Source: an optimization exercise on an open RTL-to-GDS flow (aim: small area, a short achievable clock period and few clock cycles). Production flows keep margins and buffers that such runs may drop.
The RTL was checked by simulation tests, not by an equivalence proof against the original design.
Not every run is shown, and edits may drop behaviour that the tests do not exercise.

==> flow/design.v, too long to show whole: its modules and the start of the top module <==
// module fibonacci: 1124 lines
module fibonacci (
    input  logic        clk_i,
    input  logic        rst_ni,
    input  logic        start_i,
    input  logic [31:0] n_i,
    output logic [31:0] result_o,
    output logic        busy_o
);
  // ...
==> flow/run.sh <==
#!/bin/bash
# synth_recipe.tcl (not shown) runs the flow's synth.tcl, then flattens the netlist and writes it again
# the make line also repeats each setting of config.mk as NAME=value (left out here)
make -C /OpenROAD-flow-scripts/flow DESIGN_CONFIG=/design/flow/config.mk WORK_HOME=/design/flow/orfs CLKGATE_MAP_FILE= SYNTH_SCRIPT=/design/flow/synth_recipe.tcl finish
==> flow/config.mk <==
export PLATFORM = sky130hd
export DESIGN_NAME = fibonacci
export DESIGN_NICKNAME = fibonacci
export VERILOG_FILES = /design/flow/design.v
export SDC_FILE = /design/flow/constraint.sdc
export NUM_CORES = 4
export LEC_CHECK = 0
export ABC_AREA = 1
export CAP_MARGIN = 20
export CORE_MARGIN = 2
export CORE_UTILIZATION = 40
export GPL_TIMING_DRIVEN = 0
export SLEW_MARGIN = 20
export SYNTH_MEMORY_MAX_BITS = 65536
==> flow/constraint.sdc <==
create_clock -name core_clock -period 5.0 [get_ports {clk_i}]
set_input_delay 1.0000 -clock core_clock [delete_from_list [all_inputs] [get_ports {clk_i}]]
set_output_delay 1.0000 -clock core_clock [all_outputs]
set_load 0.01 [all_outputs]
Fig. 1: run 1, M1 wires
(2 px per um)
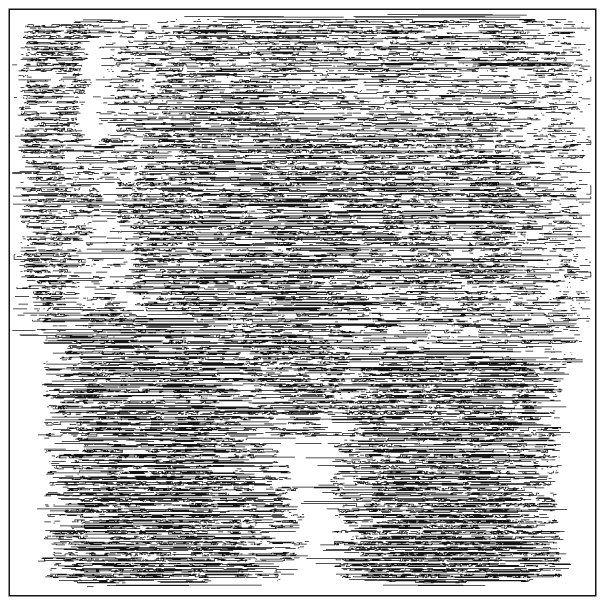
main direction: horizontal
wire length on this layer: 76.8 mm
longest straight run: 119 um
nets with wire on the layer: 5472
share of all routed wire: 39%
Global Route met1 Usage: 59.8%
Vias: 40600
Post-Route WL: 198000 um

Fig. 2: run 1, metal 2
(1 px per um)
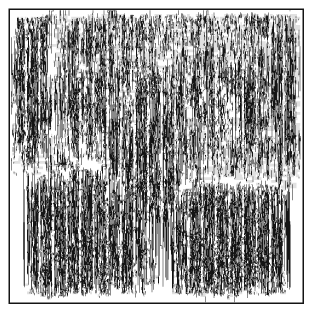
longest straight run: 124 um
share of all routed wire: 39%
wire length on this layer: 76.5 mm
main direction: vertical
nets with wire on the layer: 4639
M2 GR Usage: 61.9%

Fig. 3: run 1, metal 3
(2 px per um)
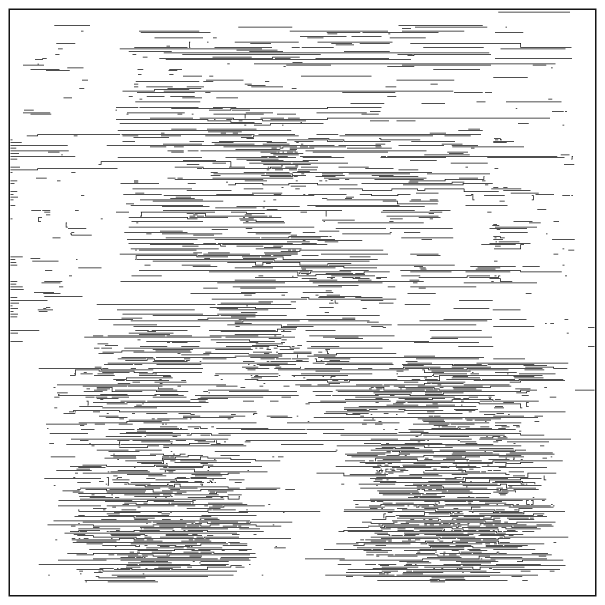
longest straight run: 162 um
wire length on this layer: 29.9 mm
nets with wire on the layer: 1059
M3 GR Usage: 16.9%

==> impl_metrics.env, run 1 <==
export IMPL_final_cell_mix="1486 x nand2_1, 671 x inv_1, 568 x nand3_1"
export IMPL_final_seq_area_sq_um=6020
export IMPL_grt_setup_unrepaired="yes"
export IMPL_cts_post_setup_buffers_inserted=4
export IMPL_insertion_delay_ns=0.62
export IMPL_initial_standard_cell_utilization_of_the_core_pct=40.5
export IMPL_cts_root_to_sink_buffers=3
export IMPL_end_kind="register"
export IMPL_synthDominantAreaCellType="nand2_1"
export IMPL_grt_max_degree=33
export IMPL_avgRoutedWirePerCell_um=30.9
export IMPL_multi_input_gate_area_in_the_final_layout_sq_um=23800
export IMPL_max_cap_violations=0
export IMPL_layout_failed_checks="setup timing"
export IMPL_r2r_cells=20
export IMPL_final_max_slew_viol_count=0
export IMPL_worstMarginPinSlew_ns=1.29
export IMPL_io_pins=68
export IMPL_async_flop_share_pct=17.2
export IMPL_detail_route_iter0_violations=7034
export IMPL_cts_hold_buffers_added=0
export IMPL_finalSetupViolCount=20
export IMPL_layout_cells_largest_class="multi-input combinational cells"
export IMPL_portBuffers=55
export IMPL_worstPathCellList="inv_1 -> ha_1 -> ha_1 -> a21oi_4 -> buf_6 -> ha_1 -> inv_1 -> nor2_1 -> nand2_1 -> nand3_1 -> nand2_1 -> nand3_1 -> nand3_1 -> nand2_1 -> nand2_1 -> nand4_1 -> o21ai_0 -> nand2_1 -> nand2_1 -> nand2_1"
export IMPL_setup_ws_ns=-0.195
export IMPL_most_prevalent_standard_cell_on_the_critical_path="nand2_1"
export IMPL_timing_final_crit_share_pct=104
export IMPL_clock_buffers=34
export IMPL_dominantRegCellSynth="edfxtp_1"
export IMPL_stdcell_count=6417
export IMPL_cts_tree="built"
export IMPL_synth_cells_most_frequent="1496 x nand2_1, 671 x inv_1, 572 x nand3_1"
export IMPL_crit_required_ns=5.50
export IMPL_layout_commonest_cell="nand2_1"
export IMPL_drc=0
export IMPL_route_antenna_remaining_nets=0
export IMPL_num_nets_final=5746
export IMPL_grt_util_all_layers_pct=44.9
export IMPL_floorplan_die_height_um=292
export IMPL_final_core_utilization_pct=44.3
export IMPL_run_status="complete, but fails checks"
export IMPL_post_synth_top_count_cell="nand2_1"
export IMPL_die_width_um=292
export IMPL_ctsRootBufferMaster="clkbuf_16"
Testbench counts for the RTL of run 1, summed over its fixed seeds: cycles 3,280.
-- run 1: stage by stage --
step                hold slack (ns)  instance area (sq um)
floorplan                     0.396                  33300
global placement              0.516                  35200
detailed placement            0.506                  35300
CTS                           0.430                  36300
global route                  0.462                  36400
finish                        0.419                  36500
-- run 1: layer usage --
layer  track usage (%)  routed length [um]  up-vias
met5                 0                  83        -
met4              25.5               14800       10
met3              16.9               29900      795
met2              61.9               76500     3332
met1              59.8               76800    19200
li1                  -                   -    17200
-- run 1: worst register-to-register path, cell delays in order, from the launching register on --
cell and delay [ns]:
edfxtp_1 0.40, inv_1 0.26, ha_1 0.27, ha_1 0.28, a21oi_4 0.33, buf_6 0.26, ha_1 0.29, inv_1 0.06
nor2_1 0.61, nand2_1 0.63, nand3_1 0.35, nand2_1 0.08, nand3_1 0.19, nand3_1 0.11, nand2_1 0.39, nand2_1 0.16
nand4_1 0.16, o21ai_0 0.10, nand2_1 0.07, nand2_1 0.06, nand2_1 0.08
Fig. 4: run 1, metal 4
(2 px per um)
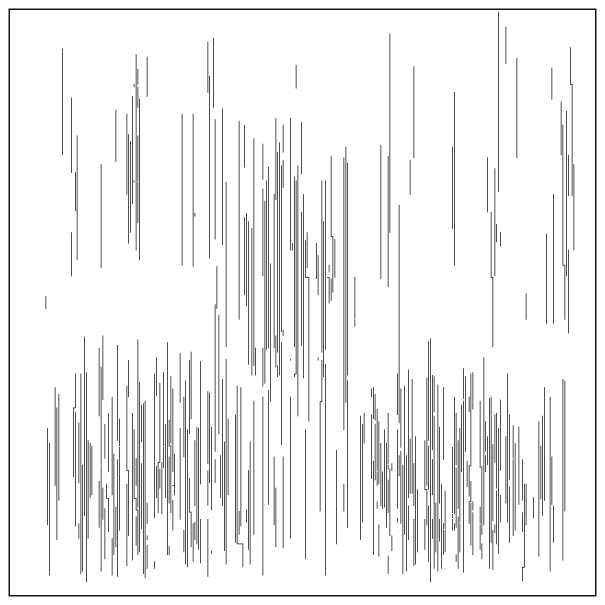

==> run 1 -> run 2 <==
--- a/flow/design.v
+++ b/flow/design.v
@@ -7,10 +7,12 @@
     output logic        busy_o
 );
-    logic        busy_q;
+    logic        busy_q, big_q;
     logic        ld_q, p0_q, p1_q, p2_q, p3_q;    
+    logic        gen_q, een_q;                    
     logic        b_q, last_q;                     
     logic        qg_q, qe_q, xg_q;                
+    logic        rsel_q, xsel_q;                  
     logic [4:0]  cnt_q;
-    logic [6:0]  wnd_q;
+    logic [6:0]  eva_q, oda_q;                    
     logic [31:0] x_q, ra_q, rb_q, c0_q, c1_q, c2_q;
     logic [31:0] above, lead;
@@ -32,279 +34,81 @@
         end
     end
-    logic [6:0]  ev_i, od_i, ld_od;
-    logic [31:0] tab_ev, tab_od, tab_f, tab_fm1;
-    logic        odd;
-    assign ld_od = {1'b1, wnd_q[6:1]} - 7'(!wnd_q[0]);
-    assign ev_i  = ld_q ? {1'b1, wnd_q[6:1]} : n_i[7:1];
-    assign od_i  = ld_q ? ld_od : n_i[7:1];
-    assign odd   = ld_q ? wnd_q[0] : n_i[0];
+    logic [7:0]  ti;
+    logic [6:0]  eva, oda;
+    assign ti  = big ? {1'b1, wnd} : n_i[7:0];
+    assign eva = ti[7:1];
+    assign oda = ti[7:1] - 7'(big && !ti[0]);
+    logic [127:0] dec_ev, dec_od;
+    logic [31:0]  tab_ev, tab_od;
     always_comb begin
-        case (ev_i)
-            7'd0: tab_ev = 32'd0;
-            7'd1: tab_ev = 32'd1;
-            7'd2: tab_ev = 32'd3;
-            7'd3: tab_ev = 32'd8;
-            7'd4: tab_ev = 32'd21;
-            7'd5: tab_ev = 32'd55;
-            7'd6: tab_ev = 32'd144;
-            7'd7: tab_ev = 32'd377;
-            7'd8: tab_ev = 32'd987;
-            7'd9: tab_ev = 32'd2584;
-            7'd10: tab_ev = 32'd6765;
-            7'd11: tab_ev = 32'd17711;
-            7'd12: tab_ev = 32'd46368;
-            7'd13: tab_ev = 32'd121393;
-            7'd14: tab_ev = 32'd317811;
-            7'd15: tab_ev = 32'd832040;
-            7'd16: tab_ev = 32'd2178309;
-            7'd17: tab_ev = 32'd5702887;
-            7'd18: tab_ev = 32'd14930352;
-            7'd19: tab_ev = 32'd39088169;
-            7'd20: tab_ev = 32'd102334155;
-            7'd21: tab_ev = 32'd267914296;
-            7'd22: tab_ev = 32'd701408733;
-            7'd23: tab_ev = 32'd1836311903;
-            7'd24: tab_ev = 32'd512559680;
-            7'd25: tab_ev = 32'd3996334433;
-            7'd26: tab_ev = 32'd2886509027;
-            7'd27: tab_ev = 32'd368225352;
-            7'd28: tab_ev = 32'd2513134325;
-            7'd29: tab_ev = 32'd2876210327;
-            7'd30: tab_ev = 32'd1820529360;
-            7'd31: tab_ev = 32'd2585377753;
-            7'd32: tab_ev = 32'd1640636603;
-            7'd33: tab_ev = 32'd2336532056;
-            7'd34: tab_ev = 32'd1073992269;
-            7'd35: tab_ev = 32'd885444751;
-            7'd36: tab_ev = 32'd1582341984;
-            7'd37: tab_ev = 32'd3861581201;
-            7'd38: tab_ev = 32'd1412467027;
-            7'd39: tab_ev = 32'd375819880;
-            7'd40: tab_ev = 32'd4009959909;
-            7'd41: tab_ev = 32'd3064125255;
-            7'd42: tab_ev = 32'd887448560;
-            7'd43: tab_ev = 32'd3893187721;
-            7'd44: tab_ev = 32'd2202180011;
-            7'd45: tab_ev = 32'd2713352312;
-            7'd46: tab_ev = 32'd1642909629;
-            7'd47: tab_ev = 32'd2215376575;
-            7'd48: tab_ev = 32'd708252800;
-            7'd49: tab_ev = 32'd4204349121;
-            7'd50: tab_ev = 32'd3314859971;
-            7'd51: tab_ev = 32'd1445263496;
-            7'd52: tab_ev = 32'd1020930517;
-            7'd53: tab_ev = 32'd1617528055;
-            7'd54: tab_ev = 32'd3831653648;
-            7'd55: tab_ev = 32'd1287498297;
-            7'd56: tab_ev = 32'd30841243;
-            7'd57: tab_ev = 32'd3099992728;
-            7'd58: tab_ev = 32'd679202349;
-            7'd59: tab_ev = 32'd3232581615;
-            7'd60: tab_ev = 32'd428607904;
-            7'd61: tab_ev = 32'd2348209393;
-            7'd62: tab_ev = 32'd2321052979;
-            7'd63: tab_ev = 32'd319982248;
-            7'd64: tab_ev = 32'd2933861061;
-            7'd65: tab_ev = 32'd4186633639;
-            7'd66: tab_ev = 32'd1036105264;
-            7'd67: tab_ev = 32'd3216649449;
-            7'd68: tab_ev = 32'd23908491;
-            7'd69: tab_ev = 32'd1150043320;
-            7'd70: tab_ev = 32'd3426221469;
-            7'd71: tab_ev = 32'd538686495;
-            7'd72: tab_ev = 32'd2484805312;
-            7'd73: tab_ev = 32'd2620762145;
-            7'd74: tab_ev = 32'd1082513827;
-            7'd75: tab_ev = 32'd626779336;
-            7'd76: tab_ev = 32'd797824181;
-            7'd77: tab_ev = 32'd1766693207;
-            7'd78: tab_ev = 32'd207288144;
-            7'd79: tab_ev = 32'd3150138521;
-            7'd80: tab_ev = 32'd653192827;
-            7'd81: tab_ev = 32'd3104407256;
-            7'd82: tab_ev = 32'd70094349;
-            7'd83: tab_ev = 32'd1400843087;
-            7'd84: tab_ev = 32'd4132434912;
-            7'd85: tab_ev = 32'd2406527057;
-            7'd86: tab_ev = 32'd3087146259;
-            7'd87: tab_ev = 32'd2559944424;
-            7'd88: tab_ev = 32'd297719717;
-            7'd89: tab_ev = 32'd2628182023;
-            7'd90: tab_ev = 32'd3291859056;
-            7'd91: tab_ev = 32'd2952427849;
-            7'd92: tab_ev = 32'd1270457195;
-            7'd93: tab_ev = 32'd858943736;
-            7'd94: tab_ev = 32'd1306374013;
-            7'd95: tab_ev = 32'd3060178303;
-            7'd96: tab_ev = 32'd3579193600;
-            7'd97: tab_ev = 32'd3382435201;
-            7'd98: tab_ev = 32'd2273144707;
-            7'd99: tab_ev = 32'd3436998920;
-            7'd100: tab_ev = 32'd3742884757;
-            7'd101: tab_ev = 32'd3496688055;
-            7'd102: tab_ev = 32'd2452212112;
-            7'd103: tab_ev = 32'd3859948281;
-            7'd104: tab_ev = 32'd537698139;
-            7'd105: tab_ev = 32'd2048113432;
-            7'd106: tab_ev = 32'd1311674861;
-            7'd107: tab_ev = 32'd1886911151;
-            7'd108: tab_ev = 32'd54091296;
-            7'd109: tab_ev = 32'd2570330033;
-            7'd110: tab_ev = 32'd3361931507;
-            7'd111: tab_ev = 32'd3220497192;
-            7'd112: tab_ev = 32'd2004592773;
-            7'd113: tab_ev = 32'd2793281127;
-            7'd114: tab_ev = 32'd2080283312;
-            7'd115: tab_ev = 32'd3447568809;
-            7'd116: tab_ev = 32'd3967455819;
-            7'd117: tab_ev = 32'd4159831352;
-            7'd118: tab_ev = 32'd4217070941;
-            7'd119: tab_ev = 32'd4196414175;
-            7'd120: tab_ev = 32'd4077204288;
-            7'd121: tab_ev = 32'd3740231393;
-            7'd122: tab_ev = 32'd2848522595;
-            7'd123: tab_ev = 32'd510369096;
-            7'd124: tab_ev = 32'd2977551989;
-            7'd125: tab_ev = 32'd4127319575;
-            7'd126: tab_ev = 32'd814472144;
-            7'd127: tab_ev = 32'd2611064153;
-            default: tab_ev = 32'd0;
-        endcase
-    end
-    always_comb begin
-        case (od_i)
-            7'd0: tab_od = 32'd1;
-            7'd1: tab_od = 32'd2;
-            7'd2: tab_od = 32'd5;
-            7'd3: tab_od = 32'd13;
-            7'd4: tab_od = 32'd34;
-            7'd5: tab_od = 32'd89;
-            7'd6: tab_od = 32'd233;
-            7'd7: tab_od = 32'd610;
-            7'd8: tab_od = 32'd1597;
-            7'd9: tab_od = 32'd4181;
-            7'd10: tab_od = 32'd10946;
-            7'd11: tab_od = 32'd28657;
-            7'd12: tab_od = 32'd75025;
-            7'd13: tab_od = 32'd196418;
-            7'd14: tab_od = 32'd514229;
-            7'd15: tab_od = 32'd1346269;
-            7'd16: tab_od = 32'd3524578;
-            7'd17: tab_od = 32'd9227465;
-            7'd18: tab_od = 32'd24157817;
-            7'd19: tab_od = 32'd63245986;
-            7'd20: tab_od = 32'd165580141;
-            7'd21: tab_od = 32'd433494437;
-            7'd22: tab_od = 32'd1134903170;
-            7'd23: tab_od = 32'd2971215073;
-            7'd24: tab_od = 32'd3483774753;
-            7'd25: tab_od = 32'd3185141890;
-            7'd26: tab_od = 32'd1776683621;
-            7'd27: tab_od = 32'd2144908973;
-            7'd28: tab_od = 32'd363076002;
-            7'd29: tab_od = 32'd3239286329;
-            7'd30: tab_od = 32'd764848393;
-            7'd31: tab_od = 32'd3350226146;
-            7'd32: tab_od = 32'd695895453;
-            7'd33: tab_od = 32'd3032427509;
-            7'd34: tab_od = 32'd4106419778;
-            7'd35: tab_od = 32'd696897233;
-            7'd36: tab_od = 32'd2279239217;
-            7'd37: tab_od = 32'd1845853122;
-            7'd38: tab_od = 32'd3258320149;
-            7'd39: tab_od = 32'd3634140029;
-            7'd40: tab_od = 32'd3349132642;
-            7'd41: tab_od = 32'd2118290601;
-            7'd42: tab_od = 32'd3005739161;
-            7'd43: tab_od = 32'd2603959586;
-            7'd44: tab_od = 32'd511172301;
-            7'd45: tab_od = 32'd3224524613;
-            7'd46: tab_od = 32'd572466946;
-            7'd47: tab_od = 32'd2787843521;
-            7'd48: tab_od = 32'd3496096321;
-            7'd49: tab_od = 32'd3405478146;
-            7'd50: tab_od = 32'd2425370821;
-            7'd51: tab_od = 32'd3870634317;
-            7'd52: tab_od = 32'd596597538;
-            7'd53: tab_od = 32'd2214125593;
-            7'd54: tab_od = 32'd1750811945;
-            7'd55: tab_od = 32'd3038310242;
-            7'd56: tab_od = 32'd3069151485;
-            7'd57: tab_od = 32'd1874176917;
-            7'd58: tab_od = 32'd2553379266;
-            7'd59: tab_od = 32'd1490993585;
-            7'd60: tab_od = 32'd1919601489;
-            7'd61: tab_od = 32'd4267810882;
-            7'd62: tab_od = 32'd2293896565;
-            7'd63: tab_od = 32'd2613878813;
-            7'd64: tab_od = 32'd1252772578;
-            7'd65: tab_od = 32'd1144438921;
-            7'd66: tab_od = 32'd2180544185;
-            7'd67: tab_od = 32'd1102226338;
-            7'd68: tab_od = 32'd1126134829;
-            7'd69: tab_od = 32'd2276178149;
-            7'd70: tab_od = 32'd1407432322;
-            7'd71: tab_od = 32'd1946118817;
-            7'd72: tab_od = 32'd135956833;
-            7'd73: tab_od = 32'd2756718978;
-            7'd74: tab_od = 32'd3839232805;
-            7'd75: tab_od = 32'd171044845;
-            7'd76: tab_od = 32'd968869026;
-            7'd77: tab_od = 32'd2735562233;
-            7'd78: tab_od = 32'd2942850377;
-            7'd79: tab_od = 32'd1798021602;
-            7'd80: tab_od = 32'd2451214429;
-            7'd81: tab_od = 32'd1260654389;
-            7'd82: tab_od = 32'd1330748738;
-            7'd83: tab_od = 32'd2731591825;
-            7'd84: tab_od = 32'd2569059441;
-            7'd85: tab_od = 32'd680619202;
-            7'd86: tab_od = 32'd3767765461;
-            7'd87: tab_od = 32'd2032742589;
-            7'd88: tab_od = 32'd2330462306;
-            7'd89: tab_od = 32'd663677033;
-            7'd90: tab_od = 32'd3955536089;
-            7'd91: tab_od = 32'd2612996642;
-            7'd92: tab_od = 32'd3883453837;
-            7'd93: tab_od = 32'd447430277;
-            7'd94: tab_od = 32'd1753804290;
-            7'd95: tab_od = 32'd519015297;
-            7'd96: tab_od = 32'd4098208897;
-            7'd97: tab_od = 32'd3185676802;
-            7'd98: tab_od = 32'd1163854213;
-            7'd99: tab_od = 32'd305885837;
-            7'd100: tab_od = 32'd4048770594;
-            7'd101: tab_od = 32'd3250491353;
-            7'd102: tab_od = 32'd1407736169;
-            7'd103: tab_od = 32'd972717154;
-            7'd104: tab_od = 32'd1510415293;
-            7'd105: tab_od = 32'd3558528725;
-            7'd106: tab_od = 32'd575236290;
-            7'd107: tab_od = 32'd2462147441;
-            7'd108: tab_od = 32'd2516238737;
-            7'd109: tab_od = 32'd791601474;
-            7'd110: tab_od = 32'd4153532981;
-            7'd111: tab_od = 32'd3079062877;
-            7'd112: tab_od = 32'd788688354;
-            7'd113: tab_od = 32'd3581969481;
-            7'd114: tab_od = 32'd1367285497;
-            7'd115: tab_od = 32'd519887010;
-            7'd116: tab_od = 32'd192375533;
-            7'd117: tab_od = 32'd57239589;
-            7'd118: tab_od = 32'd4274310530;
-            7'd119: tab_od = 32'd4175757409;
-            7'd120: tab_od = 32'd3957994401;
-            7'd121: tab_od = 32'd3403258498;
-            7'd122: tab_od = 32'd1956813797;
-            7'd123: tab_od = 32'd2467182893;
-            7'd124: tab_od = 32'd1149767586;
-            7'd125: tab_od = 32'd982119865;
-            7'd126: tab_od = 32'd1796592009;
-            7'd127: tab_od = 32'd112688866;
-            default: tab_od = 32'd0;
-        endcase
+        for (int j = 0; j < 128; j++) begin
+            dec_ev[j] = (eva_q == 7'(j));
+            dec_od[j] = (oda_q == 7'(j));
+        end
     end
-    assign tab_f   = odd ? tab_od : tab_ev;
-    assign tab_fm1 = odd ? tab_ev : tab_od;
+    assign tab_ev[0] = |(dec_ev & 128'hb6db6db6db6db6db6db6db6db6db6db6);
+    assign tab_ev[1] = |(dec_ev & 128'h24924924924924924924924924924924);
+    assign tab_ev[2] = |(dec_ev & 128'h30c30c30c30c30c30c30c30c30c30c30);
+    assign tab_ev[3] = |(dec_ev & 128'h88f88f88f88f88f88f88f88f88f88f88);
+    assign tab_ev[4] = |(dec_ev & 128'hf0e463f0e463f0e463f0e463f0e463f0);
+    assign tab_ev[5] = |(dec_ev & 128'h162efca0f591162efca0f591162efca0);
+    assign tab_ev[6] = |(dec_ev & 128'hdfd24580fcbb6909283627d6dfd24580);
+    assign tab_ev[7] = |(dec_ev & 128'h428d6cf621929d7bbb3fdd29f4560140);
+    assign tab_ev[8] = |(dec_ev & 128'hcd68a77fd95864425954577086c55980);
+    assign tab_ev[9] = |(dec_ev & 128'h7396bb94519f41058e86c696d110a700);
+    assign tab_ev[10] = |(dec_ev & 128'hba623106c1c7d9ee6c67cab228f31800);
+    assign tab_ev[11] = |(dec_ev & 128'hc82d3b67cc4fa749959c70f0ab316600);
+    assign tab_ev[12] = |(dec_ev & 128'h59be3f2aa97275d6610dba1ce21df400);
+    assign tab_ev[13] = |(dec_ev & 128'ha3e98abd7abb4acf42dca503bed99000);
+    assign tab_ev[14] = |(dec_ev & 128'h7260985e2f13dc726c4aee0c309c6800);
+    assign tab_ev[15] = |(dec_ev & 128'hf83d8f52d7b57ed6a5acd2de8cc4f000);
+    assign tab_ev[16] = |(dec_ev & 128'hff695a76549ebfc50ca38d24f3972000);
+    assign tab_ev[17] = |(dec_ev & 128'h4a574eb3ab59c9cba751b3ad7ac60000);
+    assign tab_ev[18] = |(dec_ev & 128'h030ead1dc79d36713b8d4c8a254ac000);
+    assign tab_ev[19] = |(dec_ev & 128'h5e5f156e591f79bb5cb2e821b5708000);
+    assign tab_ev[20] = |(dec_ev & 128'h107fba9f7da84bc9e59720508aba0000);
+    assign tab_ev[21] = |(dec_ev & 128'h9abffc64bf2d02582ce966e02aa50000);
+    assign tab_ev[22] = |(dec_ev & 128'h1e7fc82dc839e8156770549b38ee0000);
+    assign tab_ev[23] = |(dec_ev & 128'hc624800a5b81942f3b96660959640000);
+    assign tab_ev[24] = |(dec_ev & 128'h956db017792ab81eb104710338e00000);
+    assign tab_ev[25] = |(dec_ev & 128'habe796d4b8399009e00b13b2a3380000);
+    assign tab_ev[26] = |(dec_ev & 128'h2a3b849dce355b6d00dc87f85fb00000);
+    assign tab_ev[27] = |(dec_ev & 128'h8edce61a5ae2f24f76930912e7e00000);
+    assign tab_ev[28] = |(dec_ev & 128'hfbe5aa71a3da830e921a06d899000000);
+    assign tab_ev[29] = |(dec_ev & 128'h75f78b80a853b88f06736f2966c00000);
+    assign tab_ev[30] = |(dec_ev & 128'h23fd4ebb5418246208ee497542800000);
+    assign tab_ev[31] = |(dec_ev & 128'hb7fae0ff8ef2834b6a46bb22b6000000);
+    assign tab_od[0] = |(dec_od & 128'h6db6db6db6db6db6db6db6db6db6db6d);
+    assign tab_od[1] = |(dec_od & 128'h92492492492492492492492492492492);
+    assign tab_od[2] = |(dec_od & 128'h0c30c30c30c30c30c30c30c30c30c30c);
+    assign tab_od[3] = |(dec_od & 128'h68168168168168168168168168168168);
+    assign tab_od[4] = |(dec_od & 128'h2004db2004db2004db2004db2004db20);
+    assign tab_od[5] = |(dec_od & 128'hbdbd49d00b92bdbd49d00b92bdbd49d0);
+    assign tab_od[6] = |(dec_od & 128'h8497aee00775e921758db1ae8497aee0);
+    assign tab_od[7] = |(dec_od & 128'hf75d172db4e8baef0f04962b9aebcc40);
+    assign tab_od[8] = |(dec_od & 128'h7d41b9649046ef085edae9e351713800);
+    assign tab_od[9] = |(dec_od & 128'h97144b3ae8020ccd129170be2d4dad80);
+    assign tab_od[10] = |(dec_od & 128'hb04782b17036785440c0fb5da9df3900);
+    assign tab_od[11] = |(dec_od & 128'h9e7d05e0fb7e2da11796923e577eec00);
+    assign tab_od[12] = |(dec_od & 128'hef0c03db24956274441fb5a438646200);
+    assign tab_od[13] = |(dec_od & 128'ha9316c896eb08afca6af4536cbc03c00);
+    assign tab_od[14] = |(dec_od & 128'he079fed8522878971cf23c3c82036800);
+    assign tab_od[15] = |(dec_od & 128'h664af223d65d996bbba0178d6837e000);
+    assign tab_od[16] = |(dec_od & 128'he2b44d1fa8e4b8f1275add2a22c95000);
+    assign tab_od[17] = |(dec_od & 128'h8d15b3bcaa4195fb5953f75765306000);
+    assign tab_od[18] = |(dec_od & 128'hc8dca1258e0234928b185de2557bc000);
+    assign tab_od[19] = |(dec_od & 128'h3b2c36ecfb81f1b5d9f2c19b0a920000);
+    assign tab_od[20] = |(dec_od & 128'hc21c52bc186d1f9e4eee79d3eab58000);
+    assign tab_od[21] = |(dec_od & 128'h85bc30eab992d8ef772bbc4395450000);
+    assign tab_od[22] = |(dec_od & 128'h03fc1cd7950c46c4b96312150e3c0000);
+    assign tab_od[23] = |(dec_od & 128'hb7cad8e2ef6814edcb3e019edf7a0000);
+    assign tab_od[24] = |(dec_od & 128'h4937f0f61e96f0fc82b00d19fffc0000);
+    assign tab_od[25] = |(dec_od & 128'heb79ed48bf0fe8f1b33adf7089480000);
+    assign tab_od[26] = |(dec_od & 128'h944bf2079204462223889336db000000);
+    assign tab_od[27] = |(dec_od & 128'h63d92182edb6d901ee421aa94f300000);
+    assign tab_od[28] = |(dec_od & 128'h2ccedbdba89110c0bd851e861aa00000);
+    assign tab_od[29] = |(dec_od & 128'h65c1e49356e8f68033d8c62f4e800000);
+    assign tab_od[30] = |(dec_od & 128'h57c6437554c684db3a4b23e4ad400000);
+    assign tab_od[31] = |(dec_od & 128'h0bc2da331d596624e5afadd6a3800000);
     logic [31:0] sq0, sq1, sq2;
     logic ts1;
@@ -1043,6 +847,6 @@
     assign tc  = (c0_q & c1_q) | (c0_q & c2_q) | (c1_q & c2_q);
     assign t1  = {tc[30:0], 1'b0};
-    assign ga  = ra_q & {32{p2_q | p3_q}};
-    assign ea  = ~rb_q & {32{p3_q}};
+    assign ga  = ra_q & {32{gen_q}};
+    assign ea  = ~rb_q & {32{een_q}};
     assign gs  = ts ^ t1 ^ ga;
     assign gc  = (ts & t1) | (ts & ga) | (t1 & ga);
@@ -1050,5 +854,5 @@
     assign ec  = (ts & t1) | (ts & ea) | (t1 & ea);
     assign sum_g  = gs + {gc[30:0], 1'b0};
-    assign sum_e  = es + {ec[30:0], p3_q};
+    assign sum_e  = es + {ec[30:0], een_q};
     assign sum_xy = result_o + x_q;
     logic accept;
@@ -1059,11 +863,8 @@
             result_o <= 32'd0;
         end else begin
-            if (accept) begin
-                busy_q <= big;
-                if (!big) result_o <= tab_f;
-            end else if (p3_q && last_q) begin
-                busy_q <= 1'b0;
-            end
-            if (ld_q)      result_o <= tab_fm1;
+            if (accept)                    busy_q <= 1'b1;
+            else if (ld_q && !big_q)       busy_q <= 1'b0;
+            else if (p3_q && last_q)       busy_q <= 1'b0;
+            if (ld_q)      result_o <= rsel_q ? tab_od : tab_ev;
             else if (p0_q) result_o <= x_q;
             else if (p1_q) result_o <= sum_xy;
@@ -1084,22 +885,30 @@
             p2_q <= 1'b0;
             p3_q <= 1'b0;
+            gen_q <= 1'b0;
+            een_q <= 1'b0;
             qg_q <= 1'b0;
             qe_q <= 1'b0;
             xg_q <= 1'b0;
         end else begin
-            ld_q <= accept && big;
-            p0_q <= ld_q || (p3_q && !last_q && b_q);
-            p1_q <= p0_q || (p3_q && !last_q && !b_q);
-            p2_q <= p1_q;
-            p3_q <= p2_q;
-            qg_q <= (p1_q && !b_q) || (p2_q && b_q && last_q);
-            qe_q <= p2_q && !(b_q && last_q);
-            xg_q <= p1_q || (p2_q && b_q);
+            ld_q  <= accept;
+            p0_q  <= (ld_q && big_q) || (p3_q && !last_q && b_q);
+            p1_q  <= p0_q || (p3_q && !last_q && !b_q);
+            p2_q  <= p1_q;
+            p3_q  <= p2_q;
+            gen_q <= p1_q || p2_q;
+            een_q <= p2_q;
+            qg_q  <= (p1_q && !b_q) || (p2_q && b_q && last_q);
+            qe_q  <= p2_q && !(b_q && last_q);
+            xg_q  <= p1_q || (p2_q && b_q);
         end
     end
     always_ff @(posedge clk_i) begin
         if (accept) begin
-            wnd_q <= wnd;
-            cnt_q <= cnt0;
+            big_q  <= big;
+            cnt_q  <= cnt0;
+            eva_q  <= eva;
+            oda_q  <= oda;
+            rsel_q <= ti[0] ^ big;
+            xsel_q <= ti[0];
         end
         if (ld_q) begin
@@ -1111,5 +920,5 @@
             cnt_q  <= cnt_q - 5'd1;
         end
-        if (ld_q)      x_q <= tab_f;
+        if (ld_q)      x_q <= xsel_q ? tab_od : tab_ev;
         else if (p0_q) x_q <= result_o;
         else if (xg_q) x_q <= sum_g;
--- a/flow/config.mk
+++ b/flow/config.mk
@@ -10,5 +10,3 @@
 export CORE_MARGIN = 2
 export CORE_UTILIZATION = 40
-export GPL_TIMING_DRIVEN = 0
 export SLEW_MARGIN = 20
-export SYNTH_MEMORY_MAX_BITS = 65536
Fig. 5: run 2, metal 4
(2 px per um)
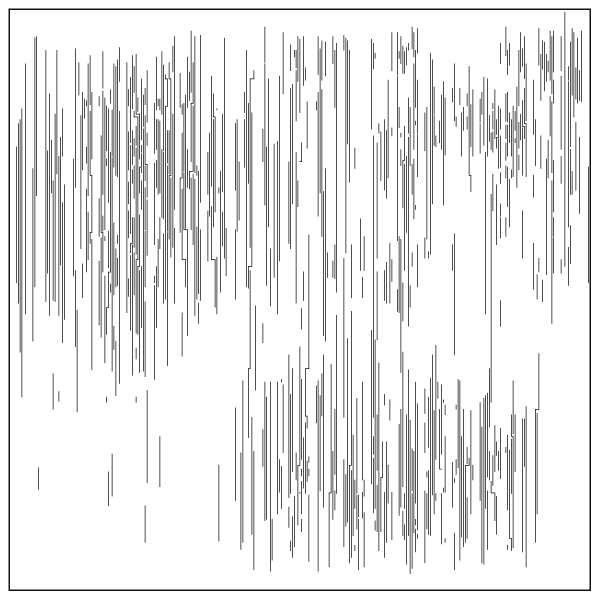
nets with wire on the layer: 459
wire length on this layer: 20.4 mm
Post-Route WL: 213000 um
Vias: 42200

Fig. 6: run 2, metal 3
(2 px per um)
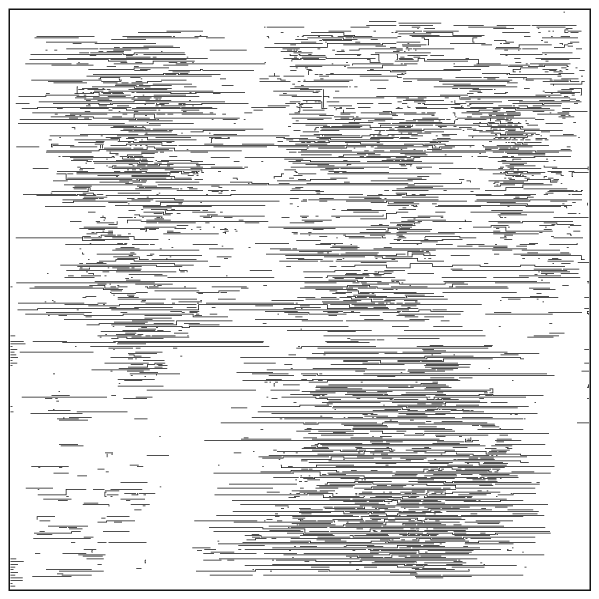
wire length on this layer: 33.2 mm
main direction: horizontal
share of all routed wire: 16%
longest straight run: 130 um
nets with wire on the layer: 1246

Fig. 7: run 2, track usage over the die
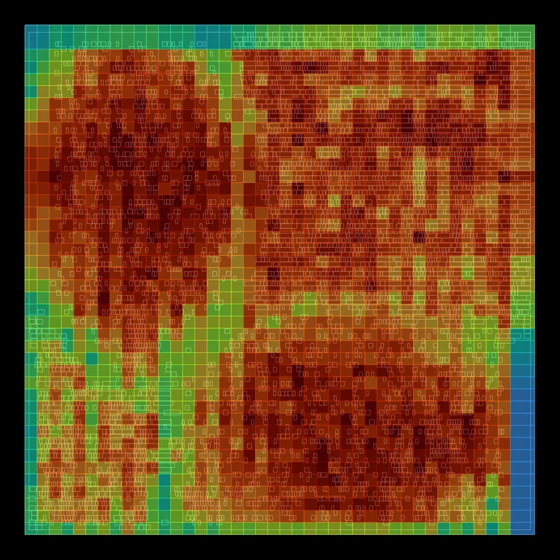
Global Route met1 Usage: 57.9%
combined global-route utilization of all metal layers: 49.5%
Final Util: 46.7%
M3 GR Usage: 22.4%
average wire per cell in the routed design: 33.3 um

==> impl_metrics.env, run 2 <==
export IMPL_run_status="finished clean"
export IMPL_synthDominantAreaCellType="fa_1"
export IMPL_setup_ws_ns=0.137
export IMPL_io_pins=68
export IMPL_post_dp_cell_area_sq_um=36700
export IMPL_floorplan_die_height_um=290
export IMPL_r2r_cells=15
export IMPL_final_cell_mix="969 x nor2_1, 886 x nand2_1, 825 x inv_1"
export IMPL_initial_standard_cell_utilization_of_the_core_pct=40.5
export IMPL_finalSetupViolCount=0
export IMPL_async_flop_share_pct=16.9
export IMPL_cts_hold_buffers_added=0
export IMPL_cts_root_to_sink_buffers=3
export IMPL_post_synth_top_count_cell="nor2_1"
export IMPL_stdcell_count=6386
export IMPL_grt_max_degree=59
export IMPL_drc=0
export IMPL_synth_compound_gate_area_share_pct=9.44
export IMPL_timing_final_crit_share_pct=97.3
export IMPL_portBuffers=67
export IMPL_cts_tree="built"
export IMPL_cts_post_setup_buffers_inserted=0
export IMPL_max_cap_violations=0
export IMPL_num_nets_final=5687
export IMPL_worstMarginPinSlew_ns=1.34
export IMPL_final_max_slew_viol_count=0
export IMPL_ctsRootBufferMaster="clkbuf_16"
export IMPL_dominantRegCellSynth="edfxtp_1"
export IMPL_insertion_delay_ns=0.60
export IMPL_crit_required_ns=5.33
export IMPL_die_width_um=290
export IMPL_detail_route_iter0_violations=7640
export IMPL_layout_commonest_cell="nor2_1"
export IMPL_final_area_sq_um=37700
export IMPL_end_kind="register"
export IMPL_hold_slack_ns=0.448
Testbench counts for the RTL of run 2, summed over its fixed seeds: cycles 3,413.
## run 2: cell types whose count changed after synthesis, sizes merged, moves of 155 or more
cell and delta:
nand3 -341, inv +155, nand2 -608, nor4 +187
o21ai -200, nor2 +496
## run 2: critical path, cell delays in order (launching register included)
cell and delay [ns]:
edfxtp_1 0.52, inv_1 0.15, nor2_1 0.05, inv_1 0.25, nor2_1 0.07, inv_1 0.38, nor2_1 0.35, inv_1 0.17
nand2_1 0.13, nor4_1 0.98, nand4_1 0.43, nor4_1 0.56, buf_4 0.23, a21oi_1 0.06, o21ai_0 0.13, o211ai_1 0.11
## run 2: final cells by class
class,count,area (sq um)
well taps,1060,1330
inverters,859,3220
repair buffers,419,3330
multi-input cells,3738,22400
clock buffers,38,790
fillers,8070,43000
flip-flops and latches,249,6350
diodes,7,17.5
clock inverters,16,228
## run 2: metal layers
layer / track usage (%) / up-vias / part of all wire, %
li1: - / 17100 / -
met1: 57.9 / 19600 / 35
met2: 71.4 / 4152 / 40
met3: 22.4 / 1300 / 16
met4: 34.9 / 26 / 9.6
met5: 3.86 / - / 0.25
## run 2: what timing repair did
action	in CTS	in global routing
gates resized for setup	0	2
setup endpoints to repair	0	2
endpoints found under the hold margin	0	0
Fig. 8: run 2, metal 2
(1 px per um)
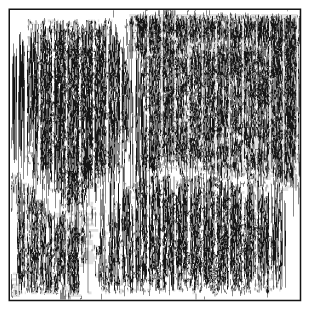

==> run 2 -> run 3 <==
--- a/flow/config.mk
+++ b/flow/config.mk
@@ -10,3 +10,4 @@
 export CORE_MARGIN = 2
 export CORE_UTILIZATION = 40
+export GPL_TIMING_DRIVEN = 0
 export SLEW_MARGIN = 20
Fig. 9: run 3, metal 2
(1 px per um)
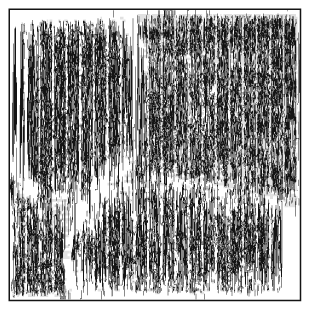
longest straight run: 121 um
main direction: vertical
nets with wire on the layer: 4742

Fig. 10: run 3, track usage over the die
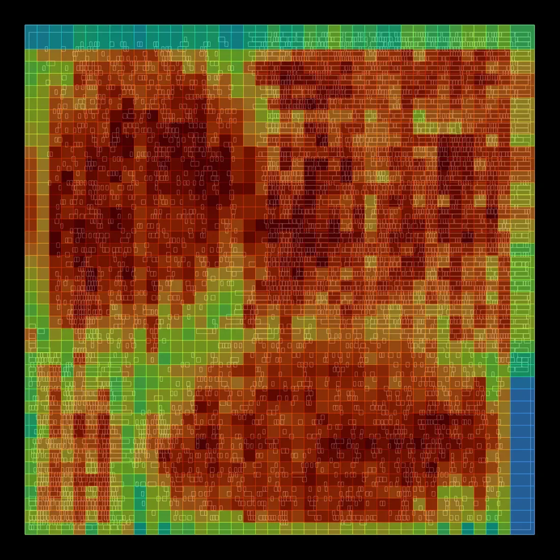
Global Route met1 Usage: 60.9%
Final Util: 44.6%
combined global-route utilization of all metal layers: 50.7%
grt peak-use layer: met2

Fig. 11: run 3, metal 3
(2 px per um)
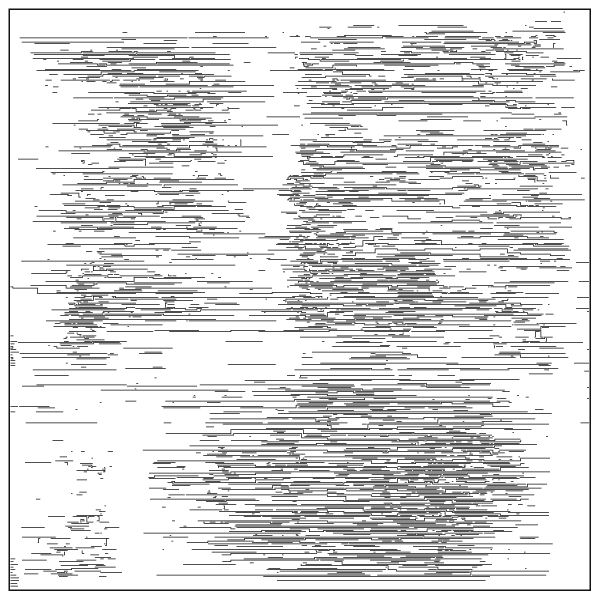
nets with wire on the layer: 1363
share of all routed wire: 16%
main direction: horizontal
wire length on this layer: 35.4 mm
longest straight run: 152 um
Vias: 41800
Post-Route WL: 218000 um
M3 GR Usage: 23.6%

==> impl_metrics.env, run 3 <==
export IMPL_r2r_cells=14
export IMPL_layout_failed_checks="setup timing"
export IMPL_final_cell_mix="935 x nor2_1, 885 x nand2_1, 827 x inv_1"
export IMPL_stdcell_count=6198
export IMPL_cts_root_to_sink_buffers=3
export IMPL_final_area_sq_um=36000
export IMPL_critical_path_slowest_cell="nor4_1"
export IMPL_portBuffers=52
export IMPL_post_dp_cell_area_sq_um=34800
export IMPL_finalSetupViolCount=22
export IMPL_insertion_delay_ns=0.64
export IMPL_setup_ws_ns=-0.384
export IMPL_hold_slack_ns=0.350
export IMPL_synthDominantAreaCellType="fa_1"
export IMPL_met3_length_um=35400
export IMPL_highest_signal_layer="met5"
export IMPL_async_flop_share_pct=16.9
export IMPL_io_pins=68
export IMPL_avgRoutedWirePerCell_um=35.1
export IMPL_final_max_slew_viol_count=0
export IMPL_ctsRootBufferMaster="clkbuf_16"
export IMPL_worstPathCellList="nor2_1 -> inv_1 -> nor2_1 -> inv_1 -> clkbuf_1 -> nor2_1 -> inv_1 -> nand4_1 -> nor4_1 -> nand4_1 -> nor3_1 -> a21oi_1 -> o21ai_0 -> o211ai_1"
export IMPL_run_status="complete, but fails checks"
==> run 3: kinds of logic after synthesis <==
| logic type | synth area share, % |
|---|---|
| flops | 19.4 |
| simple gates | 37.6 |
| buf+inv | 11.9 |
| compound gates | 9.44 |
| xor+xnor | 2.74 |
| fa+ha+maj | 18.8 |
==> run 3: cell type report <==
cell class | count | area (sq um) | area share [%]
Antenna cell | 5 | 12.5 | 0.0348
Buffer | 166 | 674 | 1.87
Clock buffer | 37 | 787 | 2.19
Clock inverter | 19 | 153 | 0.424
Inverter | 859 | 3230 | 8.98
Multi-Input combinational cell | 3738 | 22800 | 63.3
Sequential cell | 249 | 6350 | 17.6
Tap cell | 1060 | 1330 | 3.69
Timing Repair Buffer | 65 | 686 | 1.91
==> run 3: timing repair <==
item,in CTS,in global routing
hold endpoints to repair,0,0
endpoints found under the setup margin,47,42
pin swaps,0,1
gates resized for setup,16,33
setup buffers,0,3
==> run 3: routing by layer <==
| layer | GRT usage [%] | vias up |
|---|---|---|
| li1 | - | 16700 |
| met1 | 60.9 | 19500 |
| met2 | 69.9 | 4247 |
| met3 | 23.6 | 1262 |
| met4 | 38.0 | 18 |
| met5 | 1.36 | - |
Fig. 12: run 3, M1 wires
(2 px per um)
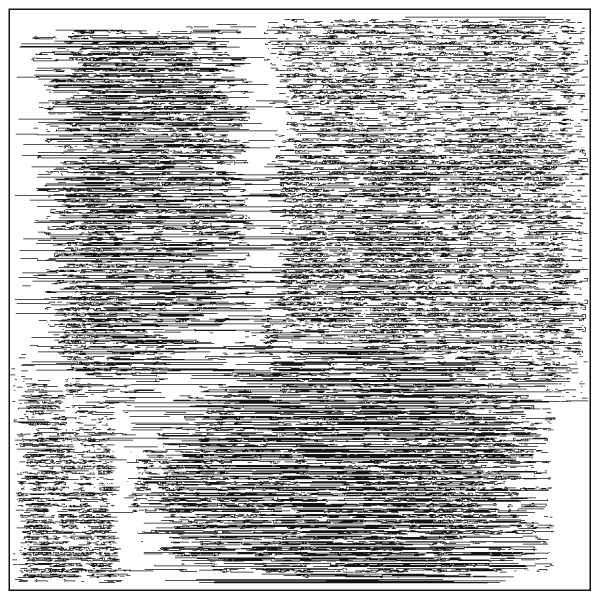

==> run 3 -> run 4 <==
--- a/flow/config.mk
+++ b/flow/config.mk
@@ -10,4 +10,4 @@
 export CORE_MARGIN = 2
 export CORE_UTILIZATION = 40
-export GPL_TIMING_DRIVEN = 0
+export PLACE_DENSITY = 0.7
 export SLEW_MARGIN = 20
Fig. 13: run 4, M1 wires
(2 px per um)
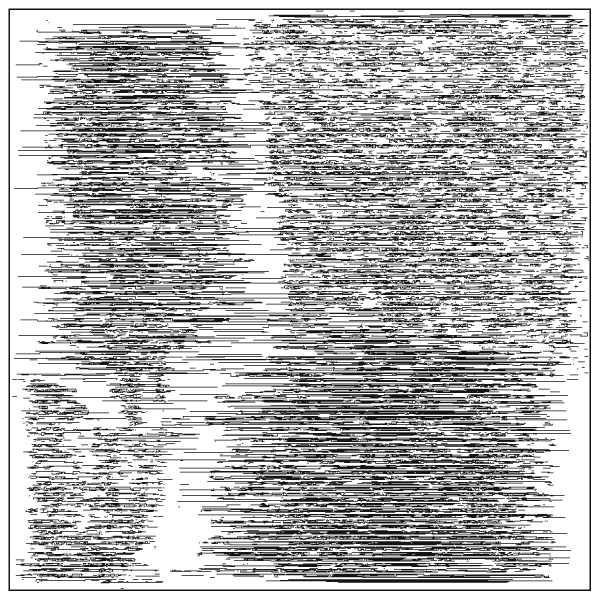
nets with wire on the layer: 5408
main direction: horizontal
longest straight run: 143 um
wire length on this layer: 74.6 mm
Vias: 42400
Global Route met1 Usage: 58.8%
Post-Route WL: 216000 um

Fig. 14: run 4, metal 2
(1 px per um)
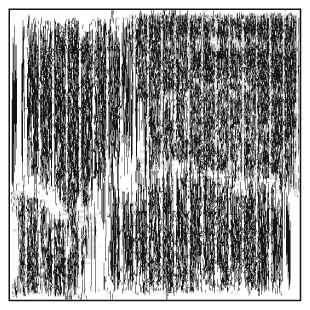
nets with wire on the layer: 4830
longest straight run: 149 um
M2 GR Usage: 71.1%

==> impl_metrics.env, run 4 <==
export IMPL_multi_input_gates=3738
export IMPL_regToRegSetupSlack_ns=-0.14
export IMPL_setup_ws_ns=-0.140
export IMPL_clock_buffers=41
export IMPL_adder_and_majority_cell_fraction_of_the_synthesized_area_pct=18.8
export IMPL_run_status="complete, but fails checks"
export IMPL_synth_compound_gate_area_share_pct=9.44
export IMPL_antenna_cells=10
export IMPL_portBuffers=67
export IMPL_hold_slack_ns=0.470
export IMPL_met3_length_um=33900
export IMPL_multi_input_area_share_pct=60.2
export IMPL_grt_pass1_vias=41000
export IMPL_multi_input_gate_area_in_the_final_layout_sq_um=22500
export IMPL_initial_standard_cell_utilization_of_the_core_pct=40.5
export IMPL_clk_share_pct=2.60
export IMPL_critical_path_max_stage_delay_ns=0.84
export IMPL_ctsRootBufferMaster="clkbuf_16"
export IMPL_layout_failed_checks="setup timing"
export IMPL_post_synthesis_mux_area_share_pct=0
export IMPL_numSequentialCells=249
export IMPL_finalSetupViolCount=1
export IMPL_critical_path_slowest_cell="nor2_1"
export IMPL_synthDominantAreaCellType="fa_1"
export IMPL_fp_dieArea_sq_um=83900
export IMPL_layout_nonclk_buf_share_pct=7.90
export IMPL_end_kind="register"
export IMPL_tapcell_inserted=1060
export IMPL_insertion_delay_ns=0.63
export IMPL_final_max_slew_viol_count=0
export IMPL_final_area_sq_um=37300
export IMPL_globalRoute_totalOverflow=0
export IMPL_final_core_utilization_pct=46.2
export IMPL_non_clock_inverter_count=859
export IMPL_post_dp_cell_area_sq_um=36300
export IMPL_worstPathCellList="inv_1 -> nor2_1 -> inv_1 -> nor2_1 -> inv_1 -> nor2_1 -> nor2_1 -> nand2_1 -> nor3_1 -> nand4_1 -> nor4_1 -> buf_4 -> a21oi_1 -> a211o_1"
export IMPL_layout_commonest_cell="nor2_1"
export IMPL_final_seq_area_sq_um=6350
export IMPL_top_usage_layer="met2"
export IMPL_synth_xor_xnor_area_share_pct=2.74
export IMPL_layout_cells_largest_class="multi-input combinational cells"
export IMPL_async_flop_share_pct=16.9
export IMPL_highest_signal_layer="met5"
export IMPL_r2r_cells=14
export IMPL_seq_area_share_pct=17.0
export IMPL_area_growth_syn_to_layout_pct=14.2
export IMPL_buffers=368
export IMPL_synthSimpleGateAreaFrac_pct=37.6
export IMPL_stdcell_count=6340
export IMPL_cts_root_to_sink_buffers=3
export IMPL_dominant_combinational_cell_family_by_area_after_synthesis="simple AND/OR/NAND/NOR gates"
export IMPL_avgRoutedWirePerCell_um=34.1
export IMPL_final_cell_mix="967 x nor2_1, 886 x nand2_1, 825 x inv_1"
Fig. 15: run 4, track usage over the die
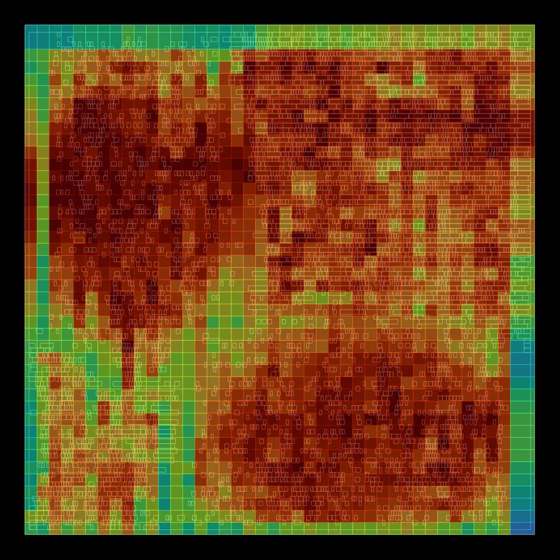
M3 GR Usage: 22.9%
combined global-route utilization of all metal layers: 50.4%

-- run 4: changes by cell type in the layout (fill, tap and decap cells not counted), moves of 5 or more --
cell / previous run / this run
nor2_2: 39 / 7
nor4_1: 168 / 192
buf_1: 14 / 0
nor2_1: 935 / 967
buf_4: 9 / 300
nor4_2: 25 / 3
diode_2: 5 / 10
clkdlybuf4s50_1: 51 / 66
buf_2: 10 / 1
clkbuf_2: 11 / 0
clkbuf_1: 132 / 6
-- run 4: worst reg2reg max path, cell delays in order, from the launching register on --
cell and delay [ns]:
edfxtp_1 0.61, inv_1 0.19, nor2_1 0.05, inv_1 0.19
nor2_1 0.09, inv_1 0.35, nor2_1 0.24, nor2_1 0.84
nand2_1 0.12, nor3_1 0.32, nand4_1 0.50, nor4_1 0.81
buf_4 0.26, a21oi_1 0.09, a211o_1 0.24
-- run 4: repair_timing --
| action | 4_1_cts | 5_1_grt |
|---|---|---|
| buffers inserted | 0 | 0 |
| gates resized for setup | 0 | 1 |
| hold buffers | 0 | 0 |
| endpoints found under the setup margin | 0 | 1 |
Fig. 16: run 4, metal 3
(2 px per um)
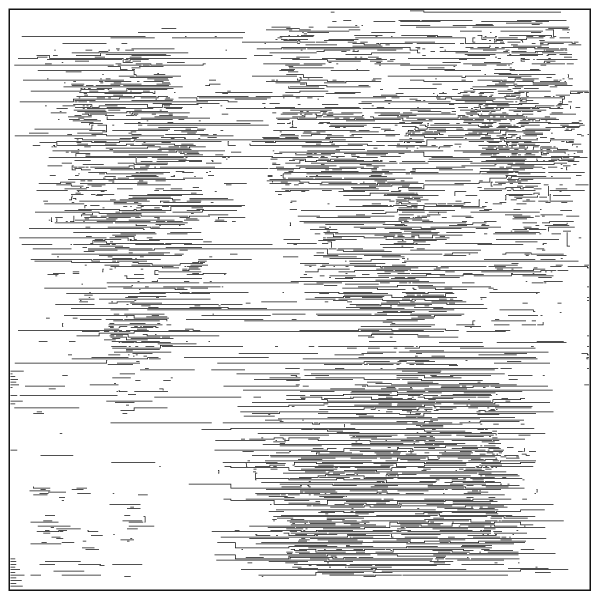

==> run 4 -> run 5 <==
--- a/flow/design.v
+++ b/flow/design.v
@@ -15,5 +15,5 @@
     logic [4:0]  cnt_q;
     logic [6:0]  eva_q, oda_q;                    
-    logic [31:0] x_q, ra_q, rb_q, c0_q, c1_q, c2_q;
+    logic [31:0] x_q, ra_q, rb_q, c0_q, c1_q;
     logic [31:0] above, lead;
     always_comb begin
@@ -111,5 +111,5 @@
     assign tab_od[30] = |(dec_od & 128'h57c6437554c684db3a4b23e4ad400000);
     assign tab_od[31] = |(dec_od & 128'h0bc2da331d596624e5afadd6a3800000);
-    logic [31:0] sq0, sq1, sq2;
+    logic [31:0] sq0, sq1;
     logic ts1;
     logic tc2;
@@ -476,4 +476,60 @@
     logic ts363;
     logic tc364;
+    logic ts365;
+    logic tc366;
+    logic ts367;
+    logic tc368;
+    logic ts369;
+    logic tc370;
+    logic ts371;
+    logic tc372;
+    logic ts373;
+    logic tc374;
+    logic ts375;
+    logic tc376;
+    logic ts377;
+    logic tc378;
+    logic ts379;
+    logic tc380;
+    logic ts381;
+    logic tc382;
+    logic ts383;
+    logic tc384;
+    logic ts385;
+    logic tc386;
+    logic ts387;
+    logic tc388;
+    logic ts389;
+    logic tc390;
+    logic ts391;
+    logic tc392;
+    logic ts393;
+    logic tc394;
+    logic ts395;
+    logic tc396;
+    logic ts397;
+    logic tc398;
+    logic ts399;
+    logic tc400;
+    logic ts401;
+    logic tc402;
+    logic ts403;
+    logic tc404;
+    logic ts405;
+    logic tc406;
+    logic ts407;
+    logic tc408;
+    logic ts409;
+    logic tc410;
+    logic ts411;
+    logic tc412;
+    logic ts413;
+    logic tc414;
+    logic ts415;
+    logic tc416;
+    logic ts417;
+    logic tc418;
+    logic ts419;
+    logic tc420;
     assign ts1 = result_o[13] ^ (result_o[0] & result_o[25]);
     assign tc2 = result_o[13] & (result_o[0] & result_o[25]);
@@ -840,11 +896,65 @@
     assign ts363 = tc306 ^ tc308 ^ ts309;
     assign tc364 = (tc306 & tc308) | (tc306 & ts309) | (tc308 & ts309);
-    assign sq0 = {tc362, tc360, tc358, tc356, tc354, tc352, tc350, tc348, tc346, tc344, tc342, tc340, tc338, tc336, tc334, tc332, tc330, tc328, tc326, tc324, tc322, tc320, tc318, tc316, tc314, ts313, (result_o[0] & result_o[4]), result_o[2], (result_o[0] & result_o[2]), result_o[1], 1'b0, result_o[0]};
-    assign sq1 = {ts363, ts361, ts359, ts357, ts355, ts353, ts351, ts349, ts347, ts345, ts343, ts341, ts339, ts337, ts335, ts333, ts331, ts329, ts327, ts325, ts323, ts321, ts319, ts317, ts315, (result_o[1] & result_o[4]), (result_o[1] & result_o[3]), (result_o[0] & result_o[3]), 1'b0, (result_o[0] & result_o[1]), 1'b0, 1'b0};
-    assign sq2 = {ts311, ts307, ts303, ts299, ts295, ts291, ts287, ts283, ts279, ts275, ts271, ts267, ts263, ts259, ts255, ts251, ts247, ts243, ts239, ts235, ts231, (result_o[4] & result_o[5]), (result_o[3] & result_o[5]), (result_o[3] & result_o[4]), (result_o[2] & result_o[4]), (result_o[2] & result_o[3]), 1'b0, (result_o[1] & result_o[2]), 1'b0, 1'b0, 1'b0, 1'b0};
-    logic [31:0] ga, ea, ts, tc, t1, gs, gc, es, ec, sum_g, sum_e, sum_xy;
-    assign ts  = c0_q ^ c1_q ^ c2_q;
-    assign tc  = (c0_q & c1_q) | (c0_q & c2_q) | (c1_q & c2_q);
-    assign t1  = {tc[30:0], 1'b0};
+    assign ts365 = result_o[2] ^ (result_o[0] & result_o[3]);
+    assign tc366 = result_o[2] & (result_o[0] & result_o[3]);
+    assign ts367 = (result_o[0] & result_o[4]) ^ (result_o[1] & result_o[3]);
+    assign tc368 = (result_o[0] & result_o[4]) & (result_o[1] & result_o[3]);
+    assign ts369 = ts313 ^ (result_o[1] & result_o[4]) ^ (result_o[2] & result_o[3]);
+    assign tc370 = (ts313 & (result_o[1] & result_o[4])) | (ts313 & (result_o[2] & result_o[3])) | ((result_o[1] & result_o[4]) & (result_o[2] & result_o[3]));
+    assign ts371 = tc314 ^ ts315 ^ (result_o[2] & result_o[4]);
+    assign tc372 = (tc314 & ts315) | (tc314 & (result_o[2] & result_o[4])) | (ts315 & (result_o[2] & result_o[4]));
+    assign ts373 = tc316 ^ ts317 ^ (result_o[3] & result_o[4]);
+    assign tc374 = (tc316 & ts317) | (tc316 & (result_o[3] & result_o[4])) | (ts317 & (result_o[3] & result_o[4]));
+    assign ts375 = tc318 ^ ts319 ^ (result_o[3] & result_o[5]);
+    assign tc376 = (tc318 & ts319) | (tc318 & (result_o[3] & result_o[5])) | (ts319 & (result_o[3] & result_o[5]));
+    assign ts377 = tc320 ^ ts321 ^ (result_o[4] & result_o[5]);
+    assign tc378 = (tc320 & ts321) | (tc320 & (result_o[4] & result_o[5])) | (ts321 & (result_o[4] & result_o[5]));
+    assign ts379 = tc322 ^ ts323 ^ ts231;
+    assign tc380 = (tc322 & ts323) | (tc322 & ts231) | (ts323 & ts231);
+    assign ts381 = tc324 ^ ts325 ^ ts235;
+    assign tc382 = (tc324 & ts325) | (tc324 & ts235) | (ts325 & ts235);
+    assign ts383 = tc326 ^ ts327 ^ ts239;
+    assign tc384 = (tc326 & ts327) | (tc326 & ts239) | (ts327 & ts239);
+    assign ts385 = tc328 ^ ts329 ^ ts243;
+    assign tc386 = (tc328 & ts329) | (tc328 & ts243) | (ts329 & ts243);
+    assign ts387 = tc330 ^ ts331 ^ ts247;
+    assign tc388 = (tc330 & ts331) | (tc330 & ts247) | (ts331 & ts247);
+    assign ts389 = tc332 ^ ts333 ^ ts251;
+    assign tc390 = (tc332 & ts333) | (tc332 & ts251) | (ts333 & ts251);
+    assign ts391 = tc334 ^ ts335 ^ ts255;
+    assign tc392 = (tc334 & ts335) | (tc334 & ts255) | (ts335 & ts255);
+    assign ts393 = tc336 ^ ts337 ^ ts259;
+    assign tc394 = (tc336 & ts337) | (tc336 & ts259) | (ts337 & ts259);
+    assign ts395 = tc338 ^ ts339 ^ ts263;
+    assign tc396 = (tc338 & ts339) | (tc338 & ts263) | (ts339 & ts263);
+    assign ts397 = tc340 ^ ts341 ^ ts267;
+    assign tc398 = (tc340 & ts341) | (tc340 & ts267) | (ts341 & ts267);
+    assign ts399 = tc342 ^ ts343 ^ ts271;
+    assign tc400 = (tc342 & ts343) | (tc342 & ts271) | (ts343 & ts271);
+    assign ts401 = tc344 ^ ts345 ^ ts275;
+    assign tc402 = (tc344 & ts345) | (tc344 & ts275) | (ts345 & ts275);
+    assign ts403 = tc346 ^ ts347 ^ ts279;
+    assign tc404 = (tc346 & ts347) | (tc346 & ts279) | (ts347 & ts279);
+    assign ts405 = tc348 ^ ts349 ^ ts283;
+    assign tc406 = (tc348 & ts349) | (tc348 & ts283) | (ts349 & ts283);
+    assign ts407 = tc350 ^ ts351 ^ ts287;
+    assign tc408 = (tc350 & ts351) | (tc350 & ts287) | (ts351 & ts287);
+    assign ts409 = tc352 ^ ts353 ^ ts291;
+    assign tc410 = (tc352 & ts353) | (tc352 & ts291) | (ts353 & ts291);
+    assign ts411 = tc354 ^ ts355 ^ ts295;
+    assign tc412 = (tc354 & ts355) | (tc354 & ts295) | (ts355 & ts295);
+    assign ts413 = tc356 ^ ts357 ^ ts299;
+    assign tc414 = (tc356 & ts357) | (tc356 & ts299) | (ts357 & ts299);
+    assign ts415 = tc358 ^ ts359 ^ ts303;
+    assign tc416 = (tc358 & ts359) | (tc358 & ts303) | (ts359 & ts303);
+    assign ts417 = tc360 ^ ts361 ^ ts307;
+    assign tc418 = (tc360 & ts361) | (tc360 & ts307) | (ts361 & ts307);
+    assign ts419 = tc362 ^ ts363 ^ ts311;
+    assign tc420 = (tc362 & ts363) | (tc362 & ts311) | (ts363 & ts311);
+    assign sq0 = {tc418, tc416, tc414, tc412, tc410, tc408, tc406, tc404, tc402, tc400, tc398, tc396, tc394, tc392, tc390, tc388, tc386, tc384, tc382, tc380, tc378, tc376, tc374, tc372, tc370, tc368, tc366, ts365, (result_o[0] & result_o[2]), result_o[1], 1'b0, result_o[0]};
+    assign sq1 = {ts419, ts417, ts415, ts413, ts411, ts409, ts407, ts405, ts403, ts401, ts399, ts397, ts395, ts393, ts391, ts389, ts387, ts385, ts383, ts381, ts379, ts377, ts375, ts373, ts371, ts369, ts367, (result_o[1] & result_o[2]), 1'b0, (result_o[0] & result_o[1]), 1'b0, 1'b0};
+    logic [31:0] ga, ea, ts, t1, gs, gc, es, ec, sum_g, sum_e, sum_xy;
+    assign ts  = c0_q;
+    assign t1  = c1_q;
     assign ga  = ra_q & {32{gen_q}};
     assign ea  = ~rb_q & {32{een_q}};
@@ -876,5 +986,4 @@
         c0_q <= sq0;
         c1_q <= sq1;
-        c2_q <= sq2;
     end
     always_ff @(posedge clk_i or negedge rst_ni) begin
--- a/flow/config.mk
+++ b/flow/config.mk
@@ -10,4 +10,3 @@
 export CORE_MARGIN = 2
 export CORE_UTILIZATION = 40
-export PLACE_DENSITY = 0.7
 export SLEW_MARGIN = 20
Fig. 17: run 5, metal 3
(2 px per um)
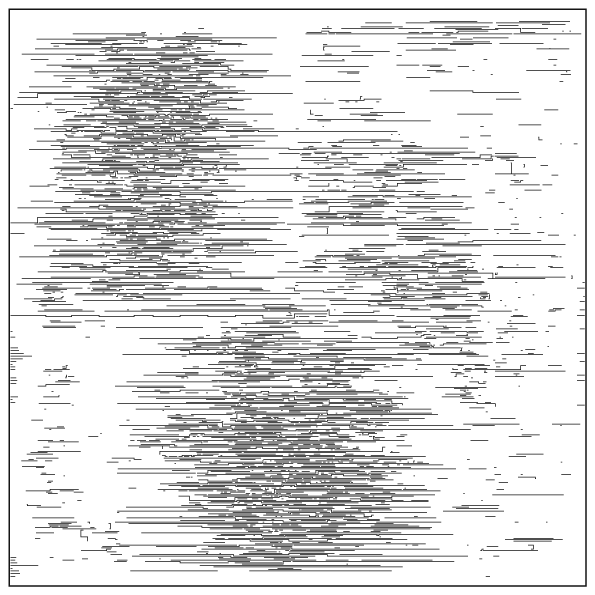
nets with wire on the layer: 1103
longest straight run: 169 um
share of all routed wire: 16%
main direction: horizontal
wire length on this layer: 32.2 mm
M3 GR Usage: 24.5%
Vias: 41100
Post-Route WL: 205000 um

Fig. 18: run 5, metal 2
(1 px per um)
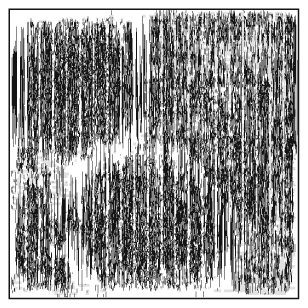
main direction: vertical
longest straight run: 130 um

==> impl_metrics.env, run 5 <==
export IMPL_hold_slack_ns=0.388
export IMPL_grt_antenna_before_repair=19
export IMPL_async_flop_share_pct=18.9
export IMPL_most_prevalent_standard_cell_on_the_critical_path="nor2_1"
export IMPL_final_max_slew_viol_count=0
export IMPL_grt_util_all_layers_pct=48.4
export IMPL_grt_setup_unrepaired="no"
export IMPL_dominant_combinational_cell_family_by_area_after_synthesis="simple AND/OR/NAND/NOR gates"
export IMPL_stdcell_count=6321
export IMPL_synth_compound_gate_area_share_pct=9.56
export IMPL_cts_root_to_sink_buffers=3
export IMPL_global_route_usage_met2_pct=69.4
export IMPL_cts_post_setup_buffers_inserted=0
export IMPL_critical_path_max_stage_delay_ns=0.77
export IMPL_final_core_utilization_pct=45.9
export IMPL_met3_length_um=32200
export IMPL_cts_hold_buffers_added=0
export IMPL_setup_ws_ns=0.198
export IMPL_io_pins=68
export IMPL_initial_standard_cell_utilization_of_the_core_pct=40.2
export IMPL_regToRegSetupSlack_ns=0.20
export IMPL_synth_xor_xnor_area_share_pct=2.91
export IMPL_fraction_of_final_layout_cells_sized_beyond_drive_strength_1_pct=7.28
export IMPL_run_status="finished clean"
export IMPL_final_cell_mix="975 x nor2_1, 880 x inv_1, 858 x nand2_1"
export IMPL_avgRoutedWirePerCell_um=32.4
export IMPL_post_dp_cell_area_sq_um=35800
export IMPL_fp_dieArea_sq_um=82700
export IMPL_cp_start_kind="register"
export IMPL_floorplan_die_height_um=288
export IMPL_globalRoute_totalOverflow=0
export IMPL_adder_and_majority_cell_fraction_of_the_synthesized_area_pct=19.1
export IMPL_area_growth_syn_to_layout_pct=14.2
export IMPL_place_ws_ns=-0.0437
export IMPL_use_met1_pct=54.8
export IMPL_post_synthesis_mux_area_share_pct=0
export IMPL_insertion_delay_ns=0.60
export IMPL_grt_pass1_vias=39400
export IMPL_final_area_sq_um=36800
export IMPL_portBuffers=67
export IMPL_synthSimpleGateAreaFrac_pct=37.8
export IMPL_r2r_cells=18
export IMPL_path_clk_slew_ns=0.07
export IMPL_ctsRootBufferMaster="clkbuf_16"
export IMPL_detail_route_iter0_violations=6806
export IMPL_worstPathCellList="inv_1 -> nor2_1 -> inv_1 -> nor2_1 -> inv_1 -> nor2_1 -> nor2_1 -> inv_1 -> nor2_1 -> and3_1 -> nand4_1 -> nor4_1 -> buf_4 -> nand2_1 -> o211ai_1 -> nand2_1 -> a21oi_1 -> nor2_1"
export IMPL_synthDominantAreaCellType="fa_1"
export IMPL_highest_signal_layer="met5"
export IMPL_critical_path_slowest_cell="nor4_1"
export IMPL_crit_required_ns=5.48
export IMPL_detail_route_vias_per_cell=6.50
Testbench counts for the RTL of run 5, summed over its fixed seeds: cycles 3,413.
Fig. 19: run 5, M1 wires
(2 px per um)
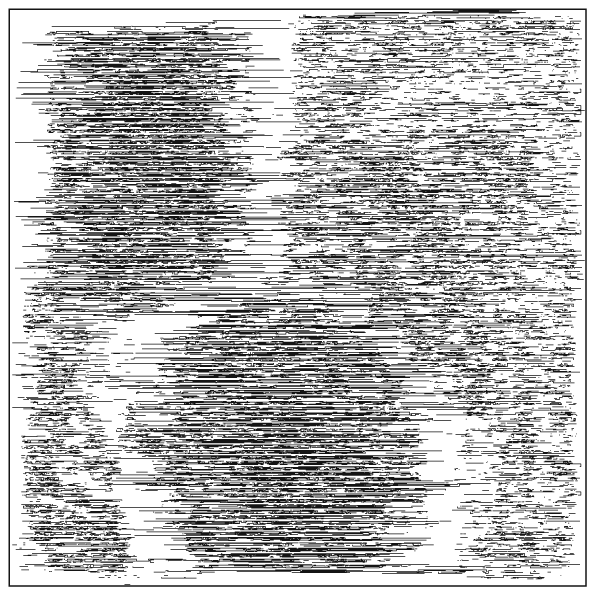
share of all routed wire: 34%
longest straight run: 81.0 um
nets with wire on the layer: 5397

run 5: cell count changes after synthesis, sizes merged, moves of 10 or more:
cell    change
buf        -13
dfxtp      -27
inv        +57
nand2      -29
nand3      -18
nand4      +10
nor3       -17
o211ai     -24
run 5: kinds of logic after synthesis:
group	count (synthesis)
flops	222
xor+xnor	107
simple gates	2726
buf+inv	1071
fa+ha+maj	355
compound gates	515
run 5: area by class of cell:
type | count | area [sq um]
well taps | 1060 | 1330
clock inverters | 18 | 181
multi-input cells | 3703 | 22400
flip-flops and latches | 222 | 5810
inverters | 916 | 3440
clock buffers | 34 | 753
repair buffers | 354 | 2820
fillers | 8394 | 43300
diodes | 14 | 35.0
run 5: worst reg2reg max path, delay by kind of cell, from the launching register on:
kind,cells,cell delay (ns)
AOI/OAI and AO/OA,2,0.24
DFF,1,0.45
buffers and inverters,5,1.40
and+or+nand+nor,11,2.58
run 5: repair_timing:
| item | CTS | global route |
|---|---|---|
| setup endpoints to repair | 0 | 1 |
| hold endpoints to repair | 0 | 0 |
| gates resized for setup | 0 | 1 |
Fig. 20: run 5, metal 4
(2 px per um)
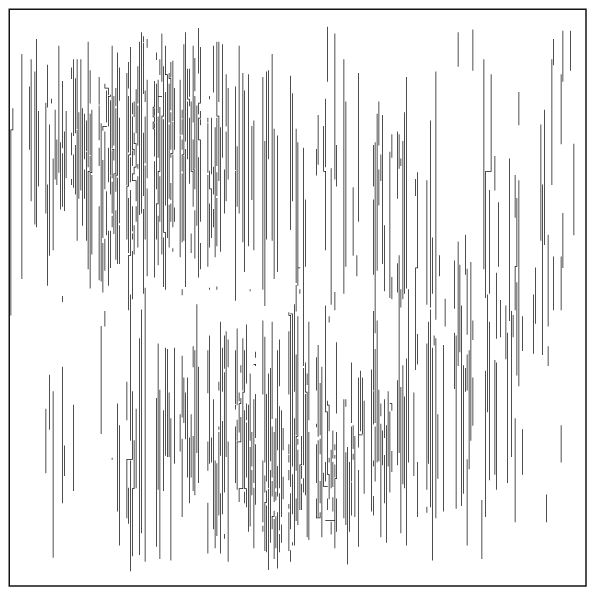

## Run 6: large edit since run 5, in outline
flow/design.v: 1042 -> 1344 lines; modules unchanged: 0
  fibonacci: edited, 1042 -> 1344 lines
--- a/flow/config.mk
+++ b/flow/config.mk
@@ -6,7 +6,7 @@
 export NUM_CORES = 4
 export LEC_CHECK = 0
-export ABC_AREA = 1
 export CAP_MARGIN = 20
 export CORE_MARGIN = 2
 export CORE_UTILIZATION = 40
 export SLEW_MARGIN = 20
+export SYNTH_MEMORY_MAX_BITS = 65536
Fig. 21: run 6, metal 4
(2 px per um)
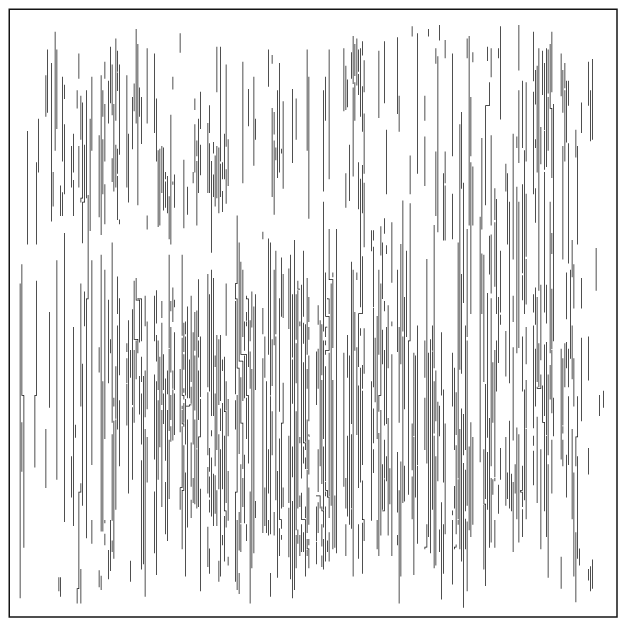
main direction: vertical
longest straight run: 175 um
nets with wire on the layer: 562
share of all routed wire: 9.6%
wire length on this layer: 25.7 mm

Fig. 22: run 6, metal 3
(2 px per um)
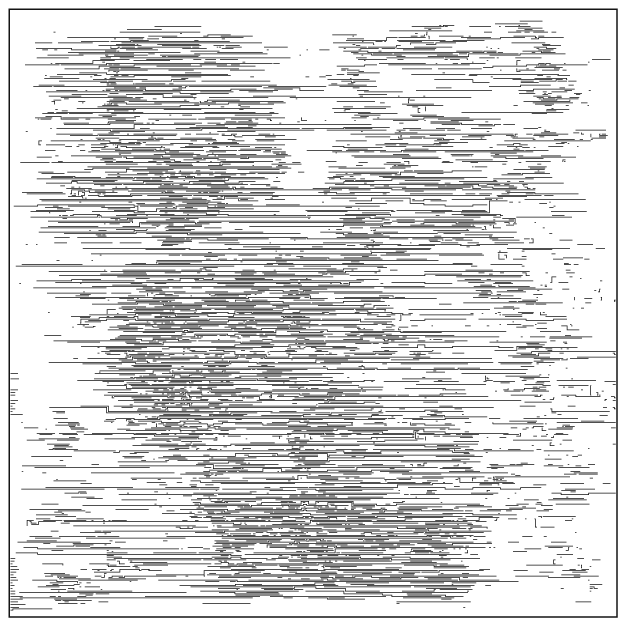
main direction: horizontal
share of all routed wire: 17%
wire length on this layer: 44.5 mm
nets with wire on the layer: 1513
longest straight run: 166 um
M3 GR Usage: 30.1%
Vias: 52400

Fig. 23: run 6, metal 2
(1 px per um)
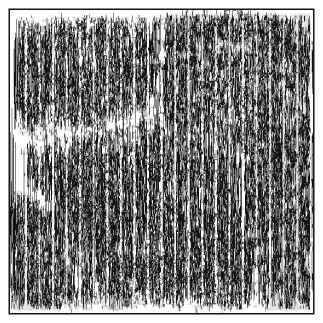
nets with wire on the layer: 5719
longest straight run: 144 um
share of all routed wire: 39%

==> impl_metrics.env, run 6 <==
export IMPL_detail_route_vias_per_cell=7.12
export IMPL_cp_start_kind="input pin"
export IMPL_synthSimpleGateAreaFrac_pct=21.9
export IMPL_ctsRootBufferMaster="clkbuf_16"
export IMPL_clock_buffers=17
export IMPL_synth_xor_xnor_area_share_pct=2.96
export IMPL_r2r_cells=23
export IMPL_tapcell_inserted=1165
export IMPL_grt_antenna_before_repair=23
export IMPL_fp_dieArea_sq_um=91900
export IMPL_floorplan_die_height_um=303
export IMPL_layout_nonclk_buf_share_pct=27.7
export IMPL_adder_and_majority_cell_fraction_of_the_synthesized_area_pct=18.3
export IMPL_finalSetupViolCount=5
export IMPL_antenna_cells=14
export IMPL_cts_hold_buffers_added=0
export IMPL_portBuffers=67
export IMPL_numSequentialCells=196
export IMPL_use_met1_pct=67.1
export IMPL_final_cell_mix="1524 x buf_4, 505 x nand2_1, 357 x a21oi_1"
export IMPL_met3_length_um=44500
export IMPL_setup_ws_ns=-0.183
export IMPL_async_flop_share_pct=16.8
export IMPL_layout_cells_largest_class="multi-input combinational cells"
export IMPL_final_fill_count=7775
export IMPL_multi_input_gates=3919
export IMPL_place_ws_ns=-1.18
export IMPL_avgRoutedWirePerCell_um=36.4
export IMPL_stdcell_count=7352
export IMPL_cts_root_to_sink_buffers=2
export IMPL_globalRoute_totalOverflow=0
export IMPL_run_status="complete, but fails checks"
export IMPL_post_dp_cell_area_sq_um=49400
export IMPL_regToRegSetupSlack_ns=0.09
export IMPL_clk_share_pct=1.13
export IMPL_post_synthesis_mux_area_share_pct=2.06
export IMPL_synth_compound_gate_area_share_pct=32.4
export IMPL_fraction_of_final_layout_cells_sized_beyond_drive_strength_1_pct=35.0
export IMPL_seq_area_share_pct=9.56
export IMPL_layout_failed_checks="setup timing"
export IMPL_postRouteWirelength_um=268000
export IMPL_final_area_sq_um=53400
export IMPL_insertion_delay_ns=0.54
export IMPL_crit_required_ns=5.34
export IMPL_initial_standard_cell_utilization_of_the_core_pct=40.4
Testbench counts for the RTL of run 6, summed over its fixed seeds: cycles 2,901.
[run 6: metrics by stage]
| step | setup TNS (ns) | hold WS (ns) | util, % |
|---|---|---|---|
| floorplan | -0.0710 | 0.464 | - |
| global placement | -57.70 | 0.522 | 55.8 |
| detailed placement | -56.09 | 0.527 | 55.9 |
| CTS | -0.174 | 0.526 | 58.1 |
| global route | -0.895 | 0.567 | 60.2 |
| finish | -0.398 | 0.524 | 60.3 |
[run 6: critical path: stages]
cell	delay [ns]
dlygate4sd2_1	0.28
buf_6	0.15
buf_4	0.14
a21oi_1	0.20
o21ai_0	0.22
o2111ai_4	0.11
o211ai_1	0.11
buf_4	0.16
buf_4	0.12
buf_4	0.13
or3_4	0.40
buf_6	0.16
o31ai_4	0.59
buf_4	0.23
a21oi_1	0.04
buf_4	0.20
o311ai_0	0.56
buf_4	0.22
o311ai_2	0.10
o21a_2	0.22
o21ai_0	0.16
[run 6: repair_timing]
action / in CTS / in global routing
pin swaps: 49 / 108
endpoints found under the setup margin: 62 / 65
resized for setup: 296 / 336
buffers inserted: 23 / 59
cloned: 1 / 2

==> notes/layouts.md <==
Pictures saved along the way, in no particular order.

Track usage over the die.
Plate I
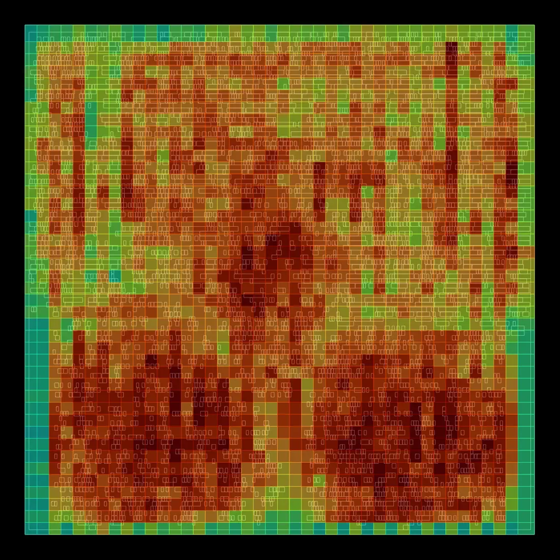
Plate II
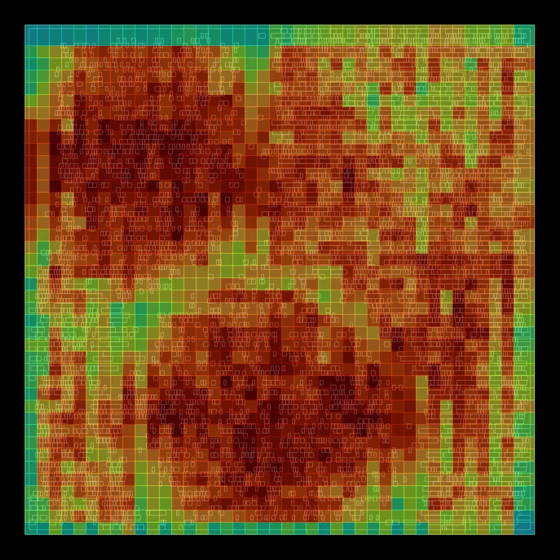
Plate III
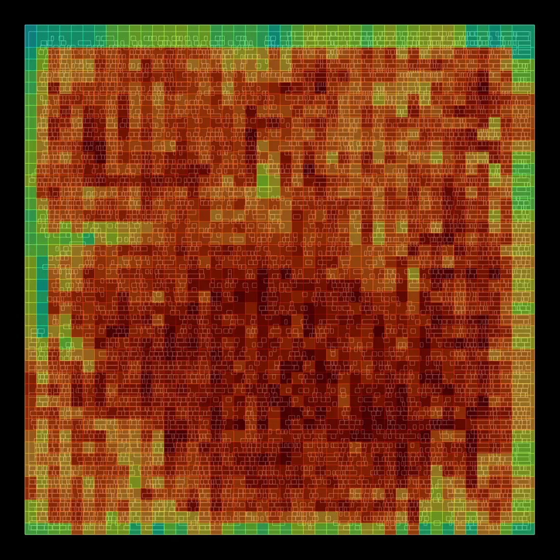
- highest utilization: Plate III
| from | picture |
|---|---|
| run 5 | Plate II |
| run 1 | Plate I |
| run 6 | Plate III |

-- what the ideal ports hide --
The flow's constraints put no driver on any port. The routed layouts listed below were extracted and timed again, unchanged, in two steps.
Step 1: set_driving_cell puts a clkbuf_16 on clk_i and a buf_2 on each other input, an assumption about the parent block.
Step 2 times the ports against the registers' clock, not the clock port: input delays grow and output delays shrink by t, the midpoint of the rising clock arrivals with the driver on.
Slacks: no drivers / after step 1 / after step 2; pairs: no drivers / after step 1.
run	t (ns)	setup slack, ns	worst setup path after step 2	worst slew at a driven data input, ns	cell pins on the clock port's net
run 1	0.655	-0.195 / -0.195 / -0.802	input to register	0.05	1
run 2	0.663	0.137 / 0.137 / 0.133	input to register	0.08	1
run 3	0.696	-0.384 / -0.384 / -0.384	register to register	0.04	1
run 4	0.675	-0.140 / -0.140 / -0.140	register to register	0.04	1
run 5	0.659	0.198 / 0.198 / -0.103	input to register	0.04	1
run 6	0.583	-0.183 / -0.138 / -0.720	input to register	0.05	1
With both steps, setup timing fails in run 5, where it was met with ideal ports. The setup slack of run 1, which loses most, moves by 0.000 ns with the drivers and by -0.607 ns with both steps.
